What follows belongs to an exercise in optimizing a design on an open flow for small area and a short achievable clock period; a production flow would make more cautious choices.
RTL that was checked went through simulation tests only; none was proved equivalent to the original.
Not every run is shown, and edits may drop behaviour that the tests do not exercise.
Only the layout flow was run in runs 5 to 10 and 16; the RTL was not checked for function there.
The clock port is modelled as an ideal driver; clocking choices that lean on that would not hold on a real chip.
Power and IR drop assume default switching activity.

Fig. 1: run 1, metal 4
Supply wires on this layer in gray.
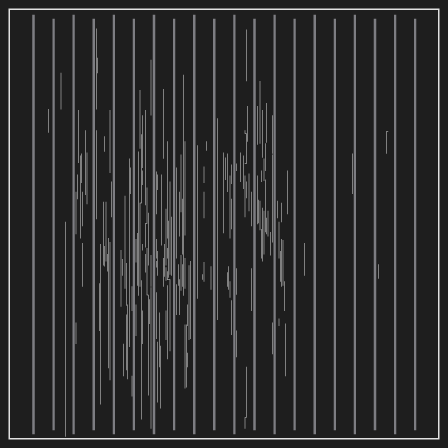
Fig. 2: run 1, cell density map
Bar = 100 um. The die is cut into 29 by 29 equal tiles; black is low, pale yellow is high, 0 to 100% covered.
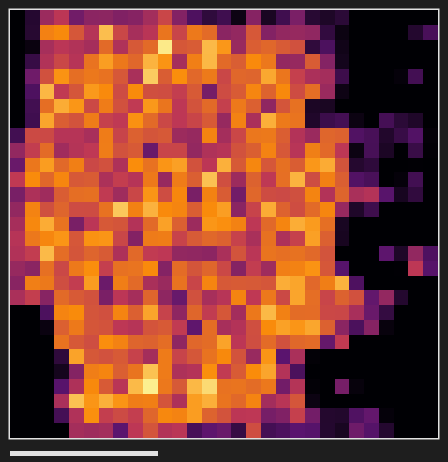
Fig. 3: run 1, wires at chosen ports, followed through buffers
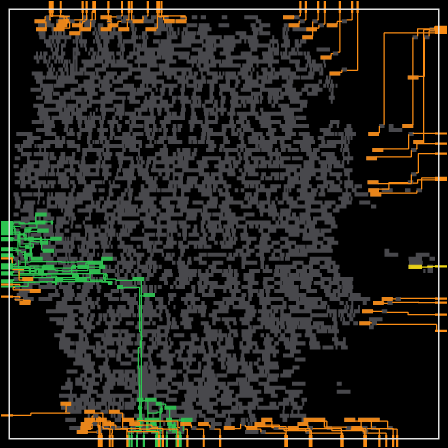
## flow/design.v in outline (module list and top-level ports)
// module fa: 10 lines
// module ha: 9 lines
// module karatsaub: 2903 lines
module karatsaub (
    input             clk,
    input             rst,
    input             in_valid,
    input      [31:0] in_a,
    input      [31:0] in_b,
    output            out_valid,
    output reg [63:0] out_c
);
  // ...
==> flow/run.sh <==
#!/bin/bash
# synth_recipe.tcl (not shown) runs the flow's synth.tcl, then flattens the netlist and writes it again
# the make line also repeats each setting of config.mk as NAME=value (left out here)
make -C /OpenROAD-flow-scripts/flow DESIGN_CONFIG=/design/flow/config.mk WORK_HOME=/design/flow/orfs CLKGATE_MAP_FILE= SYNTH_SCRIPT=/design/flow/synth_recipe.tcl finish
==> flow/config.mk <==
export PLATFORM = sky130hd
export DESIGN_NAME = karatsaub
export DESIGN_NICKNAME = karatsaub
export VERILOG_FILES = /design/flow/design.v
export SDC_FILE = /design/flow/constraint.sdc
export NUM_CORES = 4
export LEC_CHECK = 0
export ABC_AREA = 1
export CAP_MARGIN = 20
export CORE_MARGIN = 2
export CORE_UTILIZATION = 40
export SLEW_MARGIN = 20
export SYNTH_HIERARCHICAL = 1
==> flow/constraint.sdc <==
create_clock -name core_clock -period 10.0 [get_ports {clk}]
set_input_delay 2.0000 -clock core_clock [delete_from_list [all_inputs] [get_ports {clk}]]
set_output_delay 2.0000 -clock core_clock [all_outputs]
set_load 0.01 [all_outputs]
==> flow_summary.ini, run 1 <==
[status]
status = timing/DRC/antenna clean

[setup_path]
worstPathCellList = buf_4, inv_1, xor2_1, fa_1, fa_1, fa_1
cpMostUsedCell = fa_1
ff2ff_path_depth = 6
cp.buffers_inverters = 2
endpoint_kind = flop
path_depth = 6
crit_path_max_incr_delay_ns = 0.59
path_max_fanout = 33
crit_family = adder cells
rrSetupSlack_ns = 6.40
crit_type = flop to flop
cp.arrival_ns = 4.08
crit_required_ns = 10.48
startpoint_type = flop
crit_path_top_delay_cell = buf_4

[power_and_ir_drop]
ir_worst_vdd_v = 0.000194
combPwrFrac_pct = 54.2
seq_power_share_pct = 28.1
p_leak_nw = 15.7
power_switching_mw = 4.85
switching_share_pct = 40.0
power_frac_clock_pct = 17.7
powerDensity_mw_per_mm2 = 330
p_int_mw = 7.27
p_total_mw = 12.1

[sta]
fin_ws_ns = 6.40
worst_pin_slew_ns = 1.14
setup_viol = 0
max_freq_mhz = 278
hold_viol = 0
finalCriticalPeriod_ns = 3.60
min_period_over_period_pct = 36.0
slew_violations = 0
max-slew-margin-rel_pct = 23.7
setup_tns_ns = 0
rsz0062_at_grt = no
skew_ns = 0.0237

[yosys]
synth-edff-count = 0
ys_top_cells_by_count = 543 x xor2_1, 509 x fa_1, 496 x o22ai_1
ys_ff_latch = 471
netlist_area_sq_mm = 0.0325
async_flop_share_pct = 0.849
ys.flop_type = dfxtp_1
yosysMostFrequentCell = xor2_1
synth_top_area_share_pct = 31.3
ys_seq_area_share_pct = 29.1
synthCells = 3089
synth_cell_types = 40
synth_top_area_cell = fa_1
yosys_warnings = 7
synth_area_leaders = fa_1 31%, dfxtp_1 29%, xor2_1 15%, o22ai_1 9.5%, nand2_1 3.1%
avgSynthCellArea_sq_um = 10.5

[global_route]
grt_pass1_vias = 24800
grt.overflow.total = 0
grt_antenna_before_repair = 2
grt_use_total_pct = 24.4
grt_max_degree = 65
grt_pass1_wl_um = 153000

[hold_path]
hp-class = flop to flop
whs_path_depth = 0

[clock_tree]
clkSinkCount = 471
cts_setup_buffers = 0
cts-root-buf = clkbuf_16
clk_pin_slew_ns = 0.06
cts_hold_buf = 0
cts-htree-levels = 2
cts_buffers = 54
clk_path_buf_depth = 3
cts_resized = 0
clock_latency_ns = 0.62
cts_tree = done

[floorplan]
die-area_sq_mm = 0.0836
fp.dieH_um = 289
fp-row-count = 104
dieWidth_um = 289

[cells_and_area]
fin_area_sq_mm = 0.0367
multi_input_area_sq_mm = 0.0212
layout-drive-gt1-share_pct = 6.89
register_area_sq_mm = 0.00947
nets = 3735
diodes = 0
area_growth_pct = 12.8
fillCellCount = 7442
largest_reg_flops = 64

[detailed_routing]
drc = 0
vias_per_cell = 5.54
wl_per_cell_um = 23.8
num_vias = 23300
drt-total-wl_um = 100000
final_antenna_net_count = 0
drt-initial-drc-count = 2230
dr.pass1.iters = 6

[place]
post-place-ws_ns = 6.53
dp_hpwl_um = 65300
gp_congestion = 0.926
dpl_cell_area_sq_mm = 0.0347

[flow_run]
maxCapViolations = 0
Back to the opening pictures, Fig. 1:
nets with wire on the layer	97
main direction	vertical
share of all routed wire	5.5%
wire length on this layer	5550 um
longest straight run	149 um

Back to the opening pictures, Fig. 2:
tiles over 75% full	9.0%
mean over tiles	42%
fullest tile	97%
nearly empty tiles	20%
Initial Util: 40.4%
utilization after layout: 45.5%
core area: 0.0805 sq mm

Back to the opening pictures, Fig. 3:
color	port	direction	edge	end cells	buffers	wire
yellow	in_valid	input	east	1	1	21.1 um
green	in_b	input	21 west, 11 south	65	32	1370 um
orange	out_c	output	24 south, 23 north, 13 east, 4 west	64	64	1830 um
Port Buffers: 131
IO Pins: 132

[run 1: cell type report]
type                       count  share of cell area (%)
multi-input combinational   2140                    57.7
clock inverter                25                   0.938
timing repair buffer         207                    5.18
clock buffer                  77                    4.39
tap                         1060                    3.62
inverter                     228                    2.33
sequential                   471                    25.8
[run 1: power by group through the flow]
stage | registers (mW) | clock network [mW] | logic (mW)
3_5_place_dp | 3.46 | 0 | 6.65
5_1_grt | 3.51 | 2.28 | 7.72
4_1_cts | 3.42 | 2.20 | 6.73
3_3_place_gp | 3.45 | 0 | 6.53
2_1_floorplan | 3.38 | 0 | 4.39
6_report | 3.41 | 2.14 | 6.56
[run 1: cells in the final DEF, fill, tap and decap left out, drive strengths merged, types with 5 or more instances in the layout]
master	synthesis	final
a21oi	34	34
inv	228	230
buf	60	76
clkbuf	205	77
mux2	15	15
nand2	277	277
fa	509	509
dfxtp	467	467
ha	57	57
xor2	543	543
bufinv	0	7
conb	1	16
o21bai	7	7
nor3	5	5
nor2	107	107
o22ai	496	496
clkinv	0	12
nand3	47	47
clkdlybuf4s50	0	131
a21o	9	9
[run 1: metrics by stage]
| step | std cells | util, % | hold slack, ns |
|---|---|---|---|
| after floorplan | 3104 | - | 0.310 |
| after global placement | 4105 | 43.1 | 0.312 |
| after detailed placement | 4106 | 43.1 | 0.312 |
| after CTS | 4208 | 45.5 | 0.326 |
| after global routing | 4208 | 45.5 | 0.327 |
| final | 4208 | 45.5 | 0.324 |
[run 1: worst register-to-register path: stages, from the launching register on]
cell,delay [ns]
dfxtp_2,0.31
buf_4,0.59
inv_1,0.52
xor2_1,0.58
fa_1,0.54
fa_1,0.47
fa_1,0.47
[run 1: routing by layer]
metal  track usage, %  wire length [um]  vias up  part of all wire [%]
met5                0                27        -                 0.027
met4             12.4              5550        4                   5.5
met3             8.32             12000      368                    12
met2             37.3             44100     1406                    44
met1             30.8             38500    11400                    38
li1                 -                 -    10100                     -
[run 1: cell families (layout without fill, tap and decap cells)]
| group | after synthesis | after routing | synth area share [%] |
|---|---|---|---|
| adders and majority gates | 566 | 566 | 33.5 |
| AOI/OAI and AO/OA | 552 | 552 | 10.6 |
| xor gates and xnor gates | 546 | 546 | 14.7 |
| buffers and inverters | 493 | 537 | 5.99 |
| DFF | 471 | 471 | 29.1 |
| and+or+nand+nor | 445 | 445 | 5.61 |
| muxes | 15 | 15 | 0.519 |
| other | 1 | 16 | 0.0115 |
## Run 2: large edit since run 1, in outline
flow/design.v: 2924 -> 3082 lines; modules unchanged: 2
  karatsaub: edited, 2903 -> 3061 lines
==> flow/flow/run.sh (new file) <==
#!/bin/bash
# Layout flow: the standard synthesis unchanged, then the standard ORFS
# layout steps with timing repair aimed below the clock period (a larger
# setup slack margin).  Each step's output goes to its own log.
set -e
bash standard.sh synth > synth.log 2>&1
bash standard.sh SETUP_SLACK_MARGIN=6.9 finish > layout.log 2>&1
==> flow/standard.sh (new file) <==
#!/bin/bash
# synth_recipe.tcl (not shown) runs the flow's synth.tcl, then flattens the netlist and writes it again
# the make line also repeats each setting of config.mk as NAME=value (left out here)
make -C /OpenROAD-flow-scripts/flow DESIGN_CONFIG=/design/flow/config.mk WORK_HOME=/design/flow/orfs CLKGATE_MAP_FILE= SYNTH_SCRIPT=/design/flow/synth_recipe.tcl "${@:-finish}"
removed: flow/run.sh
==> run 2 against run 1 <==
Compared with the run above: flip-flop and latch count up 79; total power up 10%; clock skew up 0.014 ns; critical path type is now flop to output port; clock power up 18%; largest cell class unchanged; worst setup slack better by 0.50 ns; hold slack better by 0.0039 ns; via count up 3.4%; still clean; synthesized cell count up 2.0%; area after synthesis up 4.7%; wire length up 4.0%; combinational power up 7.3%; utilization down 0.24 points.
==> flow_summary.ini, run 2 <==
[clock_tree]
clkSinkCount = 550
clk_path_buf_depth = 3
cts-root-buf = clkbuf_16
clk_pin_slew_ns = 0.07
cts-htree-levels = 3
clock_latency_ns = 0.61
cts_hold_buf = 0
cts_tree = done
cts_buffers = 67

[sta]
max-slew-margin-rel_pct = 39.7
max_freq_mhz = 323
worst_pin_slew_ns = 0.904
min_period_over_period_pct = 30.9
slew_violations = 0
setup_viol = 0
rsz0062_at_grt = yes
hold_viol = 0
setup_tns_ns = 0
finalCriticalPeriod_ns = 3.09
skew_ns = 0.0379

[yosys]
ys_seq_area_share_pct = 32.4
async_flop_share_pct = 0.727
ys_ff_latch = 550
yosys_warnings = 7
synth_area_leaders = dfxtp_1 32%, fa_1 30%, xor2_1 14%, o22ai_1 9.1%, nand2_1 2.9%
avgSynthCellArea_sq_um = 10.8
synth_top_area_cell = dfxtp_1
synthCells = 3151
synth_top_area_share_pct = 32.1
ys.flop_type = dfxtp_1
ys_top_cells_by_count = 546 x dfxtp_1, 540 x xor2_1, 509 x fa_1
synth_cell_types = 41
yosysMostFrequentCell = dfxtp_1
synth-edff-count = 0
netlist_area_sq_mm = 0.0341

[setup_path]
endpoint_kind = output port
cp.buffers_inverters = 1
path_max_fanout = 1
startpoint_type = flop
crit_required_ns = 8.00
crit_type = flop to output port
crit_family = flip-flops
crit_path_max_incr_delay_ns = 0.38
rrSetupSlack_ns = 6.98
cp.arrival_ns = 1.09
path_depth = 1
crit_path_top_delay_cell = dfrtp_1
worstPathCellList = buf_6
ff2ff_path_depth = 6

[place]
io_buffer_count = 131
dp_hpwl_um = 69600
dp_cells = 4253
gp_congestion = 0.891

[detailed_routing]
drt-initial-drc-count = 2201
drc = 0
wl_per_cell_um = 23.8
vias_per_cell = 5.51
dr.pass1.iters = 5
final_antenna_net_count = 0

[global_route]
grt_max_degree = 40
grt_use_total_pct = 24.1
use_met2_pct = 35.7
grt_pass1_wl_um = 157000
grt.overflow.total = 0
grt_pass1_vias = 25000
use_met3_pct = 7.88
busiest_layer = met2
grt_antenna_before_repair = 9
use_met1_pct = 31.5

[power_and_ir_drop]
p_total_mw = 13.4
ir_worst_vdd_v = 0.000157
p_leak_nw = 16.4
powerDensity_mw_per_mm2 = 349

[floorplan]
initial_core_util_pct = 40.2
fp-row-count = 107
dieWidth_um = 296
ios = 132
fp.dieH_um = 296
fp.coreArea_sq_mm = 0.0847
die-area_sq_mm = 0.0875

[cells_and_area]
mostFrequentLayoutCell = xor2_1
nets = 3813
final_cells = 4370
area_growth_pct = 12.7
final_cell_mix = 540 x xor2_1, 529 x dfxtp_1, 509 x fa_1, 496 x o22ai_1, 260 x nand2_1
largest_reg_flops = 64
layout-drive-gt1-share_pct = 9.80
fillCellCount = 7819
diodes = 0

[hold_path]
hp-class = flop to flop
whs_path_depth = 0

[status]
status = timing/DRC/antenna clean

[flow_run]
maxCapViolations = 0
[run 2: area by class of cell]
| type | count | area, sq um | area share (%) |
|---|---|---|---|
| Clock inverter | 24 | 333 | 0.867 |
| Sequential cell | 550 | 11100 | 28.8 |
| Timing Repair Buffer | 209 | 1600 | 4.16 |
| Clock buffer | 91 | 1970 | 5.13 |
| Inverter | 224 | 852 | 2.22 |
| Multi-Input combinational cell | 2128 | 21200 | 55.1 |
| Tap cell | 1144 | 1430 | 3.73 |
[run 2: where the power goes]
group          leakage (nW)  internal [mW]  switching [mW]  total [mW]
Sequential             4.65           3.33           0.487        3.82
Clock                  1.12           1.54           0.983        2.53
Combinational          10.6           3.11            3.93        7.04
[run 2: per-layer routing]
| metal | up-vias | part of all wire [%] | wire (um) |
|---|---|---|---|
| met5 | - | 0.081 | 84 |
| met4 | 12 | 5.5 | 5690 |
| met3 | 365 | 12 | 12300 |
| met2 | 1466 | 43 | 45200 |
| met1 | 11900 | 39 | 40900 |
| li1 | 10300 | - | - |
[run 2: kinds of logic (layout without fill, tap and decap cells)]
family | after synthesis | after routing | synth area share, %
buffers and inverters | 488 | 548 | 5.65
other | 1 | 16 | 0.0110
XOR/XNOR | 545 | 545 | 14.0
flip-flops | 550 | 550 | 32.4
AND/OR/NAND/NOR | 444 | 444 | 5.54
AO/OA/AOI/OAI | 542 | 542 | 9.89
adder cells (fa/ha/maj) | 566 | 566 | 32.0
multiplexers | 15 | 15 | 0.496
[run 2: per-stage QoR]
stage / util, % / area (sq um) / hold WS, ns / worst slack [ns]
2_1_floorplan: - / 34100 / 0.310 / 7.35
3_3_place_gp: 42.9 / 36400 / 0.311 / 6.81
3_5_place_dp: 42.9 / 36400 / 0.312 / 6.82
4_1_cts: 45.2 / 38300 / 0.327 / 6.82
5_1_grt: 45.3 / 38400 / 0.347 / 6.86
6_report: 45.3 / 38400 / 0.328 / 6.91
[run 2: what timing repair did]
item                       CTS  global route
setup endpoints to repair   65            50
buffers inserted             0             1
resized for setup          259             6
Fig. 4: run 2, metal 4
Supply wires on this layer in gray.
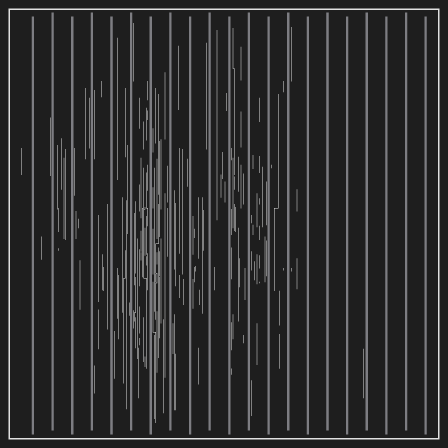
share of all routed wire	5.5%
main direction	vertical
nets with wire on the layer	117
wire length on this layer	5690 um
longest straight run	144 um
via count: 24100
wirelength, routed: 104000 um

Fig. 5: run 2, clock network drawn from the DEF
Bar = 100 um.
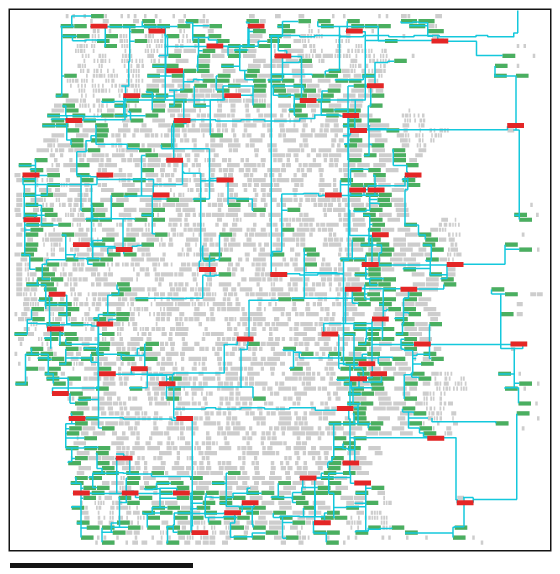
[green] flip-flops | count: 550
[red] cells driving clock nets | count: 67
[cyan] clock wires | length: 7700 um
routed clock nets	68
flops lie	widely spread

==> run 3, diff against run 2 <==
--- a/flow/flow/run.sh
+++ b/flow/flow/run.sh
@@ -6,2 +6,2 @@
 bash standard.sh synth > synth.log 2>&1
-bash standard.sh SETUP_SLACK_MARGIN=6.9 finish > layout.log 2>&1
+bash standard.sh SETUP_SLACK_MARGIN=6.9 MATCH_CELL_FOOTPRINT=0 finish > layout.log 2>&1
Fig. 6: run 3, cell density map
Bar = 100 um. The die is cut into 30 by 30 equal tiles; black is low, pale yellow is high, 0 to 100% covered.
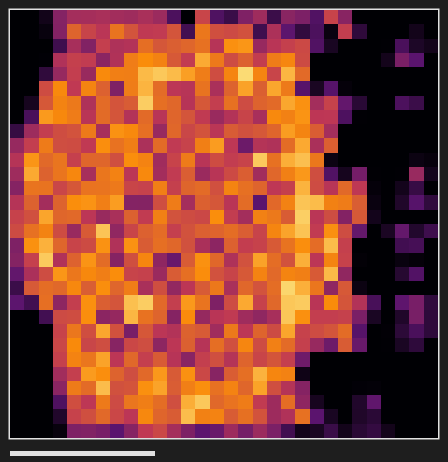
emptiest ninth of the die	north-east
mean over tiles	42%
tiles over 75% full	9.7%
nearly empty tiles	21%
fullest tile	92%

==> run 3 against run 2 <==
Compared with the run above: hold slack barely moved; synthesized cell count did not move; first-iteration DRC count fell by 4.6%; flip-flop and latch count did not move; cell count barely moved; critical path type unchanged; highest routed layer unchanged.
==> flow_summary.ini, run 3 <==
[detailed_routing]
drc = 0
wl_per_cell_um = 23.8
vias_per_cell = 5.50
dr.pass1.iters = 6
final_antenna_net_count = 0
drt-initial-drc-count = 2100

[place]
dp_hpwl_um = 69600
io_buffer_count = 131
gp_congestion = 0.891

[yosys]
netlist_area_sq_mm = 0.0341
yosys_warnings = 7
yosysMostFrequentCell = dfxtp_1
ys_ff_latch = 550
synth_top_area_share_pct = 32.1
synth-xor-area-share_pct = 14.0
synthMuxAreaShare_pct = 0.496
avgSynthCellArea_sq_um = 10.8
yosys.area_share.simple_pct = 5.54
ys_seq_area_share_pct = 32.4
synth_cell_types = 41
synth-edff-count = 0
ys_top_cells_by_count = 546 x dfxtp_1, 540 x xor2_1, 509 x fa_1
synth_compound_area_share_pct = 9.89
ys.flop_type = dfxtp_1
async_flop_share_pct = 0.727
synth_top_area_cell = dfxtp_1
synth_area_leaders = dfxtp_1 32%, fa_1 30%, xor2_1 14%, o22ai_1 9.1%, nand2_1 2.9%
synthCells = 3151
synthAdderAreaFrac_pct = 32.0
synth_top_family_by_area = adder cells

[sta]
max-slew-margin-rel_pct = 39.5
setup_viol = 0
worst_pin_slew_ns = 0.908
min_period_over_period_pct = 30.8
holdWs_ns = 0.328
max_freq_mhz = 324
finalCriticalPeriod_ns = 3.08
hold_viol = 0
setup_tns_ns = 0
slew_violations = 0
skew_ns = 0.0391
rsz0062_at_grt = yes

[cells_and_area]
fillCellCount = 7823
largest_reg_flops = 64
final_cell_mix = 540 x xor2_1, 530 x dfxtp_1, 509 x fa_1, 496 x o22ai_1, 260 x nand2_1
mostFrequentLayoutCell = xor2_1
layout-drive-gt1-share_pct = 9.39
area_growth_pct = 13.0
nets = 3813

[power_and_ir_drop]
powerDensity_mw_per_mm2 = 348
ir_worst_vdd_v = 0.000158
p_leak_nw = 16.5

[setup_path]
path_depth = 1
endpoint_kind = output port
rrSetupSlack_ns = 6.99
crit_type = flop to output port
ff2ff_path_depth = 6
cp.arrival_ns = 1.08
crit_required_ns = 8.00
crit_family = flip-flops
startpoint_type = flop
worstPathCellList = clkbuf_2
path_max_fanout = 1
cp.buffers_inverters = 1
crit_path_max_incr_delay_ns = 0.36
crit_path_top_delay_cell = dfrtp_1

[clock_tree]
cts_tree = done
clock_latency_ns = 0.61
cts_buffers = 67
cts-root-buf = clkbuf_16
cts_hold_buf = 0
clkSinkCount = 550
clk_path_buf_depth = 3
clk_pin_slew_ns = 0.06
cts-htree-levels = 3

[floorplan]
dieWidth_um = 296
fp.coreArea_sq_mm = 0.0847
ios = 132
die-area_sq_mm = 0.0875
fp.dieH_um = 296
fp-row-count = 107
initial_core_util_pct = 40.2

[hold_path]
whs_path_depth = 0
hp-class = flop to flop

[global_route]
grt_pass1_vias = 25100
grt_antenna_before_repair = 9
grt_use_total_pct = 24.1
grt_pass1_wl_um = 158000
grt.overflow.total = 0
grt_max_degree = 40

[status]
status = timing/DRC/antenna clean

[flow_run]
maxCapViolations = 0
Fig. 7: run 3, metal 4
Supply wires on this layer in gray.
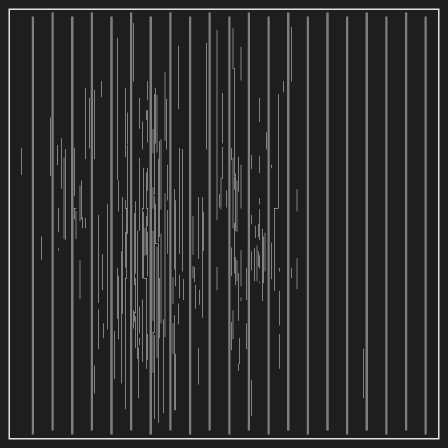
nets with wire on the layer	119
main direction	vertical
share of all routed wire	5.6%
wire length on this layer	5850 um
longest straight run	131 um
wirelength, routed: 104000 um
via count: 24000

-- run 3: cell counts after synthesis --
No cell type changed its count.
-- run 3: metal layers --
metal,up-vias,share of wire [%],global-route usage (%)
met3,372,11,7.83
met2,1452,43,35.8
met4,12,5.6,12.4
li1,10300,-,-
met1,11900,40,31.6
met5,-,0.078,0
-- run 3: area by class of cell --
class	count	area, sq um	area share, %
Inverter	224	852	2.21
Timing Repair Buffer	209	1680	4.37
Sequential cell	550	11100	28.7
Clock inverter	24	333	0.865
Tap cell	1144	1430	3.72
Antenna cell	1	2.50	0.00650
Multi-Input combinational cell	2128	21200	55.0
Clock buffer	91	1970	5.12
-- run 3: timing repair --
item                       CTS  global route
gates resized for setup     89            35
setup endpoints to repair   65            80
setup buffers                0             1
-- run 3: report_power, final --
part | internal, mW | switching, mW | total (mW)
combinational | 3.13 | 3.93 | 7.05
sequential | 3.33 | 0.491 | 3.82
clock | 1.54 | 0.983 | 2.53
total | 8.00 | 5.40 | 13.4
-- run 3: cells by family (layout without fill, tap and decap cells) --
kind of cell / after synthesis / after routing
other cells: 1 / 17
compound gates: 542 / 542
fa+ha+maj: 566 / 566
flops: 550 / 550
buf+inv: 488 / 548
simple gates: 444 / 444
xor+xnor: 545 / 545
mux: 15 / 15
-- run 3: worst register-to-register path, stage by stage, from the launching register on --
cell and delay [ns]:
dfxtp_1 0.37, inv_1 0.69, buf_4 0.39, o22ai_1 0.15
xor2_1 0.18, fa_1 0.64, fa_1 0.44
-- run 3: stage by stage --
| step | cell area [sq um] | setup slack, ns | power [mW] | std cells | utilization (%) |
|---|---|---|---|---|---|
| finish | 38500 | 6.92 | 13.4 | 4371 | 45.4 |
| global route | 38500 | 6.86 | 14.9 | 4370 | 45.4 |
| CTS | 38700 | 6.87 | 13.7 | 4368 | 45.6 |
| detailed placement | 36400 | 6.82 | 11.2 | 4253 | 42.9 |
| global placement | 36400 | 6.81 | 11.0 | 4253 | 42.9 |
| floorplan | 34100 | 7.35 | 8.56 | 3166 | - |
==> run 4, diff against run 3 <==
==> flow/run.sh (new file) <==
#!/bin/bash
# synth_recipe.tcl (not shown) runs the flow's synth.tcl, then flattens the netlist and writes it again
# the make line also repeats each setting of config.mk as NAME=value (left out here)
make -C /OpenROAD-flow-scripts/flow DESIGN_CONFIG=/design/flow/config.mk WORK_HOME=/design/flow/orfs CLKGATE_MAP_FILE= SYNTH_SCRIPT=/design/flow/synth_recipe.tcl finish
removed: flow/flow/run.sh
removed: flow/standard.sh
Fig. 8: run 4, clock network drawn from the DEF
Bar = 100 um.
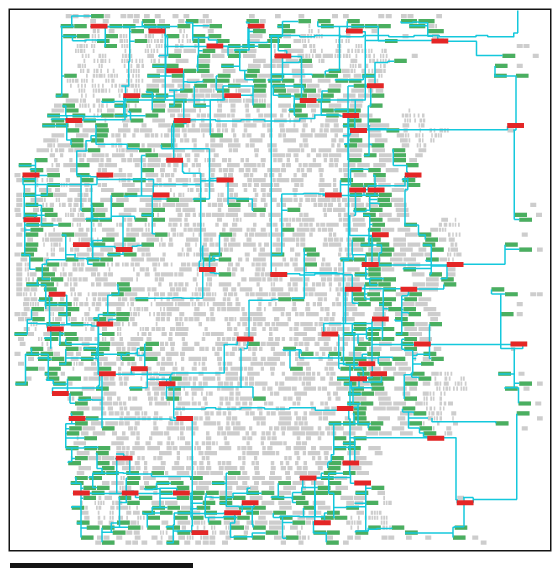
[green] flip-flops | count: 550
[cyan] clock wires | length: 7700 um
[red] cells driving clock nets | count: 67
routed clock nets	68

==> run 4 against run 3 <==
Compared with the run above: sequential share of layout area decreased by 0.16 points; combinational power up 2%; worst setup slack got worse by 0.39 ns; highest routed layer unchanged; sequential power is essentially flat; still clean.
==> flow_summary.ini, run 4 <==
[status]
status = timing/DRC/antenna clean

[floorplan]
fp.coreArea_sq_mm = 0.0847
fp.dieH_um = 296
ios = 132
dieWidth_um = 296
die-area_sq_mm = 0.0875
fp-row-count = 107
initial_core_util_pct = 40.2

[cells_and_area]
final_util_pct = 45.7
register_area_sq_mm = 0.0111
final_cell_mix = 540 x xor2_1, 530 x dfxtp_1, 509 x fa_1, 496 x o22ai_1, 260 x nand2_1
fillCellCount = 7784
final_cells = 4369
diodes = 0
layout-drive-gt1-share_pct = 7.63
multi_input_area_sq_mm = 0.0212
largest_reg_flops = 64
area_growth_pct = 13.6
mostFrequentLayoutCell = xor2_1
nets = 3812

[yosys]
yosysMostFrequentCell = dfxtp_1
async_flop_share_pct = 0.727
synthCells = 3151
ys_ff_latch = 550
ys.flop_type = dfxtp_1
ys_top_cells_by_count = 546 x dfxtp_1, 540 x xor2_1, 509 x fa_1
avgSynthCellArea_sq_um = 10.8
synth_area_leaders = dfxtp_1 32%, fa_1 30%, xor2_1 14%, o22ai_1 9.1%, nand2_1 2.9%
synth_cell_types = 41
yosys_warnings = 7
ys_seq_area_share_pct = 32.4
synth_top_area_share_pct = 32.1
synth-edff-count = 0
synth_top_area_cell = dfxtp_1
netlist_area_sq_mm = 0.0341

[place]
gp_congestion = 0.891
dp_hpwl_um = 69600
post-place-ws_ns = 6.82
io_buffer_count = 131
dp_cells = 4253

[detailed_routing]
drt-initial-drc-count = 2110
vias_per_cell = 5.49
wl_per_cell_um = 23.8
final_antenna_net_count = 0
dr.pass1.iters = 6
drc = 0

[power_and_ir_drop]
powerDensity_mw_per_mm2 = 349
p_leak_nw = 16.4
ir_worst_vdd_v = 0.000158

[global_route]
grt_pass1_vias = 25000
grt.overflow.total = 0
grt_pass1_wl_um = 157000
grt_max_degree = 40
grt_antenna_before_repair = 9
grt_use_total_pct = 24.1

[clock_tree]
cts_setup_buffers = 0
cts-root-buf = clkbuf_16
cts_resized = 0
clk_path_buf_depth = 3
cts_tree = done
cts_buffers = 67
cts_hold_buf = 0
clock_latency_ns = 0.61
clk_pin_slew_ns = 0.06
clkSinkCount = 550
cts-htree-levels = 3

[setup_path]
crit_type = flop to output port
path_depth = 1
crit_path_top_delay_cell = clkdlybuf4s50_1
endpoint_kind = output port
crit_family = buffers and inverters
startpoint_type = flop
cp.buffers_inverters = 1
crit_required_ns = 8.00
cp.arrival_ns = 1.47
rrSetupSlack_ns = 6.86
path_max_fanout = 1
worstPathCellList = clkdlybuf4s50_1
crit_path_max_incr_delay_ns = 0.56
ff2ff_path_depth = 5

[hold_path]
hp-class = flop to flop
whs_path_depth = 0

[sta]
finalCriticalPeriod_ns = 3.47
holdWs_ns = 0.328
min_period_over_period_pct = 34.7
slew_violations = 0
setup_tns_ns = 0
setup_viol = 0
max-slew-margin-rel_pct = 28.6
rsz0062_at_grt = no
max_freq_mhz = 288
skew_ns = 0.0382
hold_viol = 0
fin_ws_ns = 6.53
worst_pin_slew_ns = 1.06

[flow_run]
maxCapViolations = 0
Fig. 9: run 4, metal 4
Supply wires on this layer in gray.
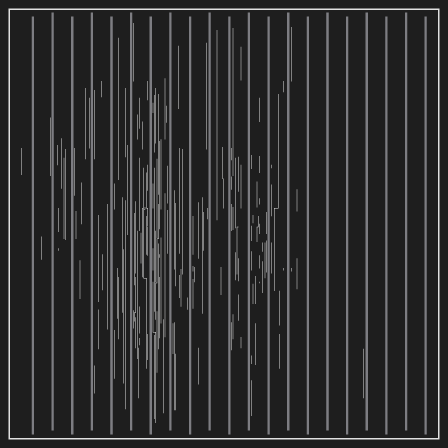
main direction	vertical
nets with wire on the layer	111
wirelength, routed: 104000 um
via count: 24000

[run 4: cell count changes in the layout (fill, tap and decap cells not counted), sizes merged]
| cell | delta |
|---|---|
| buf | -4 |
| clkbuf | -50 |
| clkdlybuf4s50 | +65 |
| clkinv | +2 |
| clkinvlp | -3 |
| diode | -1 |
| dlymetal6s2s | -12 |
| inv | +1 |
[run 4: cell type report]
type | count | area share [%]
multi-input cells | 2128 | 54.7
flip-flops and latches | 550 | 28.6
clock buffers | 91 | 5.09
repair buffers | 208 | 4.93
well taps | 1144 | 3.70
inverters | 224 | 2.17
clock inverters | 24 | 0.860
[run 4: cells by family after synthesis]
group	count (synthesis)	share of synthesized area (%)
compound gates	542	9.89
xor+xnor	545	14.0
fa+ha+maj	566	32.0
buf+inv	488	5.65
flops	550	32.4
mux	15	0.496
other cells	1	0.0110
simple gates	444	5.54
[run 4: power breakdown]
part / leakage, nW / internal (mW) / switching [mW]
clock network: 1.12 / 1.54 / 0.983
logic: 10.6 / 3.24 / 3.93
registers: 4.65 / 3.33 / 0.491
[run 4: metrics by stage]
stage               area (sq um)  total power, mW
floorplan                  34100             8.56
global placement           36400             11.0
detailed placement         36400             11.2
CTS                        38700             13.8
global route               38700             15.0
finish                     38700             13.5
[run 4: per-layer routing]
metal | wire length [um] | up-vias | global-route usage [%] | share of wire [%]
met5 | 84 | - | 0 | 0.081
met4 | 5440 | 12 | 12.4 | 5.2
met3 | 12200 | 338 | 7.85 | 12
met2 | 45100 | 1432 | 35.7 | 43
met1 | 41200 | 11900 | 31.5 | 40
li1 | - | 10300 | - | -
Fig. 10: run 4, the routed nets
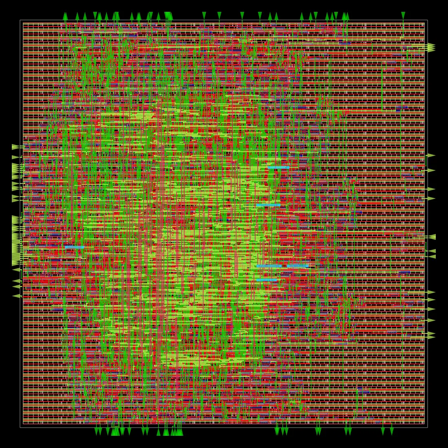

## Run 5: large edit since run 4, in outline
flow/design.v: 3082 -> 2957 lines; modules unchanged: 2
  karatsaub: edited, 3061 -> 2936 lines
==> flow/flow/run.sh (new file) <==
#!/bin/bash
# Layout flow: the standard synthesis unchanged, then the standard ORFS
# layout steps with timing repair aimed below the clock period (a larger
# setup slack margin).  Each step's output goes to its own log.
set -e
bash standard.sh synth > synth.log 2>&1
bash standard.sh SETUP_SLACK_MARGIN=6.95 finish > layout.log 2>&1
==> flow/standard.sh (new file) <==
#!/bin/bash
# synth_recipe.tcl (not shown) runs the flow's synth.tcl, then flattens the netlist and writes it again
# the make line also repeats each setting of config.mk as NAME=value (left out here)
make -C /OpenROAD-flow-scripts/flow DESIGN_CONFIG=/design/flow/config.mk WORK_HOME=/design/flow/orfs CLKGATE_MAP_FILE= SYNTH_SCRIPT=/design/flow/synth_recipe.tcl "${@:-finish}"
removed: flow/run.sh
Fig. 11: run 5, the routed nets
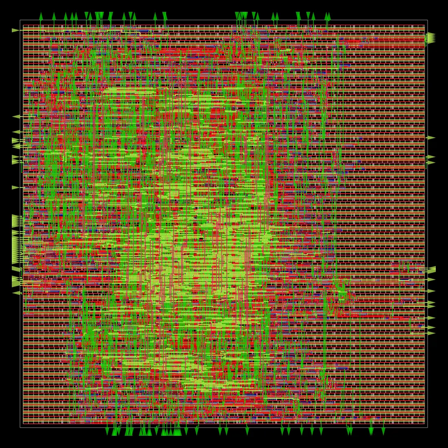
met3 wire len: 12300 um
DR WL met2: 44400 um

Fig. 12: run 5, cell density map
Bar = 100 um. The die is cut into 29 by 29 equal tiles; black is low, pale yellow is high, 0 to 100% covered.
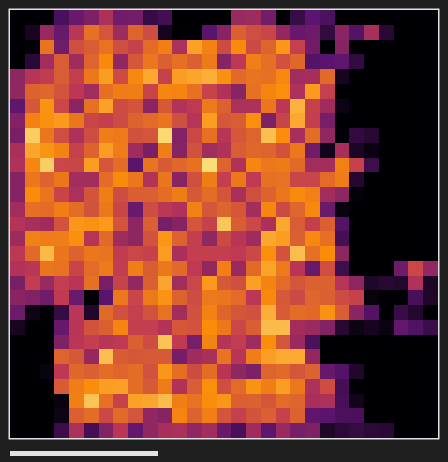
nearly empty tiles	22%
emptiest ninth of the die	north-east
fullest tile	93%
mean over tiles	42%
tiles over 75% full	8.3%

==> run 5 against run 4 <==
Compared with the run above: sequential share of layout area down 1.7 points; die area down 4.4%; area after synthesis down 4.5%; hold slack worse by 0.0055 ns; critical path type unchanged; still clean on timing, DRC and antenna; largest power group unchanged; clock power down 22%; utilization down 0.71 points; clock skew up 0.0094 ns; largest cell class unchanged; critical path depth unchanged.
==> flow_summary.ini, run 5 <==
[status]
status = timing/DRC/antenna clean

[setup_path]
worstPathCellList = buf_6
cp.buffers_inverters = 1
crit_type = flop to output port
crit_required_ns = 8.00
endpoint_kind = output port
rrSetupSlack_ns = 6.96
startpoint_type = flop
crit_family = flip-flops
crit_path_max_incr_delay_ns = 0.37
ff2ff_path_depth = 5
crit_path_top_delay_cell = dfrtp_1
path_depth = 1
path_max_fanout = 1
cp.arrival_ns = 1.09

[detailed_routing]
vias_per_cell = 5.71
num_vias = 23500
drt-initial-drc-count = 2546
drt-total-wl_um = 99600
dr.pass1.iters = 6
wl_per_cell_um = 24.2
final_antenna_net_count = 0
drc = 0

[cells_and_area]
area_growth_pct = 11.3
final_cells = 4116
fin_area_sq_mm = 0.0362
final_cell_mix = 537 x xor2_1, 509 x fa_1, 496 x o22ai_1, 357 x dfxtp_1, 198 x nand2_1
mostFrequentLayoutCell = xor2_1
largest_reg_flops = 64
nets = 3645
diodes = 0
layout-drive-gt1-share_pct = 11.1

[yosys]
netlist_area_sq_mm = 0.0325
ys.flop_type = dfxtp_1
synthCells = 3076
synth_area_leaders = fa_1 31%, dfxtp_1 29%, xor2_1 14%, o22ai_1 9.5%, clkbuf_1 2.8%
synth_top_area_share_pct = 31.3
yosysMostFrequentCell = xor2_1
synth_top_area_cell = fa_1
async_flop_share_pct = 0.849
avgSynthCellArea_sq_um = 10.6
ys_ff_latch = 471
synth-edff-count = 0
yosys_warnings = 7
ys_seq_area_share_pct = 29.0
synth_cell_types = 37

[floorplan]
ios = 132
dieWidth_um = 289
initial_core_util_pct = 40.4
fp.dieH_um = 289
die-area_sq_mm = 0.0836
fp.coreArea_sq_mm = 0.0805
fp-row-count = 104

[hold_path]
hp-class = flop to flop
whs_path_depth = 0

[power_and_ir_drop]
power_switching_mw = 5.11
powerDensity_mw_per_mm2 = 341
p_leak_nw = 15.1
switching_share_pct = 41.4
p_int_mw = 7.24
power_frac_clock_pct = 16.0
ir_worst_vdd_v = 0.000176
combPwrFrac_pct = 54.2

[clock_tree]
clk_pin_slew_ns = 0.06
clock_latency_ns = 0.64
cts_hold_buf = 0
clk_path_buf_depth = 3
cts_buffers = 54
cts-htree-levels = 2
cts-root-buf = clkbuf_16
cts_tree = done
clkSinkCount = 471

[place]
io_buffer_count = 131
gp_congestion = 0.854
dpl_cell_area_sq_mm = 0.0343
dp_cells = 4015

[global_route]
grt_use_total_pct = 24.1
grt.overflow.total = 0
grt_pass1_vias = 25000
grt_antenna_before_repair = 1
grt_pass1_wl_um = 152000
grt_max_degree = 36

[sta]
setup_tns_ns = 0
min_period_over_period_pct = 30.9
setup_viol = 0
hold_viol = 0
worst_pin_slew_ns = 0.994
max-slew-margin-rel_pct = 33.7
max_freq_mhz = 323
slew_violations = 0
rsz0062_at_grt = yes
finalCriticalPeriod_ns = 3.09
skew_ns = 0.0476

[flow_run]
maxCapViolations = 0
==> run 5: cell types whose count changed after synthesis, moves of 4 or more <==
cell	previous run	this run
dfxtp_1	546	467
inv_1	219	144
nor2_1	96	165
nand2_1	260	198
clkbuf_1	210	242
a21oi_1	25	52
mux2_2	15	0
nand2_2	7	22
xnor2_1	5	19
a21o_1	1	11
nand4_1	17	7
nor3_1	1	8
a21boi_0	1	5
==> run 5: area by class of cell <==
type	instances	area, sq um
clock buffers	73	1510
repair buffers	161	1460
multi-input cells	2175	21400
flip-flops and latches	471	9720
fillers	7449	44300
inverters	149	563
clock inverters	27	263
well taps	1060	1330
==> run 5: worst register-to-register path: stages, from the launching register on <==
cell	delay [ns]
dfxtp_2	0.95
o22ai_1	0.23
xor2_1	0.21
fa_1	0.45
fa_1	0.53
fa_1	0.50
==> run 5: timing repair <==
| action | 4_1_cts | 5_1_grt |
|---|---|---|
| setup endpoints to repair | 155 | 127 |
| pin swaps | 0 | 0 |
| cloned | 0 | 0 |
| gates resized for setup | 321 | 76 |
| endpoints found under the hold margin | 0 | 0 |
| buffers inserted | 0 | 1 |
==> run 5: power by group through the flow <==
| stage | registers [mW] | clock network, mW | logic (mW) |
|---|---|---|---|
| after detailed placement | 3.68 | 0 | 6.83 |
| after CTS | 3.65 | 2.04 | 6.80 |
| final | 3.68 | 1.98 | 6.69 |
| after global placement | 3.67 | 0 | 6.67 |
| after global routing | 3.76 | 2.11 | 7.85 |
| after floorplan | 3.40 | 0 | 4.60 |
==> run 5: cell families after synthesis <==
kind of cell | count (synthesis) | synth area share, %
adder cells (fa/ha/maj) | 566 | 33.5
XOR/XNOR | 556 | 15.0
other | 1 | 0.0115
buffers and inverters | 445 | 5.46
flip-flops | 471 | 29.0
AO/OA/AOI/OAI | 578 | 11.0
AND/OR/NAND/NOR | 459 | 6.02
==> run 5: metrics by stage <==
stage          power (mW)  hold slack [ns]  utilization (%)  worst slack (ns)
6_report             12.4            0.323             44.9              6.91
5_1_grt              13.7            0.335             44.9              6.85
4_1_cts              12.5            0.328             44.6              6.86
3_5_place_dp         10.5            0.314             42.6              6.74
3_3_place_gp         10.3            0.311             42.6              6.76
2_1_floorplan        8.00            0.310                -              6.99
==> run 5: metal layers <==
metal / GRT usage, % / wire length (um) / vias up / share of wire [%]
li1: - / - / 9955 / -
met1: 31.0 / 38600 / 11600 / 39
met2: 37.4 / 44400 / 1551 / 45
met3: 7.77 / 12300 / 361 / 12
met4: 10.2 / 4240 / 0 / 4.3
met5: 0 / 0 / - / 0
Fig. 13: run 5, clock network drawn from the DEF
Bar = 100 um.
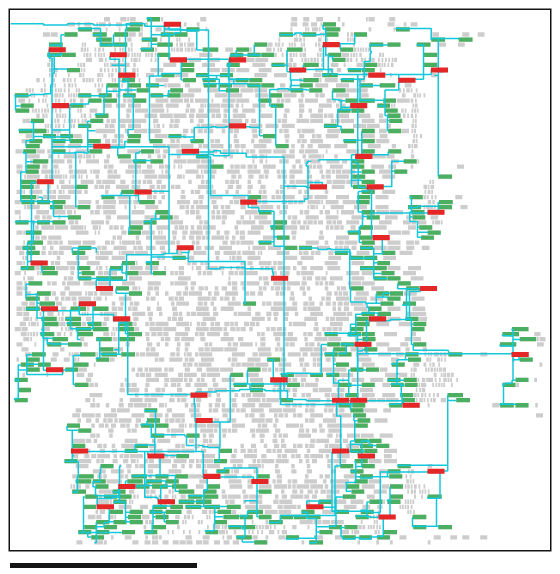

==> run 6, diff against run 5 <==
--- a/flow/config.mk
+++ b/flow/config.mk
@@ -10,3 +10,3 @@
 export CORE_MARGIN = 2
-export CORE_UTILIZATION = 40
+export CORE_UTILIZATION = 65
 export SLEW_MARGIN = 20
Fig. 14: run 6, clock network drawn from the DEF
Bar = 50 um.
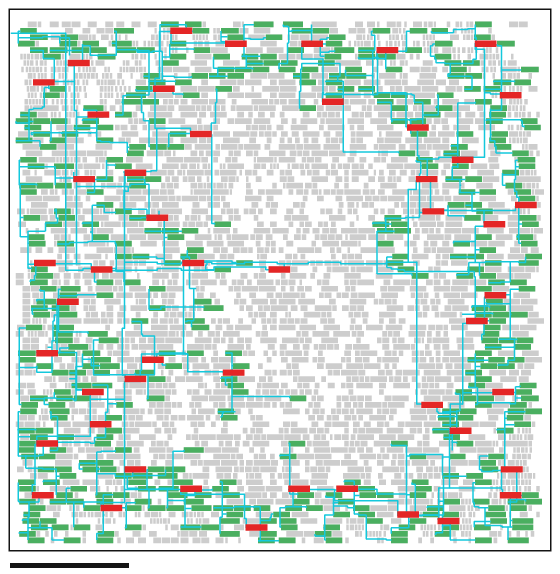
[green] flip-flops | count: 471
[cyan] clock wires | length: 5690 um
[red] cells driving clock nets | count: 49
flops lie	widely spread
skew final: 0.0335 ns
Clock power frac: 16.0%
clk pwr: 1.99 mW

==> run 6 against run 5 <==
Compared with the run above: still clean; sequential share of layout area is 0.25 points higher; total power is 0.49% higher; global-route usage is 13 points higher; clock power hardly changed; via count is 3.9% higher; worst setup slack better by 0.027 ns; synthesized cell count stayed put; cell count is 9.5% lower; critical path type unchanged; critical endpoint unchanged; highest routed layer is now met5.
==> flow_summary.ini, run 6 <==
[status]
status = timing/DRC/antenna clean

[cells_and_area]
final_cell_mix = 537 x xor2_1, 509 x fa_1, 496 x o22ai_1, 385 x dfxtp_1, 198 x nand2_1
area_growth_pct = 9.60
nets = 3653
layout-drive-gt1-share_pct = 10.4
final_util_pct = 72.5
fin_area_sq_mm = 0.0357
largest_reg_flops = 64
mostFrequentLayoutCell = xor2_1

[floorplan]
ios = 132
fp-row-count = 81
fp.coreArea_sq_mm = 0.0492
fp.dieH_um = 228
die-area_sq_mm = 0.0519
initial_core_util_pct = 66.2
dieWidth_um = 228

[sta]
slew_violations = 0
min_period_over_period_pct = 30.7
worst_pin_slew_ns = 1.02
hold_viol = 0
setup_tns_ns = 0
max-slew-margin-rel_pct = 31.8
rsz0062_at_grt = yes
finalCriticalPeriod_ns = 3.07
fin_ws_ns = 6.93
max_freq_mhz = 326
setup_viol = 0

[power_and_ir_drop]
powerDensity_mw_per_mm2 = 348
p_leak_nw = 15.2
ir_worst_vdd_v = 0.000227

[flow_run]
maxCapViolations = 0

[clock_tree]
cts_buffers = 49
clkSinkCount = 471
cts_tree = done
cts-root-buf = clkbuf_16
clk_path_buf_depth = 3
cts-htree-levels = 2
clock_latency_ns = 0.61
clk_pin_slew_ns = 0.06
cts_hold_buf = 0

[global_route]
grt.overflow.total = 0
grt_pass1_wl_um = 149000
grt_pass1_vias = 26500
grt_use_total_pct = 37.2
grt_max_degree = 36
grt_antenna_before_repair = 4

[hold_path]
hp-class = flop to flop
whs_path_depth = 0

[place]
io_buffer_count = 131
dpl_cell_area_sq_mm = 0.0339
dp_hpwl_um = 59500
gp_congestion = 0.912
post-place-ws_ns = 6.76

[setup_path]
crit_family = flip-flops
cp.buffers_inverters = 1
path_max_fanout = 1
crit_path_max_incr_delay_ns = 0.35
rrSetupSlack_ns = 6.96
crit_required_ns = 8.00
ff2ff_path_depth = 5
endpoint_kind = output port
startpoint_type = flop
worstPathCellList = buf_2
crit_path_top_delay_cell = dfrtp_1
cp.arrival_ns = 1.07
crit_type = flop to output port
path_depth = 1

[yosys]
async_flop_share_pct = 0.849
yosysMostFrequentCell = xor2_1
ys_ff_latch = 471
synth-edff-count = 0
synth_top_area_share_pct = 31.3
synth_top_area_cell = fa_1
ys_top_cells_by_count = 537 x xor2_1, 509 x fa_1, 496 x o22ai_1
ys.flop_type = dfxtp_1
avgSynthCellArea_sq_um = 10.6
synthCells = 3076
ys_seq_area_share_pct = 29.0
netlist_area_sq_mm = 0.0325
synth_area_leaders = fa_1 31%, dfxtp_1 29%, xor2_1 14%, o22ai_1 9.5%, clkbuf_1 2.8%
yosys_warnings = 7
synth_cell_types = 37

[detailed_routing]
drt-total-wl_um = 95800
vias_per_cell = 6.56
final_antenna_net_count = 0
num_vias = 24400
wl_per_cell_um = 25.7
drt-initial-drc-count = 3046
dr.pass1.iters = 7
drc = 0
Fig. 15: run 6, wires at chosen ports, followed through buffers
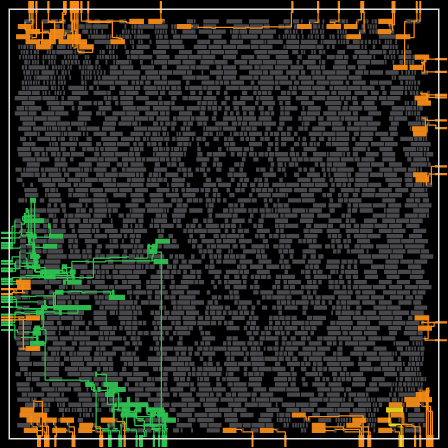
color	port	direction	edge	end cells	buffers	wire
yellow	in_valid	input	south	1	1	24.8 um
orange	out_c	output	26 south, 24 north, 10 east, 4 west	64	64	1180 um
green	in_b	input	20 west, 12 south	94	32	1460 um

[run 6: area by class of cell]
type | count | area, sq um
fillers | 3529 | 13500
flip-flops and latches | 471 | 9660
well taps | 664 | 831
inverters | 149 | 563
clock buffers | 59 | 1280
diodes | 1 | 2.50
clock inverters | 31 | 473
multi-input cells | 2175 | 21400
repair buffers | 174 | 1480
[run 6: stage by stage]
stage / cells / power [mW] / hold slack (ns)
3_3_place_gp: 3631 / 10.2 / 0.315
5_1_grt: 3723 / 13.6 / 0.338
4_1_cts: 3721 / 12.4 / 0.326
6_report: 3724 / 12.4 / 0.323
3_5_place_dp: 3631 / 10.5 / 0.315
2_1_floorplan: 3091 / 8.00 / 0.310
[run 6: power breakdown]
part           internal, mW  total, mW  switching [mW]
Clock                  1.21       1.99           0.784
Sequential             2.95       3.61           0.661
Combinational          3.15       6.81            3.65
Total                  7.31       12.4            5.10
[run 6: layer usage]
layer  GRT usage [%]  wire [um]  part of all wire (%)  up-vias
li1                -          -                     -     9975
met1            47.4      35200                    37    12100
met2            57.1      42700                    45     1846
met3            13.0      12700                    13      507
met4            18.0       5150                   5.4       10
met5               0        118                  0.12        -
[run 6: cell families after synthesis]
kind of cell	share of synthesized area, %
and+or+nand+nor	6.02
buffers and inverters	5.46
xor gates and xnor gates	15.0
DFF	29.0
AOI/OAI and AO/OA	11.0
other	0.0115
adders and majority gates	33.5
[run 6: timing repair]
action | CTS | global route
setup endpoints to repair | 112 | 107
resized for setup | 287 | 73
setup buffers | 0 | 2
pin swaps | 0 | 0
==> run 7, diff against run 6 <==
--- a/flow/config.mk
+++ b/flow/config.mk
@@ -10,3 +10,5 @@
 export CORE_MARGIN = 2
-export CORE_UTILIZATION = 65
+export CORE_UTILIZATION = 40
+export CTS_CLUSTER_DIAMETER = 200
+export CTS_CLUSTER_SIZE = 15
 export SLEW_MARGIN = 20
==> run 7 against run 6 <==
Compared with the run above: cell count grew 9.0%; first-iteration DRC count shrank 22%; still clean on timing, DRC and antenna; wire length grew 3.9%; critical endpoint is now r2_n938_0; maximum frequency shrank 0.44%; synthesized cell count is the same; largest cell class unchanged; utilization shrank 29 points; sequential power grew 1%; total power shrank 5.6%; clock skew grew 0.0077 ns.
==> flow_summary.ini, run 7 <==
[status]
status = timing/DRC/antenna clean

[yosys]
synth_cell_types = 37
ys.flop_type = dfxtp_1
synthCells = 3076
yosys_warnings = 7
ys_seq_area_share_pct = 29.0
synth-edff-count = 0
async_flop_share_pct = 0.849
netlist_area_sq_mm = 0.0325
yosysMostFrequentCell = xor2_1
synth_top_area_cell = fa_1
avgSynthCellArea_sq_um = 10.6

[cells_and_area]
largest_reg_flops = 64
fillCellCount = 7544
final_cell_mix = 537 x xor2_1, 509 x fa_1, 496 x o22ai_1, 369 x dfxtp_1, 198 x nand2_1
final_cells = 4060
multi_input_area_sq_mm = 0.0214
mostFrequentLayoutCell = xor2_1
area_growth_pct = 8.50
layout-drive-gt1-share_pct = 9.37
nets = 3630
diodes = 0
final_util_pct = 43.8
register_area_sq_mm = 0.00970

[place]
dp_hpwl_um = 60500
io_buffer_count = 131
dp_cells = 4015

[clock_tree]
cts-htree-levels = 2
cts-root-buf = clkbuf_16
clk_path_buf_depth = 3
clock_latency_ns = 0.60
cts_buffers = 37
clk_pin_slew_ns = 0.06

[detailed_routing]
drc = 0
dr.pass1.iters = 5
drt-total-wl_um = 99600
final_antenna_net_count = 0
drt-initial-drc-count = 2370

[sta]
hold_viol = 0
min_period_over_period_pct = 30.8
finalCriticalPeriod_ns = 3.08
skew_ns = 0.0412
slew_violations = 0
max_freq_mhz = 325
worst_pin_slew_ns = 1.01
rsz0062_at_grt = yes

[global_route]
grt.overflow.total = 0
grt_antenna_before_repair = 0
grt_pass1_vias = 24900
grt_max_degree = 36
grt_pass1_wl_um = 152000

[setup_path]
ff2ff_path_depth = 5
crit_type = flop to flop
endpoint_kind = flop
cp.arrival_ns = 3.51
worstPathCellList = o22ai_1, xor2_1, fa_1, fa_1, fa_1
crit_path_top_delay_cell = dfxtp_2
crit_required_ns = 10.44
path_max_fanout = 32
startpoint_type = flop

[floorplan]
fp.coreArea_sq_mm = 0.0805
dieWidth_um = 289
fp-row-count = 104

[power_and_ir_drop]
p_leak_nw = 14.7
p_total_mw = 11.7
ir_worst_vdd_v = 0.000168

[flow_run]
maxCapViolations = 0

[hold_path]
whs_path_depth = 0
## run 7: cell count changes in the layout (fill, tap and decap cells not counted), sizes merged
cell,delta
clkbuf,-19
clkinv,-14
buf,-11
bufinv,-11
clkinvlp,-4
diode,-1
## run 7: worst max-delay path, delay by kind of cell, from the launching register on
family                   cells  cell delay, ns
XOR/XNOR                     1            0.21
flip-flops                   1            0.97
AO/OA/AOI/OAI                1            0.19
adder cells (fa/ha/maj)      3            1.53
## run 7: cell type report
class	count	area share, %
Clock inverter	2	0.0567
Sequential cell	471	27.5
Inverter	149	1.59
Timing Repair Buffer	163	3.81
Tap cell	1060	3.76
Clock buffer	40	2.78
Multi-Input combinational cell	2175	60.5
## run 7: power by group
| group | leakage, nW | internal [mW] | switching, mW | total [mW] |
|---|---|---|---|---|
| sequential | 4.00 | 2.95 | 0.706 | 3.66 |
| clock | 0.492 | 0.695 | 0.706 | 1.40 |
| combinational | 10.3 | 3.10 | 3.56 | 6.66 |
| total | 14.7 | 6.74 | 4.97 | 11.7 |
## run 7: kinds of logic after synthesis
group	after synthesis	share of synthesized area (%)
compound gates	578	11.0
xor+xnor	556	15.0
fa+ha+maj	566	33.5
buf+inv	445	5.46
flops	471	29.0
other cells	1	0.0115
simple gates	459	6.02
## run 7: stage by stage
| step | worst slack (ns) | instance area [sq um] |
|---|---|---|
| after floorplan | 6.99 | 32600 |
| after global placement | 6.76 | 34300 |
| after detailed placement | 6.74 | 34300 |
| after CTS | 6.90 | 35100 |
| after global routing | 6.89 | 35300 |
| final | 6.92 | 35300 |
## run 7: timing repair
action / in CTS / in global routing
gates resized for setup: 316 / 48
setup endpoints to repair: 149 / 78
buffers inserted: 0 / 3
gates cloned: 0 / 0
hold buffers: 0 / 0
## run 7: per-layer routing
layer / GRT usage (%) / vias up / wire length [um]
met5: 0 / - / 0
met4: 10.2 / 0 / 4440
met3: 7.88 / 372 / 11900
met2: 37.5 / 1499 / 44300
met1: 30.9 / 11600 / 38900
li1: - / 9897 / -
Fig. 16: run 7, the routed nets
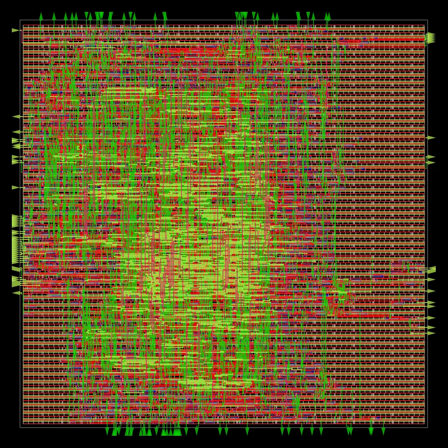
via count: 23400
WL per Instance: 24.5 um
gr usage total: 24.1%
WL met1: 38900 um

Fig. 17: run 7, wires at chosen ports, followed through buffers
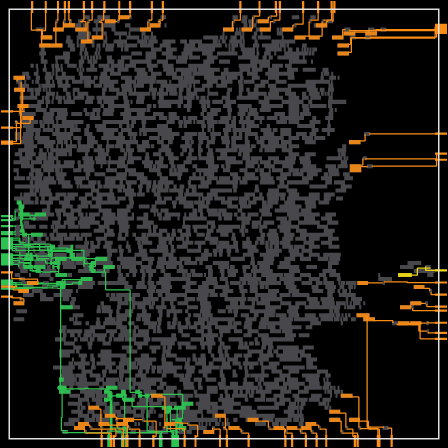
color	port	direction	edge	end cells	buffers	wire
orange	out_c	output	22 south, 20 north, 15 east, 7 west	64	64	1720 um
green	in_b	input	21 west, 11 south	94	32	1640 um
yellow	in_valid	input	east	1	1	35.1 um

Fig. 18: run 7, clock network drawn from the DEF
Bar = 100 um.
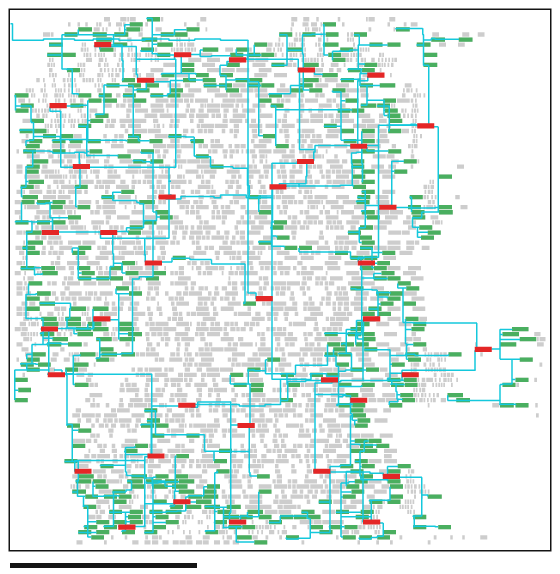

==> run 8, diff against run 7 <==
--- a/flow/config.mk
+++ b/flow/config.mk
@@ -10,5 +10,5 @@
 export CORE_MARGIN = 2
-export CORE_UTILIZATION = 40
-export CTS_CLUSTER_DIAMETER = 200
-export CTS_CLUSTER_SIZE = 15
+export CORE_UTILIZATION = 60
+export CTS_CLUSTER_DIAMETER = 150
+export CTS_CLUSTER_SIZE = 25
 export SLEW_MARGIN = 20
Fig. 19: run 8, clock network drawn from the DEF
Bar = 50 um.
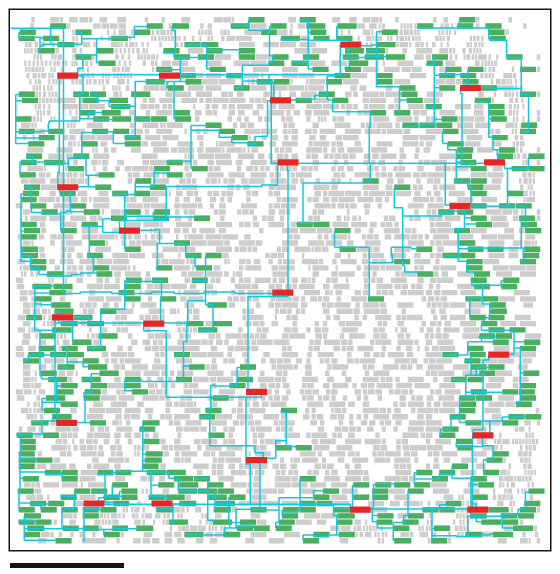
[cyan] clock wires | length: 5340 um
[red] cells driving clock nets | count: 22
[green] flip-flops | count: 471
routed clock nets	23

Fig. 20: run 8, cell density map
Bar = 50 um. The die is cut into 24 by 24 equal tiles; black is low, pale yellow is high, 0 to 100% covered.
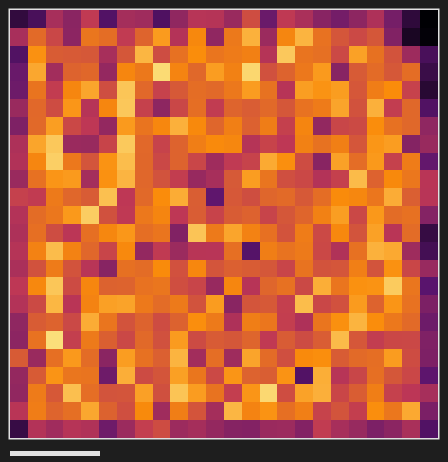
nearly empty tiles	0.30%
fullest tile	93%
tiles over 75% full	18%
mean over tiles	60%

==> run 8 against run 7 <==
Compared with the run above: combinational power is essentially flat; die area decreased by 33%; wire length shrank 4.2%; worst setup slack worse by 0.0048 ns; utilization rose by 20 points; sequential share of layout area increased by 0.56 points; non-clock buffer count rose by 5; first-iteration DRC count decreased by 4.8%; clock skew down 0.0093 ns; via count up 2.0%; critical path type is now flop to output port; largest cell class unchanged.
==> flow_summary.ini, run 8 <==
[yosys]
yosys.area_share.simple_pct = 6.02
synth_compound_area_share_pct = 11.0
synthMuxAreaShare_pct = 0
synthAdderAreaFrac_pct = 33.5
synthCells = 3076
netlist_area_sq_mm = 0.0325
synth_cell_types = 37
yosysMostFrequentCell = xor2_1
async_flop_share_pct = 0.849
synth-edff-count = 0
yosys_warnings = 7
ys.flop_type = dfxtp_1
synth_top_family_by_area = adder cells

[cells_and_area]
final_cell_mix = 537 x xor2_1, 509 x fa_1, 496 x o22ai_1, 384 x dfxtp_1, 198 x nand2_1
layout-drive-gt1-share_pct = 8.50
final_cells = 3685
area_growth_pct = 5.99
largest_reg_flops = 64
nets = 3620
fin_area_sq_mm = 0.0345

[floorplan]
fp.coreArea_sq_mm = 0.0537
fp-row-count = 85
dieWidth_um = 237

[clock_tree]
clk_pin_slew_ns = 0.09
cts_hold_buf = 0
clk_path_buf_depth = 3
cts-root-buf = clkbuf_16
cts-htree-levels = 1

[place]
dpl_cell_area_sq_mm = 0.0339
io_buffer_count = 131
dp_cells = 3657
dp_hpwl_um = 60100

[setup_path]
endpoint_kind = output port
startpoint_type = flop
worstPathCellList = buf_2
crit_type = flop to output port
crit_family = flip-flops
cp.buffers_inverters = 1
crit_required_ns = 8.00
cp.arrival_ns = 1.08
path_depth = 1

[global_route]
grt_pass1_vias = 25500
grt_use_total_pct = 34.6
grt_antenna_before_repair = 2
grt_max_degree = 36
grt_pass1_wl_um = 148000

[detailed_routing]
num_vias = 23900
final_antenna_net_count = 0
drt-total-wl_um = 95300
drc = 0
dr.pass1.iters = 9

[sta]
finalCriticalPeriod_ns = 3.08
slew_violations = 0
rsz0062_at_grt = yes
max_freq_mhz = 324
hold_viol = 0
min_period_over_period_pct = 30.8
skew_ns = 0.0319

[flow_run]
maxCapViolations = 0

[status]
status = timing/DRC/antenna clean

[hold_path]
whs_path_depth = 0
-- run 8: cell counts after synthesis --
Identical to the previous run, type by type.
-- run 8: logic make-up (layout without fill, tap and decap cells) --
family / count (synthesis) / in the layout
AO/OA/AOI/OAI: 578 / 578
adder cells (fa/ha/maj): 566 / 566
XOR/XNOR: 556 / 556
flip-flops: 471 / 471
AND/OR/NAND/NOR: 459 / 459
buffers and inverters: 445 / 342
other: 1 / 17
-- run 8: area by class of cell --
type                    count  area [sq um]
multi-input cells        2175         21400
fillers                  4301         19200
flip-flops and latches    471          9670
repair buffers            168          1400
well taps                 696           871
clock buffers              24           579
inverters                 149           563
clock inverters             1          30.0
diodes                      1          2.50
-- run 8: metal layers --
metal	global-route usage, %	vias up	share of wire, %
li1	-	9858	-
met1	45.9	11900	38
met2	53.8	1704	45
met3	9.35	440	12
met4	14.8	0	4.6
met5	0	-	0
-- run 8: what timing repair did --
action | CTS | global route
cloned | 0 | 0
setup buffers | 2 | 0
setup endpoints to repair | 132 | 107
resized for setup | 297 | 57
-- run 8: through the flow --
stage          utilization (%)  hold WS [ns]  setup WS, ns
6_report                  64.2         0.332          6.92
5_1_grt                   64.2         0.337          6.89
4_1_cts                   63.9         0.334          6.80
3_5_place_dp              63.1         0.315          6.59
3_3_place_gp              63.1         0.312          6.68
2_1_floorplan                -         0.310          6.99
-- run 8: report_power, final --
part	switching (mW)	internal, mW	leakage, nW
sequential	0.688	2.94	3.99
combinational	3.56	3.12	10.3
clock	0.601	0.439	0.299
total	4.85	6.51	14.6
==> run 9, diff against run 8 <==
--- a/flow/design.v
+++ b/flow/design.v
@@ -386,2 +386,3 @@
     reg r3_n1244_0;
+    reg r3_n1244_1;
     reg r3_n1245_0;
@@ -391,2 +392,3 @@
     reg r3_n1248_0;
+    reg r3_n1248_1;
     reg r3_n1249_0;
@@ -396,2 +398,3 @@
     reg r3_n1252_0;
+    reg r3_n1252_1;
     reg r3_n1253_0;
@@ -425,5 +428,2 @@
     reg r3_n1331;
-    reg r3_n1335;
-    reg r3_n1339;
-    reg r3_n1343;
     reg r3_n1373;
@@ -1932,3 +1932,3 @@
     wire n1130_0, n1130_1;
-    fa u1130 (.a(n1128_0), .b(n1129_0), .c(n1119_1), .s(n1130_0), .co(n1130_1));
+    fa u1130 (.a(n1128_0), .b(n1119_1), .c(n1129_0), .s(n1130_0), .co(n1130_1));
     wire n1131_0, n1131_1;
@@ -1970,3 +1970,3 @@
     wire n1149_0, n1149_1;
-    fa u1149 (.a(n1147_0), .b(n1148_0), .c(n1139_1), .s(n1149_0), .co(n1149_1));
+    fa u1149 (.a(n1147_0), .b(n1139_1), .c(n1148_0), .s(n1149_0), .co(n1149_1));
     wire n1150_0, n1150_1;
@@ -2266,3 +2266,3 @@
     wire n1334 = n1282 & n1280;
-    wire n1335 = n1244_1 | (n1244_0 & n1283);
+    wire n1335 = r3_n1244_1 | (r3_n1244_0 & r3_n1283);
     wire n1336 = r3_n1244_0 & n1284;
@@ -2270,3 +2270,3 @@
     wire n1338 = n1286 & n1284;
-    wire n1339 = n1248_1 | (n1248_0 & n1287);
+    wire n1339 = r3_n1248_1 | (r3_n1248_0 & r3_n1287);
     wire n1340 = r3_n1248_0 & n1288;
@@ -2274,3 +2274,3 @@
     wire n1342 = n1290 & n1288;
-    wire n1343 = n1252_1 | (n1252_0 & n1291);
+    wire n1343 = r3_n1252_1 | (r3_n1252_0 & r3_n1291);
     wire n1344 = r3_n1252_0 & n1292;
@@ -2328,3 +2328,3 @@
     wire n1402 = n1288 & n1338;
-    wire n1403 = r3_n1339 | (n1340 & n1337);
+    wire n1403 = n1339 | (n1340 & n1337);
     wire n1404 = n1340 & n1338;
@@ -2382,3 +2382,3 @@
     wire n1466 = n1292 & n1406;
-    wire n1467 = r3_n1343 | (n1344 & n1405);
+    wire n1467 = n1343 | (n1344 & n1405);
     wire n1468 = n1344 & n1406;
@@ -2456,3 +2456,3 @@
     wire n1561 = r3_n1283 | (n1284 & n1525);
-    wire n1563 = r3_n1335 | (n1336 & n1525);
+    wire n1563 = n1335 | (n1336 & n1525);
     wire n1565 = n1337 | (n1338 & n1525);
@@ -2899,2 +2899,3 @@
         r3_n1244_0 <= n1244_0;
+        r3_n1244_1 <= n1244_1;
         r3_n1245_0 <= n1245_0;
@@ -2904,2 +2905,3 @@
         r3_n1248_0 <= n1248_0;
+        r3_n1248_1 <= n1248_1;
         r3_n1249_0 <= n1249_0;
@@ -2909,2 +2911,3 @@
         r3_n1252_0 <= n1252_0;
+        r3_n1252_1 <= n1252_1;
         r3_n1253_0 <= n1253_0;
@@ -2938,5 +2941,2 @@
         r3_n1331 <= n1331;
-        r3_n1335 <= n1335;
-        r3_n1339 <= n1339;
-        r3_n1343 <= n1343;
         r3_n1373 <= n1373;
--- a/flow/flow/run.sh
+++ b/flow/flow/run.sh
@@ -6,2 +6,2 @@
 bash standard.sh synth > synth.log 2>&1
-bash standard.sh SETUP_SLACK_MARGIN=6.95 finish > layout.log 2>&1
+bash standard.sh SETUP_SLACK_MARGIN=6.95   finish > layout.log 2>&1
--- a/flow/config.mk
+++ b/flow/config.mk
@@ -11,4 +11,4 @@
 export CORE_UTILIZATION = 60
-export CTS_CLUSTER_DIAMETER = 150
-export CTS_CLUSTER_SIZE = 25
+export CTS_CLUSTER_DIAMETER = 200
+export CTS_CLUSTER_SIZE = 15
 export SLEW_MARGIN = 20
Fig. 21: run 9, clock network drawn from the DEF
Bar = 50 um.
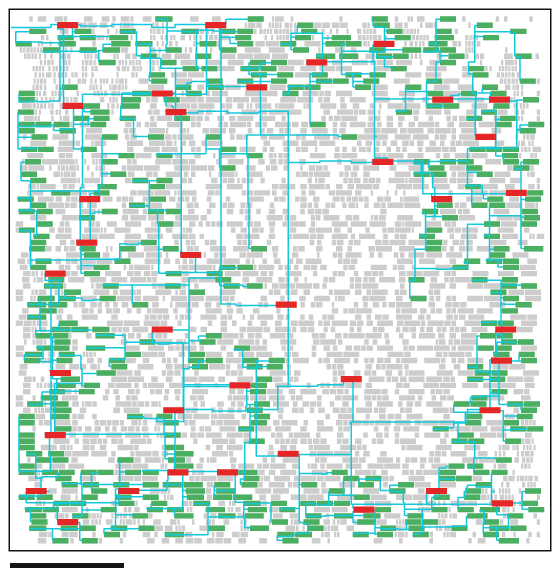
[red] cells driving clock nets | count: 37
[cyan] clock wires | length: 5780 um
[green] flip-flops | count: 471
routed clock nets	38
worst skew pair latency: 0.59 ns
clk pwr: 1.35 mW
Clock power frac: 11.7%

==> run 9 against run 8 <==
Compared with the run above: global-route usage rose by 0.82 points; largest cell class unchanged; critical endpoint is now out_valid; area after synthesis fell by 0.32%; clock power rose by about 30%; still clean; die area fell by 0.31%; clock skew rose by 0.0041 ns; worst setup slack improved by 0.022 ns; highest routed layer is now met5; largest power group unchanged; hold slack got worse by 0.0070 ns.
==> flow_summary.ini, run 9 <==
[status]
status = timing/DRC/antenna clean

[setup_path]
cp.arrival_ns = 1.06
cp.buffers_inverters = 1
path_depth = 1
crit_family = flip-flops
endpoint_kind = output port
worstPathCellList = buf_2
crit_required_ns = 8.00
crit_type = flop to output port
startpoint_type = flop

[detailed_routing]
final_antenna_net_count = 0
num_vias = 23900
vias_per_cell = 6.49
drc = 0
drt-initial-drc-count = 2790
drt-total-wl_um = 97600
dr.pass1.iters = 7

[global_route]
grt_antenna_before_repair = 2
grt_pass1_wl_um = 150000
grt_pass1_vias = 25800
grt_max_degree = 36
grt_use_total_pct = 35.4

[yosys]
yosysMostFrequentCell = xor2_1
synth-edff-count = 0
synthCells = 3056
synth_area_leaders = fa_1 31%, dfxtp_1 29%, xor2_1 15%, o22ai_1 9.6%, clkbuf_1 2.8%
ys_top_cells_by_count = 540 x xor2_1, 509 x fa_1, 496 x o22ai_1
synth_cell_types = 37
avgSynthCellArea_sq_um = 10.6
yosys_warnings = 7
ys.flop_type = dfxtp_1
async_flop_share_pct = 0.849
netlist_area_sq_mm = 0.0324

[sta]
skew_ns = 0.0360
rsz0062_at_grt = yes
hold_viol = 0
slew_violations = 0
finalCriticalPeriod_ns = 3.06
max_freq_mhz = 327
min_period_over_period_pct = 30.6

[hold_path]
hp-class = flop to flop
whs_path_depth = 0

[flow_run]
maxCapViolations = 0

[place]
io_buffer_count = 131
dp_cells = 3635
dp_hpwl_um = 59600

[cells_and_area]
largest_reg_flops = 64
area_growth_pct = 7.04
final_cells = 3678
final_cell_mix = 540 x xor2_1, 509 x fa_1, 496 x o22ai_1, 383 x dfxtp_1, 206 x nand2_1
nets = 3611
diodes = 0
final_util_pct = 64.8
layout-drive-gt1-share_pct = 8.92

[floorplan]
fp-row-count = 85
ios = 132
fp.coreArea_sq_mm = 0.0536
dieWidth_um = 236

[clock_tree]
clk_path_buf_depth = 3
cts_setup_buffers = 0
cts-root-buf = clkbuf_16
cts-htree-levels = 2
clk_pin_slew_ns = 0.07
Fig. 22: run 9, wires at chosen ports, followed through buffers
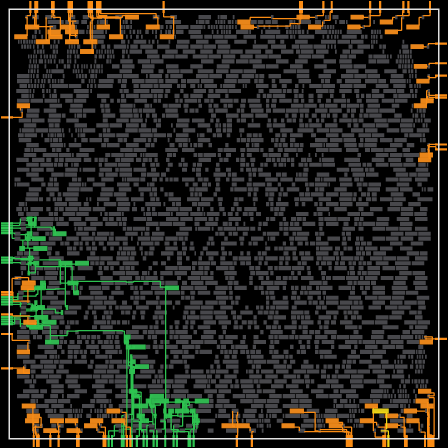
color	port	direction	edge	end cells	buffers	wire
yellow	in_valid	input	south	1	1	23.7 um
green	in_b	input	16 west, 16 south	94	32	1330 um
orange	out_c	output	26 south, 24 north, 8 east, 6 west	64	64	1110 um

-- run 9: cell families after synthesis --
family	count (synthesis)	share of synthesized area [%]
AOI/OAI and AO/OA	570	10.9
xor gates and xnor gates	560	15.1
adders and majority gates	566	33.6
buffers and inverters	443	5.45
DFF	471	29.1
other	1	0.0116
and+or+nand+nor	445	5.77
-- run 9: timing repair --
action | CTS | global route
resized for setup | 288 | 60
hold buffers | 0 | 0
endpoints found under the setup margin | 153 | 90
cloned | 0 | 0
-- run 9: routing by layer --
layer  wire [um]  GRT usage (%)
met1       35800           44.8
met2       44000           55.1
met3       12500           11.7
met4        5240           16.9
met5          27              0
-- run 9: metrics by stage --
stage / setup slack, ns / power (mW) / instance area (sq um) / hold slack [ns]
6_report: 6.94 / 11.5 / 34700 / 0.325
5_1_grt: 6.90 / 12.8 / 34700 / 0.325
4_1_cts: 6.85 / 11.6 / 34500 / 0.329
3_5_place_dp: 6.73 / 10.4 / 33800 / 0.314
3_3_place_gp: 6.79 / 10.1 / 33800 / 0.317
2_1_floorplan: 6.99 / 7.84 / 32500 / 0.310
-- run 9: final cells by class --
| class | instances | area (sq um) |
|---|---|---|
| Multi-Input combinational cell | 2157 | 21300 |
| Fill cell | 4338 | 18900 |
| Sequential cell | 471 | 9670 |
| Timing Repair Buffer | 164 | 1360 |
| Clock buffer | 39 | 933 |
| Tap cell | 696 | 871 |
| Inverter | 147 | 554 |
| Clock inverter | 4 | 52.6 |
-- run 9: power by group --
part           switching, mW  internal (mW)  total (mW)
clock network          0.686          0.669        1.35
registers              0.679           2.94        3.62
logic                   3.51           3.05        6.56
total                   4.87           6.66        11.5
Fig. 23: run 9, cell density map
Bar = 50 um. The die is cut into 24 by 24 equal tiles; black is low, pale yellow is high, 0 to 100% covered.
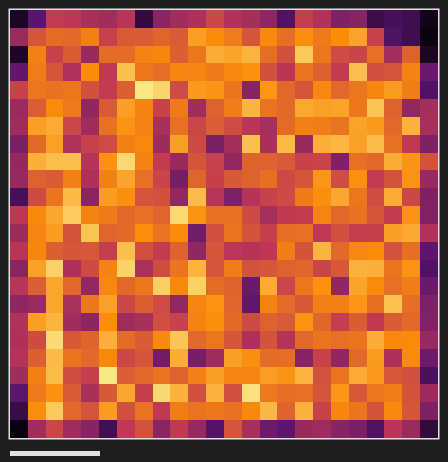

==> run 10, diff against run 9 <==
==> flow/flow/run.sh (replaced) <==
#!/bin/bash
# Layout flow: the standard synthesis unchanged, then the standard ORFS
# layout steps with timing repair aimed below the clock period (a larger
# setup slack margin), and before CTS the port buffers made plain
# buffers (pre_cts.tcl).  Each step's output goes to its own log.
set -e
bash standard.sh synth > synth.log 2>&1
bash standard.sh SETUP_SLACK_MARGIN=6.95 PRE_CTS_TCL=$PWD/flow/pre_cts.tcl HOOK_IN_BUF=sky130_fd_sc_hd__buf_1 HOOK_OUT_BUF=sky130_fd_sc_hd__buf_4 HOOK_FF_SIZE=2  finish > layout.log 2>&1
==> flow/flow/pre_cts.tcl (new file) <==
# Port buffers: plain buffers instead of delay cells; output-stage flops
# one size up.  Only drive strengths and buffer types change.
set block [ord::get_db_block]
foreach bterm [$block getBTerms] {
  set net [$bterm getNet]
  if {$net == "NULL"} continue
  set name [$bterm getName]
  if {$name == "clk"} continue
  if {[$bterm getIoType] == "INPUT"} {
    foreach it [$net getITerms] {
      set inst [$it getInst]
      set m [[$inst getMaster] getName]
      if {[string match "*dlybuf*" $m] || [string match "*dlygate*" $m]} {
        replace_cell [$inst getName] $::env(HOOK_IN_BUF)
      }
    }
  } else {
    foreach it [$net getITerms] {
      if {![$it isOutputSignal]} continue
      set inst [$it getInst]
      replace_cell [$inst getName] $::env(HOOK_OUT_BUF)
      # the flop behind the output buffer
      foreach it2 [$inst getITerms] {
        if {![$it2 isInputSignal]} continue
        set n2 [$it2 getNet]
        foreach it3 [$n2 getITerms] {
          if {![$it3 isOutputSignal]} continue
          set f [$it3 getInst]
          set fm [[$f getMaster] getName]
          if {[regsub {_1$} $fm "_$::env(HOOK_FF_SIZE)" nm]} {
            if {[string match "*df*" $fm]} { replace_cell [$f getName] $nm }
          }
        }
      }
    }
  }
}
Fig. 24: run 10, cell density map
Bar = 50 um. The die is cut into 24 by 24 equal tiles; black is low, pale yellow is high, 0 to 100% covered.
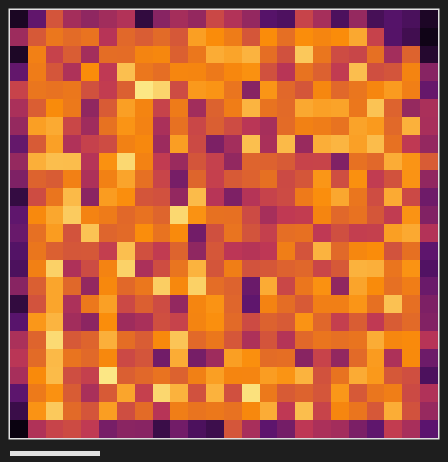
tiles over 75% full	21%
mean over tiles	60%
fullest tile	95%

==> run 10 against run 9 <==
Compared with the run above: wire length is 0.24% higher; combinational power is 1% higher; non-clock buffer count stayed put; synthesized cell count stayed put; count of clock-buffer cells in the layout stayed put; critical path type unchanged; largest cell class unchanged; largest power group unchanged.
==> flow_summary.ini, run 10 <==
[power_and_ir_drop]
p_total_mw = 11.6
seq_power_share_pct = 31.4
powerDensity_mw_per_mm2 = 337
power_frac_clock_pct = 11.6
combPwrFrac_pct = 57.0
switching_share_pct = 42.0
ir_worst_vdd_v = 0.000197
p_leak_nw = 14.6
power_switching_mw = 4.89
p_int_mw = 6.74

[detailed_routing]
drc = 0
final_antenna_net_count = 0
wl_per_cell_um = 26.6
vias_per_cell = 6.49
dr.pass1.iters = 6
drt-initial-drc-count = 2701

[global_route]
grt.overflow.total = 0
grt_use_total_pct = 35.5
grt_max_degree = 36
grt_antenna_before_repair = 2
grt_pass1_vias = 25800
grt_pass1_wl_um = 150000

[setup_path]
cp.arrival_ns = 1.08
rrSetupSlack_ns = 6.98
path_depth = 1
crit_path_max_incr_delay_ns = 0.40
crit_required_ns = 8.00
worstPathCellList = buf_6
endpoint_kind = output port
crit_type = flop to output port
cp.buffers_inverters = 1
path_max_fanout = 1
crit_family = flip-flops
startpoint_type = flop
ff2ff_path_depth = 5
crit_path_top_delay_cell = dfrtp_2

[sta]
min_period_over_period_pct = 30.8
max-slew-margin-rel_pct = 35.6
setup_tns_ns = 0
worst_pin_slew_ns = 0.967
skew_ns = 0.0363
max_freq_mhz = 324
slew_violations = 0
hold_viol = 0
setup_viol = 0
finalCriticalPeriod_ns = 3.08
rsz0062_at_grt = yes

[yosys]
ys_seq_area_share_pct = 29.1
netlist_area_sq_mm = 0.0324
synthCells = 3056
synth_top_area_share_pct = 31.4
synth_area_leaders = fa_1 31%, dfxtp_1 29%, xor2_1 15%, o22ai_1 9.6%, clkbuf_1 2.8%
synth-edff-count = 0
synth_top_area_cell = fa_1
synth_cell_types = 37
ys_ff_latch = 471
avgSynthCellArea_sq_um = 10.6
ys.flop_type = dfxtp_1
ys_top_cells_by_count = 540 x xor2_1, 509 x fa_1, 496 x o22ai_1
yosys_warnings = 7
yosysMostFrequentCell = xor2_1
async_flop_share_pct = 0.849

[floorplan]
fp.dieH_um = 236
initial_core_util_pct = 60.5
fp.coreArea_sq_mm = 0.0536
fp-row-count = 85
die-area_sq_mm = 0.0559
ios = 132
dieWidth_um = 236

[cells_and_area]
largest_reg_flops = 64
area_growth_pct = 6.56
layout-drive-gt1-share_pct = 10.5
final_cell_mix = 540 x xor2_1, 509 x fa_1, 496 x o22ai_1, 337 x dfxtp_1, 206 x nand2_1
nets = 3611
mostFrequentLayoutCell = xor2_1
diodes = 0

[hold_path]
hp-class = flop to flop
whs_path_depth = 0

[place]
gp_congestion = 0.875
dp_hpwl_um = 59600
io_buffer_count = 131

[clock_tree]
cts_hold_buf = 0
clk_pin_slew_ns = 0.07
cts_buffers = 37
cts_setup_buffers = 0
clkSinkCount = 471
clock_latency_ns = 0.59
cts_tree = done

[flow_run]
maxCapViolations = 0

[status]
status = timing/DRC/antenna clean
Fig. 25: run 10, metal 4
Supply wires on this layer in gray.
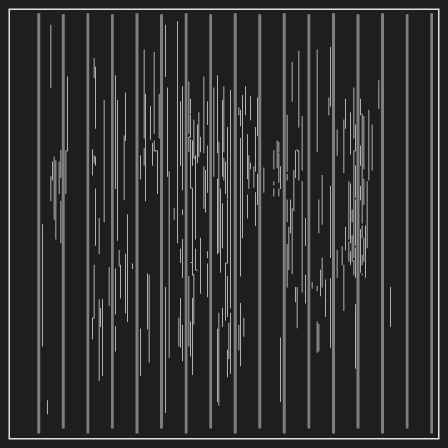
wire length on this layer	5410 um
share of all routed wire	5.5%
main direction	vertical
nets with wire on the layer	100
wirelength, routed: 97900 um
via count: 23900

-- run 10: cell counts after synthesis --
Identical to the previous run, type by type.
-- run 10: cells by family (layout without fill, tap and decap cells) --
kind of cell	after synthesis	count (layout)	synth area share (%)
other	1	16	0.0116
AOI/OAI and AO/OA	570	570	10.9
DFF	471	471	29.1
xor gates and xnor gates	560	560	15.1
and+or+nand+nor	445	445	5.77
adders and majority gates	566	566	33.6
buffers and inverters	443	354	5.45
-- run 10: power groups by stage --
| stage | clock network [mW] | registers [mW] | logic (mW) |
|---|---|---|---|
| after global placement | 0 | 3.62 | 6.48 |
| after global routing | 1.46 | 3.73 | 7.71 |
| after CTS | 1.39 | 3.63 | 6.73 |
| after floorplan | 0 | 3.39 | 4.45 |
| final | 1.35 | 3.65 | 6.63 |
| after detailed placement | 0 | 3.64 | 6.73 |
-- run 10: what timing repair did --
| action | in CTS | in global routing |
|---|---|---|
| hold endpoints to repair | 0 | 0 |
| resized for setup | 35 | 55 |
| pin swaps | 0 | 0 |
| endpoints found under the setup margin | 95 | 95 |
-- run 10: stage by stage --
stage	instance area (sq um)	worst slack [ns]	instances	hold WS, ns	util, %
finish	34600	6.92	3678	0.324	64.5
global route	34600	6.88	3678	0.325	64.5
CTS	34400	6.89	3678	0.326	64.1
detailed placement	33800	6.73	3635	0.314	63.0
global placement	33800	6.79	3635	0.317	63.0
floorplan	32500	6.99	3071	0.310	-
-- run 10: area by class of cell --
cell class                      instances  area, sq um
Fill cell                            4361        19000
Timing Repair Buffer                  164         1140
Inverter                              147          554
Tap cell                              696          871
Clock inverter                          4         52.6
Clock buffer                           39          933
Sequential cell                       471         9730
Multi-Input combinational cell       2157        21300
-- run 10: metal layers --
layer  up-vias  global-route usage, %  wire (um)
li1       9819                      -          -
met1     11800                   44.9      35800
met2      1754                   55.2      44100
met3       472                   11.7      12500
met4         4                   16.9       5410
met5         -                      0         27
Fig. 26: run 10, wires at chosen ports, followed through buffers
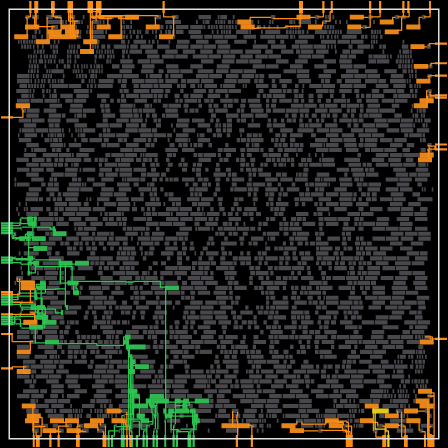

==> run 11: too many edits to list; what changed since run 10 <==
flow/design.v: 2957 -> 2814 lines; modules unchanged: 2
  karatsaub: edited, 2936 -> 2793 lines
--- a/flow/config.mk
+++ b/flow/config.mk
@@ -14,2 +14,3 @@
 export SLEW_MARGIN = 20
 export SYNTH_HIERARCHICAL = 1
+export TNS_END_PERCENT = 20
Fig. 27: run 11, wires at chosen ports, followed through buffers
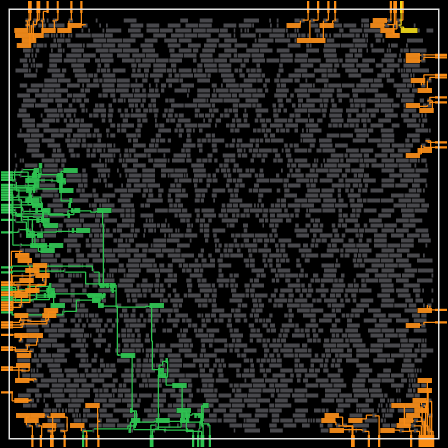
color	port	direction	edge	end cells	buffers	wire
yellow	in_valid	input	north	1	1	12.9 um
orange	out_c	output	21 south, 17 west, 16 north, 10 east	64	64	1110 um
green	in_b	input	24 west, 8 south	94	32	1600 um

==> run 11 against run 10 <==
Compared with the run above: still clean; clock skew fell by 0.0042 ns; die area fell by 3.1%; critical path depth did not move; flip-flop and latch count did not move; utilization rose by 0.44 points; via count fell by 8.2%; maximum frequency fell by 0.67%; register-to-register slack got worse by 0.08 ns; global-route usage rose by 0.076 points; first-iteration DRC count fell by 4.5%.
==> flow_summary.ini, run 11 <==
[power_and_ir_drop]
powerDensity_mw_per_mm2 = 337
power_switching_mw = 4.64
ir_worst_vdd_v = 0.000195
switching_share_pct = 41.2
p_int_mw = 6.62
combPwrFrac_pct = 55.9
seq_power_share_pct = 32.1
power_frac_clock_pct = 12.0
p_leak_nw = 13.9
p_total_mw = 11.3

[floorplan]
ios = 132
initial_core_util_pct = 61.0
fp-row-count = 83
die-area_sq_mm = 0.0542
dieWidth_um = 233
fp.dieH_um = 233
fp.coreArea_sq_mm = 0.0515

[cells_and_area]
layout-drive-gt1-share_pct = 10.7
mostFrequentLayoutCell = xor2_1
area_growth_pct = 6.41
fillCellCount = 4041
diodes = 0
final_util_pct = 64.9
largest_reg_flops = 64
nets = 3339
final_cell_mix = 551 x xor2_1, 509 x fa_1, 496 x o22ai_1, 338 x dfxtp_1, 111 x nor2_1

[status]
status = timing/DRC/antenna clean

[setup_path]
worstPathCellList = buf_6
crit_type = flop to output port
path_max_fanout = 1
crit_family = flip-flops
path_depth = 1
cp.arrival_ns = 1.10
endpoint_kind = output port
cp.buffers_inverters = 1
crit_required_ns = 8.00
startpoint_type = flop
rrSetupSlack_ns = 6.90
ff2ff_path_depth = 5
crit_path_max_incr_delay_ns = 0.40
crit_path_top_delay_cell = dfrtp_2

[detailed_routing]
num_vias = 21900
dr.pass1.iters = 7
drt-initial-drc-count = 2580
drc = 0
vias_per_cell = 6.51
drt-total-wl_um = 93300
final_antenna_net_count = 0
wl_per_cell_um = 27.8

[yosys]
netlist_area_sq_mm = 0.0314
yosys_warnings = 7
yosysMostFrequentCell = xor2_1
synth_area_leaders = fa_1 32%, dfxtp_1 30%, xor2_1 15%, o22ai_1 9.9%, ha_1 3.3%
ys.flop_type = dfxtp_1
synth-edff-count = 0
ys_ff_latch = 471
ys_seq_area_share_pct = 30.1
avgSynthCellArea_sq_um = 11.4
async_flop_share_pct = 0.849
synthCells = 2753
ys_top_cells_by_count = 551 x xor2_1, 509 x fa_1, 496 x o22ai_1
synth_cell_types = 32
synth_top_area_cell = fa_1
synth_top_area_share_pct = 32.4

[global_route]
grt_pass1_vias = 23600
grt_max_degree = 36
grt.overflow.total = 0
grt_antenna_before_repair = 1
grt_use_total_pct = 35.5
grt_pass1_wl_um = 143000

[sta]
max_freq_mhz = 322
rsz0062_at_grt = yes
hold_viol = 0
min_period_over_period_pct = 31.0
setup_tns_ns = 0
slew_violations = 0
skew_ns = 0.0321
max-slew-margin-rel_pct = 28.4
setup_viol = 0
worst_pin_slew_ns = 1.07
finalCriticalPeriod_ns = 3.10
fin_ws_ns = 6.90

[place]
post-place-ws_ns = 6.78
gp_congestion = 0.878
io_buffer_count = 131
dp_hpwl_um = 57300

[clock_tree]
cts_tree = done
clock_latency_ns = 0.60
cts_buffers = 37
clk_pin_slew_ns = 0.06
clkSinkCount = 471

[flow_run]
maxCapViolations = 0

[hold_path]
whs_path_depth = 0
hp-class = flop to flop
Fig. 28: run 11, clock network drawn from the DEF
Bar = 50 um.
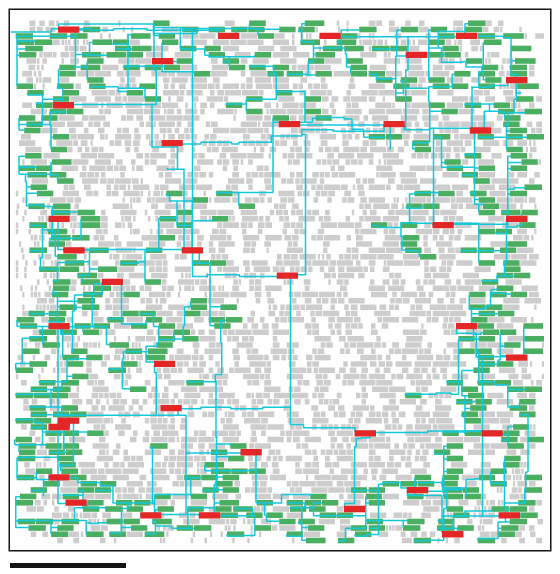
[red] cells driving clock nets | count: 37
[green] flip-flops | count: 471
[cyan] clock wires | length: 5700 um
flops lie	widely spread

==> run 11: cell types whose count changed after synthesis, moves of 26 or more <==
cell     before  now
inv_1       138   76
nor2_1      151  111
a21oi_1      48   19
nand2_1     206   65
ha_1         57   83
nand3_1      42   11
==> run 11: final cells by class <==
class / count / area, sq um / share of cell area (%)
inverter: 76 / 285 / 0.853
multi-input combinational: 1931 / 20600 / 61.6
sequential: 471 / 9720 / 29.1
clock inverter: 4 / 52.6 / 0.157
timing repair buffer: 163 / 998 / 2.99
tap: 680 / 851 / 2.54
clock buffer: 38 / 930 / 2.78
==> run 11: power groups by stage <==
stage	clock network [mW]	logic (mW)	registers (mW)
floorplan	0	4.20	3.38
global placement	0	6.20	3.60
detailed placement	0	6.41	3.61
CTS	1.38	6.43	3.61
global route	1.45	7.37	3.69
finish	1.35	6.29	3.62
==> run 11: cells by family after synthesis <==
kind of cell	after synthesis	share of synthesized area (%)
AOI/OAI and AO/OA	541	10.8
xor gates and xnor gates	574	16.0
adders and majority gates	592	35.7
buffers and inverters	366	4.56
DFF	471	30.1
other	1	0.0119
and+or+nand+nor	208	2.80
==> run 11: metal layers <==
metal	GRT usage, %	up-vias	share of wire [%]
met5	0	-	0.014
met1	49.0	10900	39
li1	-	8929	-
met3	11.6	390	13
met4	14.6	2	4.6
met2	51.9	1643	43
==> run 11: metrics by stage <==
stage	hold WS [ns]	area (sq um)	instances
finish	0.329	33400	3363
global route	0.338	33400	3363
CTS	0.321	33300	3363
detailed placement	0.314	32800	3321
global placement	0.316	32800	3321
floorplan	0.310	31500	2768
==> run 11: repair_timing <==
action | CTS | global route
setup buffers | 0 | 0
endpoints found under the hold margin | 0 | 0
setup endpoints to repair | 68 | 112
hold buffers | 0 | 0
gates resized for setup | 3 | 49
Fig. 29: run 11, the routed nets
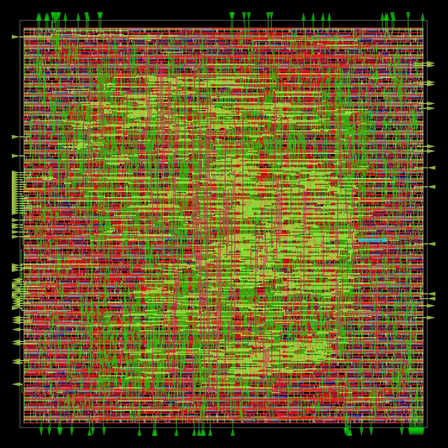

==> run 12, diff against run 11 <==
--- a/flow/config.mk
+++ b/flow/config.mk
@@ -15,2 +15 @@
 export SYNTH_HIERARCHICAL = 1
-export TNS_END_PERCENT = 20
Fig. 30: run 12, the routed nets
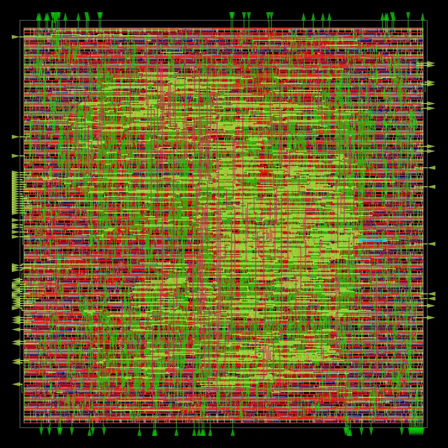
highest metal used: met5
via count: 21800
WL per Instance: 27.8 um

==> run 12 against run 11 <==
Compared with the run above: first-iteration DRC count is 7.8% lower; register-to-register slack better by 0.05 ns; maximum frequency is essentially flat; sequential share of layout area decreased by 0.079 points; critical path type unchanged; via count decreased by 0.54%; critical path depth stayed put; flip-flop and latch count did not move; area after synthesis stayed put; wire length is essentially flat; cell area rose by 0.30%; utilization grew 0.19 points; combinational power about the same.
==> flow_summary.ini, run 12 <==
[setup_path]
crit_path_top_delay_cell = dfrtp_2
path_max_fanout = 1
crit_required_ns = 8.00
endpoint_kind = output port
cp.buffers_inverters = 1
rrSetupSlack_ns = 6.95
crit_type = flop to output port
startpoint_type = flop
worstPathCellList = buf_6
path_depth = 1
cp.arrival_ns = 1.10
ff2ff_path_depth = 5
crit_path_max_incr_delay_ns = 0.40
crit_family = flip-flops

[yosys]
ys.flop_type = dfxtp_1
yosys_warnings = 7
ys_ff_latch = 471
ys_top_cells_by_count = 551 x xor2_1, 509 x fa_1, 496 x o22ai_1
synth_top_area_share_pct = 32.4
synth_compound_area_share_pct = 10.8
synth_area_leaders = fa_1 32%, dfxtp_1 30%, xor2_1 15%, o22ai_1 9.9%, ha_1 3.3%
netlist_area_sq_mm = 0.0314
synthMuxAreaShare_pct = 0
synth-edff-count = 0
yosysMostFrequentCell = xor2_1
synth_cell_types = 32
async_flop_share_pct = 0.849
synth_top_area_cell = fa_1
synth_top_family_by_area = adder cells
ys_seq_area_share_pct = 30.1
synth-xor-area-share_pct = 16.0
yosys.area_share.simple_pct = 2.80
synthAdderAreaFrac_pct = 35.7
avgSynthCellArea_sq_um = 11.4
synthCells = 2753

[global_route]
grt_pass1_vias = 23600
grt.overflow.total = 0
grt_antenna_before_repair = 1
grt_max_degree = 36
grt_use_total_pct = 35.5
grt_pass1_wl_um = 143000

[floorplan]
dieWidth_um = 233
fp.coreArea_sq_mm = 0.0515
fp-row-count = 83
initial_core_util_pct = 61.0
ios = 132
die-area_sq_mm = 0.0542
fp.dieH_um = 233

[sta]
min_period_over_period_pct = 31.0
hold_viol = 0
worst_pin_slew_ns = 1.03
rsz0062_at_grt = yes
setup_tns_ns = 0
skew_ns = 0.0296
max_freq_mhz = 322
setup_viol = 0
finalCriticalPeriod_ns = 3.10
slew_violations = 0
max-slew-margin-rel_pct = 31.5

[cells_and_area]
area_growth_pct = 6.73
fillCellCount = 4024
nets = 3339
final_cell_mix = 551 x xor2_1, 509 x fa_1, 496 x o22ai_1, 338 x dfxtp_1, 111 x nor2_1
mostFrequentLayoutCell = xor2_1
diodes = 0
register_area_sq_mm = 0.00973
final_cells = 3363
largest_reg_flops = 64
layout-drive-gt1-share_pct = 10.7
multi_input_area_sq_mm = 0.0206

[hold_path]
hp-class = flop to flop
whs_path_depth = 0

[detailed_routing]
drc = 0
drt-total-wl_um = 93300
wl_met2_um = 40500
wl_met1_um = 36700
drt-initial-drc-count = 2380
dr.pass1.iters = 5
met3WireLength_um = 12100
final_antenna_net_count = 0
vias_per_cell = 6.48

[flow_run]
maxCapViolations = 0

[place]
io_buffer_count = 131
dp_hpwl_um = 57300
gp_congestion = 0.878
dp_cells = 3321

[power_and_ir_drop]
p_leak_nw = 13.9
powerDensity_mw_per_mm2 = 337
ir_worst_vdd_v = 0.000199

[clock_tree]
cts_tree = done
clock_latency_ns = 0.59
clkSinkCount = 471
cts_setup_buffers = 0
clk_pin_slew_ns = 0.08
cts_buffers = 37

[status]
status = timing/DRC/antenna clean
Fig. 31: run 12, cell density map
Bar = 50 um. The die is cut into 23 by 23 equal tiles; black is low, pale yellow is high, 0 to 100% covered.
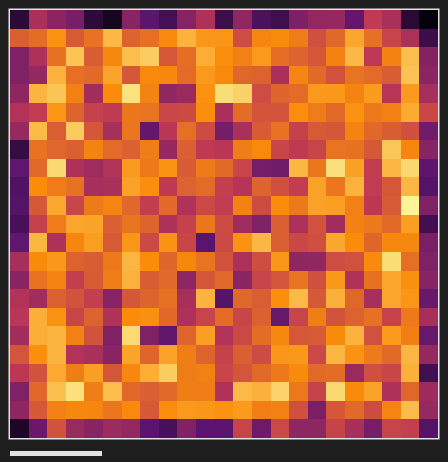
nearly empty tiles	0.20%
fullest tile	98%
tiles over 75% full	22%
mean over tiles	60%

## run 12: cells by family after synthesis
kind of cell,count (synthesis)
adders and majority gates,592
and+or+nand+nor,208
xor gates and xnor gates,574
buffers and inverters,366
other,1
DFF,471
AOI/OAI and AO/OA,541
## run 12: through the flow
step / power (mW) / utilization [%] / worst slack (ns) / area (sq um) / hold slack (ns)
3_5_place_dp: 10.0 / 63.7 / 6.78 / 32800 / 0.314
6_report: 11.3 / 65.1 / 6.90 / 33500 / 0.329
3_3_place_gp: 9.81 / 63.7 / 6.86 / 32800 / 0.316
4_1_cts: 11.4 / 64.9 / 6.87 / 33400 / 0.321
5_1_grt: 12.6 / 65.1 / 6.85 / 33500 / 0.338
2_1_floorplan: 7.58 / - / 6.99 / 31500 / 0.310
## run 12: routing by layer
| layer | vias to the layer above | GRT usage, % |
|---|---|---|
| met5 | - | 0 |
| met3 | 357 | 11.7 |
| met1 | 10900 | 48.8 |
| met4 | 2 | 14.7 |
| met2 | 1573 | 51.9 |
| li1 | 8936 | - |
## run 12: area by class of cell
cell class,count,area share (%)
clock buffer,38,2.77
clock inverter,4,0.157
inverter,76,0.851
multi-input combinational,1931,61.4
sequential,471,29.0
tap,680,2.54
timing repair buffer,163,3.27
## run 12: repair_timing
item,CTS,global route
hold buffers,0,0
endpoints found under the setup margin,68,84
gates cloned,0,0
gates resized for setup,36,43
## run 12: report_power, final
group          switching, mW  internal, mW
Sequential             0.663          2.96
Clock                  0.679         0.667
Combinational           3.30          3.02
Total                   4.64          6.65
==> run 13, diff against run 12 <==
--- a/flow/flow/run.sh
+++ b/flow/flow/run.sh
@@ -7,2 +7,2 @@
 bash standard.sh synth > synth.log 2>&1
-bash standard.sh SETUP_SLACK_MARGIN=6.95 PRE_CTS_TCL=$PWD/flow/pre_cts.tcl HOOK_IN_BUF=sky130_fd_sc_hd__buf_1 HOOK_OUT_BUF=sky130_fd_sc_hd__buf_4 HOOK_FF_SIZE=2  finish > layout.log 2>&1
+bash standard.sh SETUP_SLACK_MARGIN=6.95 PRE_CTS_TCL=$PWD/flow/pre_cts.tcl HOOK_IN_BUF=sky130_fd_sc_hd__buf_1 HOOK_OUT_BUF=sky130_fd_sc_hd__buf_2 HOOK_FF_SIZE=2 HOOK_R1_SIZE=  finish > layout.log 2>&1
--- a/flow/flow/pre_cts.tcl
+++ b/flow/flow/pre_cts.tcl
@@ -37 +37,15 @@
 }
+if {[info exists ::env(HOOK_R1_SIZE)] && $::env(HOOK_R1_SIZE) != ""} {
+  foreach inst [$block getInsts] {
+    set iname [$inst getName]
+    if {![string match "r1_*" $iname]} continue
+    set m [[$inst getMaster] getName]
+    if {![string match "*dfxtp*" $m]} continue
+    foreach it [$inst getITerms] {
+      if {![$it isOutputSignal]} continue
+      set n [$it getNet]
+      if {$n == "NULL"} continue
+      if {[llength [$n getITerms]] > 17} { replace_cell $iname sky130_fd_sc_hd__dfxtp_$::env(HOOK_R1_SIZE) }
+    }
+  }
+}
--- a/flow/config.mk
+++ b/flow/config.mk
@@ -7,3 +7,2 @@
 export LEC_CHECK = 0
-export ABC_AREA = 1
 export CAP_MARGIN = 20
==> run 13 against run 12 <==
Compared with the run above: die area down 0.73%; hold slack worse by 0.0023 ns; first-iteration DRC count up 7.1%; critical path type unchanged; critical endpoint unchanged; largest cell class unchanged; highest routed layer is now met4.
==> flow_summary.ini, run 13 <==
[yosys]
synth_top_area_cell = fa_1
ys.flop_type = dfxtp_1
netlist_area_sq_mm = 0.0312
yosysMostFrequentCell = xnor2_1
synth-edff-count = 0
synth_cell_types = 42
ys_ff_latch = 471
ys_top_cells_by_count = 551 x xnor2_1, 509 x fa_1, 496 x o22ai_1
yosys_warnings = 7
synth_top_area_share_pct = 32.7
ys_seq_area_share_pct = 30.3
synth_area_leaders = fa_1 33%, dfxtp_1 30%, xnor2_1 15%, o22ai_1 9.9%, ha_1 3.3%
async_flop_share_pct = 0.849
synthCells = 2690
avgSynthCellArea_sq_um = 11.6

[power_and_ir_drop]
ir_worst_vdd_v = 0.000298
p_total_mw = 11.4
powerDensity_mw_per_mm2 = 344
p_leak_nw = 12.1

[place]
gp_congestion = 0.859
io_buffer_count = 131
dp_hpwl_um = 58800
post-place-ws_ns = 6.67
dpl_cell_area_sq_mm = 0.0326

[setup_path]
worstPathCellList = buf_6
crit_family = flip-flops
crit_required_ns = 8.00
endpoint_kind = output port
path_max_fanout = 1
startpoint_type = flop
crit_path_top_delay_cell = dfrtp_2
crit_type = flop to output port
ff2ff_path_depth = 6
cp.arrival_ns = 1.08
cp.buffers_inverters = 1
rrSetupSlack_ns = 6.93
crit_path_max_incr_delay_ns = 0.40
path_depth = 1

[cells_and_area]
multi_input_area_sq_mm = 0.0206
area_growth_pct = 6.21
layout-drive-gt1-share_pct = 10.3
fin_area_sq_mm = 0.0331
diodes = 0
mostFrequentLayoutCell = xnor2_1
fillCellCount = 4070
nets = 3287
final_cell_mix = 551 x xnor2_1, 509 x fa_1, 496 x o22ai_1, 353 x dfxtp_1, 108 x nor2_1
register_area_sq_mm = 0.00970
largest_reg_flops = 64

[detailed_routing]
drc = 0
wl_per_cell_um = 28.8
num_vias = 22100
dr.pass1.iters = 7
vias_per_cell = 6.68
drt-initial-drc-count = 2550
drt-total-wl_um = 95400
final_antenna_net_count = 0

[global_route]
grt.overflow.total = 0
grt_max_degree = 66
grt_pass1_wl_um = 146000
grt_antenna_before_repair = 0
grt_pass1_vias = 24000
grt_use_total_pct = 36.4

[clock_tree]
cts_setup_buffers = 0
clkSinkCount = 471
clk_pin_slew_ns = 0.07
cts_tree = done
clock_latency_ns = 0.59
cts_buffers = 37
cts_hold_buf = 0

[sta]
worst_pin_slew_ns = 1.04
max_freq_mhz = 325
finalCriticalPeriod_ns = 3.08
hold_viol = 0
rsz0062_at_grt = yes
min_period_over_period_pct = 30.8
slew_violations = 0
max-slew-margin-rel_pct = 30.8
setup_tns_ns = 0
setup_viol = 0
fin_ws_ns = 6.92
skew_ns = 0.0387

[status]
status = timing/DRC/antenna clean

[floorplan]
fp.dieH_um = 232
dieWidth_um = 232
ios = 132
die-area_sq_mm = 0.0538
fp-row-count = 83

[flow_run]
maxCapViolations = 0

[hold_path]
hp-class = flop to flop
whs_path_depth = 0
==> run 13: changes by cell type in the layout (fill, tap and decap cells not counted), moves of 6 or more <==
| cell | before | now |
|---|---|---|
| dfxtp_2 | 83 | 73 |
| inv_4 | 0 | 10 |
| buf_6 | 30 | 9 |
| xnor2_1 | 23 | 551 |
| buf_2 | 0 | 63 |
| a31o_1 | 0 | 8 |
| xor2_1 | 551 | 23 |
| buf_4 | 66 | 21 |
| nand2_1 | 65 | 28 |
| dfxtp_1 | 338 | 353 |
| inv_1 | 76 | 38 |
| a31oi_1 | 0 | 10 |
| nand3_1 | 11 | 5 |
==> run 13: kinds of logic (layout without fill, tap and decap cells) <==
| kind of cell | count (synthesis) | count (layout) | synth area share, % |
|---|---|---|---|
| xor gates and xnor gates | 574 | 574 | 16.1 |
| AOI/OAI and AO/OA | 565 | 565 | 11.5 |
| buffers and inverters | 329 | 255 | 3.96 |
| adders and majority gates | 592 | 592 | 36.0 |
| other | 1 | 16 | 0.0120 |
| DFF | 471 | 471 | 30.3 |
| and+or+nand+nor | 158 | 158 | 2.07 |
==> run 13: power by group <==
group	internal, mW	switching (mW)	leakage (nW)	total [mW]
Sequential	2.96	0.674	3.99	3.64
Combinational	3.04	3.37	7.61	6.41
Clock	0.665	0.677	0.473	1.34
Total	6.67	4.72	12.1	11.4
==> run 13: area by class of cell <==
type                       instances  share of cell area, %
multi-input combinational       1905                   62.1
sequential                       471                   29.3
clock buffer                      39                   2.82
tap                              680                   2.57
timing repair buffer             159                   2.48
inverter                          54                  0.703
clock inverter                     3                 0.0869
==> run 13: through the flow <==
step           hold slack (ns)  cells
3_5_place_dp             0.314   3269
4_1_cts                  0.328   3311
6_report                 0.327   3311
2_1_floorplan            0.310   2705
3_3_place_gp             0.313   3269
5_1_grt                  0.331   3311
==> run 13: metal layers <==
metal / up-vias / GRT usage [%] / share of wire [%]
li1: 8867 / - / -
met1: 11000 / 46.5 / 36
met2: 1786 / 55.6 / 45
met3: 443 / 11.8 / 14
met4: 0 / 18.7 / 5.5
met5: - / 0 / 0
==> run 13: timing repair <==
item	CTS	global route
endpoints found under the setup margin	76	75
gates resized for setup	38	26
pin swaps	0	0
Fig. 32: run 13, wires at chosen ports, followed through buffers
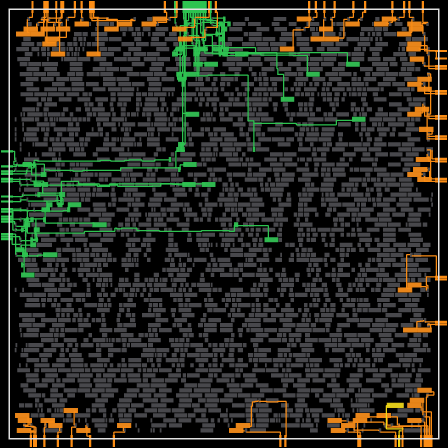
color	port	direction	edge	end cells	buffers	wire
orange	out_c	output	26 north, 20 south, 18 east	64	64	1160 um
green	in_b	input	16 west, 16 north	94	32	2110 um
yellow	in_valid	input	south	1	1	28.6 um

Fig. 33: run 13, cell density map
Bar = 50 um. The die is cut into 23 by 23 equal tiles; black is low, pale yellow is high, 0 to 100% covered.
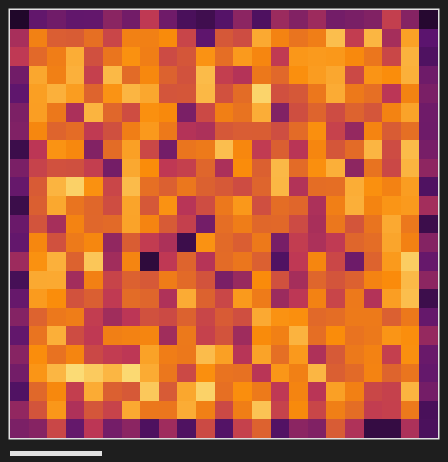
fullest tile	92%
mean over tiles	60%
tiles over 75% full	22%
utilization after layout: 64.6%
Initial Util: 60.8%
core area: 0.0513 sq mm

==> run 14, diff against run 13 <==
--- a/flow/config.mk
+++ b/flow/config.mk
@@ -9,3 +9,3 @@
 export CORE_MARGIN = 2
-export CORE_UTILIZATION = 60
+export CORE_UTILIZATION = 70
 export CTS_CLUSTER_DIAMETER = 200
Fig. 34: run 14, the routed nets
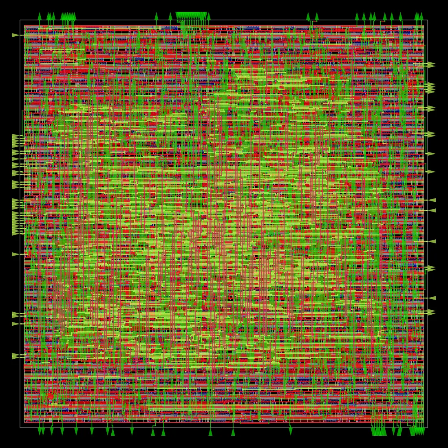
via count: 22600
DR WL met2: 41500 um
wirelength, routed: 92900 um
met3 wire len: 13500 um
highest metal used: met4

==> run 14 against run 13 <==
Compared with the run above: synthesized cell count unchanged; total power down 0.11%; cell count down 2.1%; count of clock-buffer cells in the layout down 1; non-clock buffer count up 19; utilization up 10 points; area after synthesis unchanged; sequential share of layout area down 0.21 points; largest cell class unchanged.
==> flow_summary.ini, run 14 <==
[place]
dpl_cell_area_sq_mm = 0.0327
gp_congestion = 0.916
post-place-ws_ns = 6.84
io_buffer_count = 131

[global_route]
grt_pass1_wl_um = 144000
grt_max_degree = 66
grt_antenna_before_repair = 1
grt.overflow.total = 0
grt_pass1_vias = 24900

[setup_path]
path_depth = 5
worstPathCellList = o22ai_1, xnor2_1, fa_1, fa_1, fa_1
cp.arrival_ns = 3.55
cp.buffers_inverters = 0
crit_path_max_incr_delay_ns = 1.03
startpoint_type = flop
endpoint_kind = flop
ff2ff_path_depth = 5
path_max_fanout = 32
rrSetupSlack_ns = 6.87
crit_path_top_delay_cell = dfxtp_2

[yosys]
async_flop_share_pct = 0.849
avgSynthCellArea_sq_um = 11.6
synth_top_area_share_pct = 32.7
synth-edff-count = 0
ys.flop_type = dfxtp_1
synthCells = 2690
yosys_warnings = 7
yosys.area_share.simple_pct = 2.07
synth-xor-area-share_pct = 16.1
synthMuxAreaShare_pct = 0
synthAdderAreaFrac_pct = 36.0
synth_compound_area_share_pct = 11.5
synth_top_area_cell = fa_1
yosysMostFrequentCell = xnor2_1
ys_ff_latch = 471

[sta]
holdWs_ns = 0.327
rsz0062_at_grt = yes
finalCriticalPeriod_ns = 3.13
slew_violations = 0
worst_pin_slew_ns = 1.05
fin_ws_ns = 6.87
min_period_over_period_pct = 31.3
setup_tns_ns = 0
max_freq_mhz = 320
setup_viol = 0
max-slew-margin-rel_pct = 30.1

[power_and_ir_drop]
ir_worst_vdd_v = 0.000332
powerDensity_mw_per_mm2 = 344
p_leak_nw = 12.2

[cells_and_area]
largest_reg_flops = 64
nets = 3306
fin_area_sq_mm = 0.0331
layout-drive-gt1-share_pct = 10.0
fillCellCount = 3094

[floorplan]
dieWidth_um = 215
die-area_sq_mm = 0.0463
ios = 132
fp-row-count = 77
initial_core_util_pct = 70.7
fp.coreArea_sq_mm = 0.0441

[clock_tree]
cts_buffers = 37
clk_pin_slew_ns = 0.07
clock_latency_ns = 0.59
cts_tree = done

[detailed_routing]
dr.pass1.iters = 8
wl_per_cell_um = 28.6
drt-initial-drc-count = 2959
vias_per_cell = 6.96
drc = 0
wl_met1_um = 31200

[status]
status = timing/DRC/antenna clean

[hold_path]
hp-class = flop to flop

[flow_run]
maxCapViolations = 0
Fig. 35: run 14, wires at chosen ports, followed through buffers
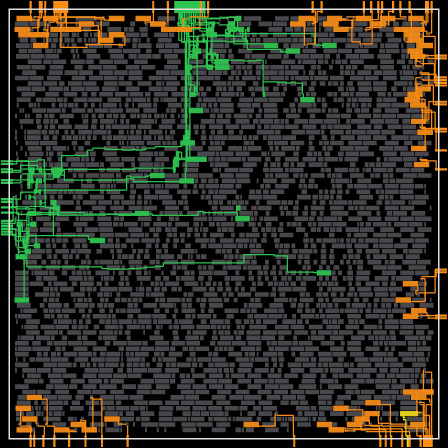
color	port	direction	edge	end cells	buffers	wire
green	in_b	input	16 north, 16 west	94	32	2230 um
orange	out_c	output	28 north, 20 south, 16 east	64	64	1520 um
yellow	in_valid	input	south	1	1	13.9 um

run 14: cell types whose count changed in the layout (fill, tap and decap cells not counted), sizes merged:
cell   previous run  this run
diode             0         1
buf             159       177
run 14: power by group:
group | switching (mW) | internal (mW) | total [mW]
Combinational | 3.47 | 3.05 | 6.52
Clock | 0.666 | 0.663 | 1.33
Sequential | 0.565 | 2.96 | 3.53
Total | 4.71 | 6.67 | 11.4
run 14: timing repair:
action                     in CTS  in global routing
hold buffers                    0                  0
resized for setup              15                 28
pin swaps                       0                  0
setup endpoints to repair      39                 67
run 14: cell families after synthesis:
family / Yosys count
adders and majority gates: 592
xor gates and xnor gates: 574
AOI/OAI and AO/OA: 565
DFF: 471
buffers and inverters: 329
and+or+nand+nor: 158
other: 1
run 14: area by class of cell:
cell class	count	area, sq um	area share [%]
multi-input combinational	1905	20600	62.2
sequential	471	9610	29.1
timing repair buffer	178	963	2.91
clock buffer	38	930	2.81
tap	592	741	2.24
inverter	54	233	0.704
clock inverter	3	28.8	0.0870
antenna	1	2.50	0.00757
run 14: metrics by stage:
stage                     power [mW]  instances  util [%]
final                           11.4       3242      74.9
after global routing            12.5       3241      74.9
after CTS                       11.5       3241      74.8
after detailed placement        10.1       3200      74.0
after global placement          9.84       3200      74.0
after floorplan                 7.66       2705         -
run 14: worst reg2reg max path, cell delays in order (launching register included):
cell,delay [ns]
dfxtp_2,1.03
o22ai_1,0.25
xnor2_1,0.23
fa_1,0.45
fa_1,0.57
fa_1,0.46
run 14: per-layer routing:
layer | GRT usage, % | vias to the layer above
met4 | 24.2 | 0
li1 | - | 8888
met2 | 63.3 | 2002
met5 | 0 | -
met1 | 50.8 | 11100
met3 | 14.6 | 633
==> run 15, diff against run 14 <==
--- a/flow/flow/run.sh
+++ b/flow/flow/run.sh
@@ -7,2 +7,2 @@
 bash standard.sh synth > synth.log 2>&1
-bash standard.sh SETUP_SLACK_MARGIN=6.95 PRE_CTS_TCL=$PWD/flow/pre_cts.tcl HOOK_IN_BUF=sky130_fd_sc_hd__buf_1 HOOK_OUT_BUF=sky130_fd_sc_hd__buf_2 HOOK_FF_SIZE=2 HOOK_R1_SIZE=  finish > layout.log 2>&1
+bash standard.sh SETUP_SLACK_MARGIN=6.95 PRE_CTS_TCL=$PWD/flow/pre_cts.tcl HOOK_IN_BUF=sky130_fd_sc_hd__buf_1 HOOK_OUT_BUF=sky130_fd_sc_hd__buf_2 HOOK_FF_SIZE=2 HOOK_R1_SIZE=4  finish > layout.log 2>&1
--- a/flow/config.mk
+++ b/flow/config.mk
@@ -9,3 +9,3 @@
 export CORE_MARGIN = 2
-export CORE_UTILIZATION = 70
+export CORE_UTILIZATION = 60
 export CTS_CLUSTER_DIAMETER = 200
Fig. 36: run 15, cell density map
Bar = 50 um. The die is cut into 23 by 23 equal tiles; black is low, pale yellow is high, 0 to 100% covered.
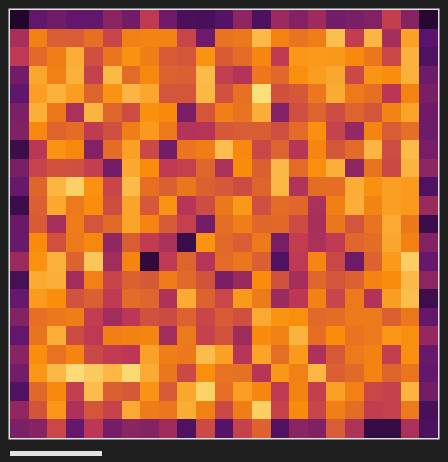
tiles over 75% full	22%
mean over tiles	60%
fullest tile	93%
utilization after layout: 64.7%

Fig. 37: run 15, metal 4
Supply wires on this layer in gray.
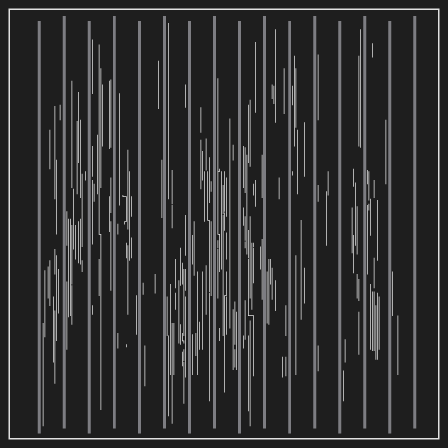
main direction	vertical
nets with wire on the layer	115
longest straight run	114 um
wirelength, routed: 95300 um
via count: 22100

==> run 15 against run 14 <==
Compared with the run above: total power up 0.49%; global-route usage shrank 4.8 points; maximum frequency grew 1.7%; critical endpoint is now out_valid; still clean.
==> flow_summary.ini, run 15 <==
[yosys]
yosysMostFrequentCell = xnor2_1
yosys_warnings = 7
synthCells = 2690
ys.flop_type = dfxtp_1
synth_top_area_cell = fa_1
avgSynthCellArea_sq_um = 11.6
synth_area_leaders = fa_1 33%, dfxtp_1 30%, xnor2_1 15%, o22ai_1 9.9%, ha_1 3.3%
netlist_area_sq_mm = 0.0312
async_flop_share_pct = 0.849
ys_ff_latch = 471
ys_seq_area_share_pct = 30.3
ys_top_cells_by_count = 551 x xnor2_1, 509 x fa_1, 496 x o22ai_1
synth_cell_types = 42
synth_top_area_share_pct = 32.7
synth-edff-count = 0

[cells_and_area]
nets = 3287
fillCellCount = 4076
area_growth_pct = 6.48
largest_reg_flops = 64
final_cell_mix = 551 x xnor2_1, 509 x fa_1, 496 x o22ai_1, 351 x dfxtp_1, 108 x nor2_1
diodes = 0
layout-drive-gt1-share_pct = 10.3
final_cells = 3325
mostFrequentLayoutCell = xnor2_1
fin_area_sq_mm = 0.0332

[global_route]
use_met2_pct = 55.3
grt_pass1_vias = 24000
use_met3_pct = 11.5
grt_use_total_pct = 36.4
grt_pass1_wl_um = 146000
use_met1_pct = 46.7
grt_antenna_before_repair = 0
grt.overflow.total = 0
busiest_layer = met2
grt_max_degree = 66

[setup_path]
startpoint_type = flop
crit_required_ns = 8.00
crit_family = flip-flops
path_depth = 1
crit_path_top_delay_cell = dfrtp_2
crit_path_max_incr_delay_ns = 0.40
ff2ff_path_depth = 6
cp.buffers_inverters = 1
worstPathCellList = buf_6
crit_type = flop to output port
path_max_fanout = 1
rrSetupSlack_ns = 6.98
endpoint_kind = output port
cp.arrival_ns = 1.08

[sta]
slew_violations = 0
max-slew-margin-rel_pct = 47.2
max_freq_mhz = 325
setup_viol = 0
skew_ns = 0.0366
holdWs_ns = 0.325
rsz0062_at_grt = yes
finalCriticalPeriod_ns = 3.08
worst_pin_slew_ns = 0.792
min_period_over_period_pct = 30.8
hold_viol = 0
fin_ws_ns = 6.92
setup_tns_ns = 0

[detailed_routing]
final_antenna_net_count = 0
dr.pass1.iters = 6
vias_per_cell = 6.65
drt-initial-drc-count = 2724
drc = 0
wl_per_cell_um = 28.7

[clock_tree]
clock_latency_ns = 0.58
cts_tree = done
cts_hold_buf = 0
cts_setup_buffers = 0
cts_resized = 17
clkSinkCount = 471
clk_pin_slew_ns = 0.07
cts_buffers = 37

[floorplan]
fp.dieH_um = 232
initial_core_util_pct = 60.8
fp-row-count = 83
die-area_sq_mm = 0.0538
ios = 132
fp.coreArea_sq_mm = 0.0513
dieWidth_um = 232

[place]
gp_congestion = 0.859
post-place-ws_ns = 6.67
io_buffer_count = 131
dpl_cell_area_sq_mm = 0.0326
dp_cells = 3269
dp_hpwl_um = 58800

[flow_run]
maxCapViolations = 0

[power_and_ir_drop]
p_leak_nw = 12.1
powerDensity_mw_per_mm2 = 344
ir_worst_vdd_v = 0.000309

[hold_path]
hp-class = flop to flop
whs_path_depth = 0

[status]
status = timing/DRC/antenna clean
run 15: cell type report:
cell class                 count  area (sq um)  share of cell area (%)
timing repair buffer         159           838                    2.52
clock inverter                 3          28.8                  0.0867
clock buffer                  53           986                    2.97
multi-input combinational   1905         20600                    61.9
tap                          680           851                    2.56
sequential                   471          9710                    29.2
inverter                      54           233                   0.701
run 15: metal layers:
layer	routed length, um	vias up
met1	34500	11000
met2	42500	1798
li1	-	8865
met3	12500	457
met5	0	-
met4	5680	0
run 15: metrics by stage:
step | util, % | power (mW)
floorplan | - | 7.66
global placement | 63.6 | 10.0
detailed placement | 63.6 | 10.3
CTS | 64.7 | 11.6
global route | 64.7 | 12.6
finish | 64.7 | 11.4
run 15: logic make-up (layout without fill, tap and decap cells):
| kind of cell | count (synthesis) | after routing | share of synthesized area, % |
|---|---|---|---|
| compound gates | 565 | 565 | 11.5 |
| buf+inv | 329 | 269 | 3.96 |
| xor+xnor | 574 | 574 | 16.1 |
| simple gates | 158 | 158 | 2.07 |
| flops | 471 | 471 | 30.3 |
| other cells | 1 | 16 | 0.0120 |
| fa+ha+maj | 592 | 592 | 36.0 |
run 15: report_power, final:
part,total [mW],switching [mW],internal (mW)
sequential,3.64,0.673,2.96
combinational,6.42,3.37,3.05
clock,1.37,0.687,0.687
==> run 16: too many edits to list; what changed since run 15 <==
flow/design.v: 2814 -> 2814 lines; modules unchanged: 2
  karatsaub: edited, 2793 -> 2793 lines
Fig. 38: run 16, cell density map
Bar = 50 um. The die is cut into 23 by 23 equal tiles; black is low, pale yellow is high, 0 to 100% covered.
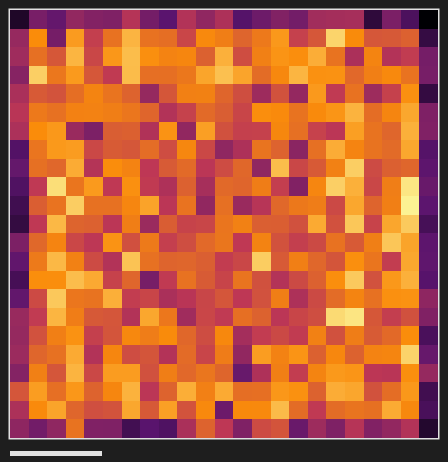
mean over tiles	60%
tiles over 75% full	20%
nearly empty tiles	0.20%
fullest tile	97%
core area: 0.0514 sq mm
Initial Util: 60.9%
utilization after layout: 64.8%

Fig. 39: run 16, clock network drawn from the DEF
Bar = 50 um.
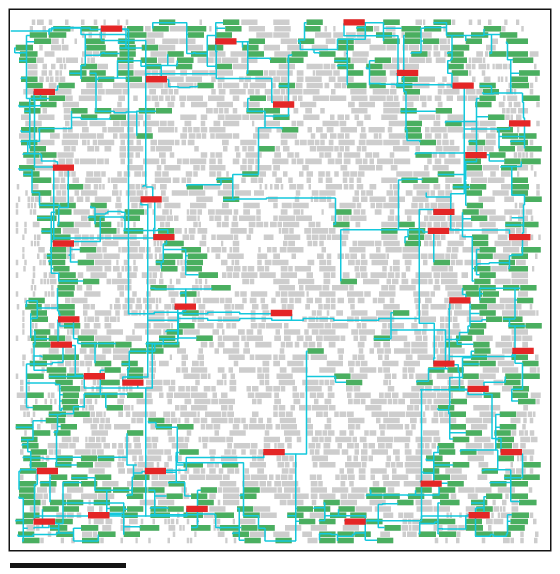
[green] flip-flops | count: 471
[cyan] clock wires | length: 5520 um
[red] cells driving clock nets | count: 37
flops lie	widely spread
skew final: 0.0444 ns
clk pwr: 1.37 mW
Clock power frac: 12.0%
worst skew pair latency: 0.60 ns

==> run 16 against run 15 <==
Compared with the run above: sequential power about the same; worst setup slack better by 0.0071 ns; synthesized cell count grew 1.7%; cell count up 1.2%; first-iteration DRC count is 5.3% higher; utilization increased by 0.079 points; via count grew 1.7%; clock power is essentially flat; largest power group unchanged; highest routed layer unchanged.
==> flow_summary.ini, run 16 <==
[setup_path]
crit_required_ns = 8.00
startpoint_type = flop
path_depth = 1
crit_path_top_delay_cell = dfrtp_2
endpoint_kind = output port
ff2ff_path_depth = 6
worstPathCellList = buf_6
rrSetupSlack_ns = 6.94
crit_type = flop to output port
crit_family = flip-flops
crit_path_max_incr_delay_ns = 0.40
cp.buffers_inverters = 1
cp.arrival_ns = 1.07
path_max_fanout = 1

[sta]
max-slew-margin-rel_pct = 42.9
worst_pin_slew_ns = 0.856
finalCriticalPeriod_ns = 3.07
holdWs_ns = 0.330
setup_viol = 0
fin_ws_ns = 6.93
min_period_over_period_pct = 30.7
slew_violations = 0
rsz0062_at_grt = yes
setup_tns_ns = 0
hold_viol = 0
max_freq_mhz = 326

[flow_run]
maxCapViolations = 0

[place]
gp_congestion = 0.873
dp_cells = 3306
dp_hpwl_um = 60000
io_buffer_count = 131
dpl_cell_area_sq_mm = 0.0327
post-place-ws_ns = 6.58

[yosys]
netlist_area_sq_mm = 0.0313
yosysMostFrequentCell = xnor2_1
synth_top_area_cell = fa_1
ys.flop_type = dfxtp_1
ys_ff_latch = 471
synth_top_area_share_pct = 31.5
ys_top_cells_by_count = 518 x xnor2_1, 496 x o22ai_1, 493 x fa_1
ys_seq_area_share_pct = 30.2
synth-edff-count = 0
synth_area_leaders = fa_1 32%, dfxtp_1 30%, xnor2_1 14%, o22ai_1 9.9%, ha_1 4.0%
yosys_warnings = 7
synthCells = 2737
synth_cell_types = 43
async_flop_share_pct = 0.849
avgSynthCellArea_sq_um = 11.4

[cells_and_area]
mostFrequentLayoutCell = xnor2_1
area_growth_pct = 6.41
fin_area_sq_mm = 0.0333
diodes = 0
final_cells = 3364
nets = 3324
layout-drive-gt1-share_pct = 10.2
register_area_sq_mm = 0.00969
final_cell_mix = 518 x xnor2_1, 496 x o22ai_1, 493 x fa_1, 357 x dfxtp_1, 99 x ha_1
multi_input_area_sq_mm = 0.0205
largest_reg_flops = 64
fillCellCount = 4137

[floorplan]
fp.dieH_um = 232
dieWidth_um = 232
ios = 132
fp-row-count = 83
die-area_sq_mm = 0.0540

[hold_path]
whs_path_depth = 0
hp-class = flop to flop

[detailed_routing]
dr.pass1.iters = 8
num_vias = 22500
vias_per_cell = 6.68
drc = 0
wl_per_cell_um = 29.1
wl_met2_um = 42000
drt-total-wl_um = 98000
highest_layer = met4
final_antenna_net_count = 0
wl_met1_um = 35900
drt-initial-drc-count = 2868
met3WireLength_um = 14200

[global_route]
grt_pass1_wl_um = 148000
grt_use_total_pct = 37.3
grt.overflow.total = 0
grt_antenna_before_repair = 0
grt_pass1_vias = 24200
grt_max_degree = 36

[clock_tree]
cts_setup_buffers = 0
clk_pin_slew_ns = 0.06
clkSinkCount = 471
cts_buffers = 37
cts_tree = done

[power_and_ir_drop]
power_switching_mw = 4.76
powerDensity_mw_per_mm2 = 344
combPwrFrac_pct = 56.3
p_total_mw = 11.4
seq_power_share_pct = 31.7
p_int_mw = 6.69
ir_worst_vdd_v = 0.000225
switching_share_pct = 41.6
p_leak_nw = 12.3

[status]
status = timing/DRC/antenna clean
## run 16: changes by cell type after synthesis, sizes merged, moves of 5 or more
cell,before,now
a31o,8,3
fa,509,493
ha,83,99
inv,54,87
nand2,28,35
nand2b,1,16
nor2,108,89
xnor2,551,518
xor2,23,56
## run 16: logic make-up after synthesis
| kind of cell | synth area share (%) |
|---|---|
| flip-flops | 30.2 |
| XOR/XNOR | 16.1 |
| AND/OR/NAND/NOR | 2.35 |
| buffers and inverters | 4.35 |
| adder cells (fa/ha/maj) | 35.5 |
| AO/OA/AOI/OAI | 11.6 |
## run 16: what timing repair did
action,4_1_cts,5_1_grt
setup endpoints to repair,55,34
cloned,0,0
pin swaps,0,0
hold buffers,0,0
gates resized for setup,14,8
## run 16: final cells by class
cell class	instances	share of cell area (%)
clock buffer	54	2.97
clock inverter	4	0.158
inverter	88	1.04
multi-input combinational	1903	61.5
sequential	471	29.1
tap	680	2.55
timing repair buffer	164	2.64
## run 16: per-layer routing
metal / global-route usage [%] / vias to the layer above
met1: 48.7 / 11100
met3: 13.0 / 494
met5: 0 / -
met4: 19.4 / 0
met2: 54.9 / 1841
li1: - / 9031
## run 16: power groups by stage
stage | clock network (mW) | registers (mW) | logic, mW
2_1_floorplan | 0 | 3.41 | 4.26
3_3_place_gp | 0 | 3.62 | 6.34
3_5_place_dp | 0 | 3.63 | 6.57
4_1_cts | 1.41 | 3.62 | 6.53
5_1_grt | 1.48 | 3.71 | 7.48
6_report | 1.37 | 3.63 | 6.44

[re-timing with driven ports]
No port has a modelled driver above. Below, the same layouts with a new extraction and two added sets of constraints.
Step 1 sets driving cells, clkbuf_16 on the clock port and buf_2 on the other inputs (assumed; they add their load-dependent delay and slew).
Step 2, shift: input delay + t, output delay - t, t = (earliest + latest rising clock arrival at the registers) / 2. This alone moves slack from input paths to output paths.
Slacks: no drivers / after step 1 / after step 2; pairs: no drivers / after step 1.
run | shift t [ns] | setup slack, ns | latest minus earliest clock arrival (ns) | worst register clock-pin slew, ns
run 1 | 0.679 | 6.400 / 6.400 / 6.400 | 0.025 / 0.026 | 0.07 / 0.07
run 2 | 0.663 | 6.905 / 6.836 / 6.822 | 0.040 / 0.039 | 0.07 / 0.07
run 3 | 0.661 | 6.916 / 6.849 / 6.813 | 0.040 / 0.041 | 0.07 / 0.07
run 4 | 0.663 | 6.529 / 6.460 / 6.804 | 0.040 / 0.040 | 0.07 / 0.07
run 5 | 0.683 | 6.908 / 6.841 / 6.893 | 0.049 / 0.049 | 0.07 / 0.07
run 6 | 0.659 | 6.935 / 6.871 / 6.956 | 0.034 / 0.033 | 0.07 / 0.07
run 7 | 0.646 | 6.921 / 6.876 / 6.900 | 0.045 / 0.044 | 0.09 / 0.09
run 8 | 0.651 | 6.916 / 6.851 / 6.919 | 0.033 / 0.033 | 0.12 / 0.12
run 9 | 0.637 | 6.939 / 6.876 / 6.940 | 0.038 / 0.038 | 0.09 / 0.09
run 10 | 0.637 | 6.917 / 6.854 / 6.982 | 0.037 / 0.037 | 0.08 / 0.08
run 11 | 0.641 | 6.897 / 6.835 / 6.902 | 0.035 / 0.035 | 0.08 / 0.08
run 12 | 0.641 | 6.897 / 6.836 / 6.948 | 0.034 / 0.034 | 0.08 / 0.08
run 13 | 0.627 | 6.921 / 6.862 / 6.930 | 0.039 / 0.040 | 0.09 / 0.09
run 14 | 0.629 | 6.871 / 6.856 / 6.871 | 0.040 / 0.041 | 0.09 / 0.09
run 15 | 0.625 | 6.922 / 6.863 / 6.981 | 0.038 / 0.037 | 0.09 / 0.09
run 16 | 0.642 | 6.929 / 6.864 / 6.939 | 0.044 / 0.044 | 0.09 / 0.09
After both steps setup and hold are still met in every run listed. The setup slack of run 3, which loses most, moves by -0.067 ns with the drivers and by -0.103 ns with both steps.
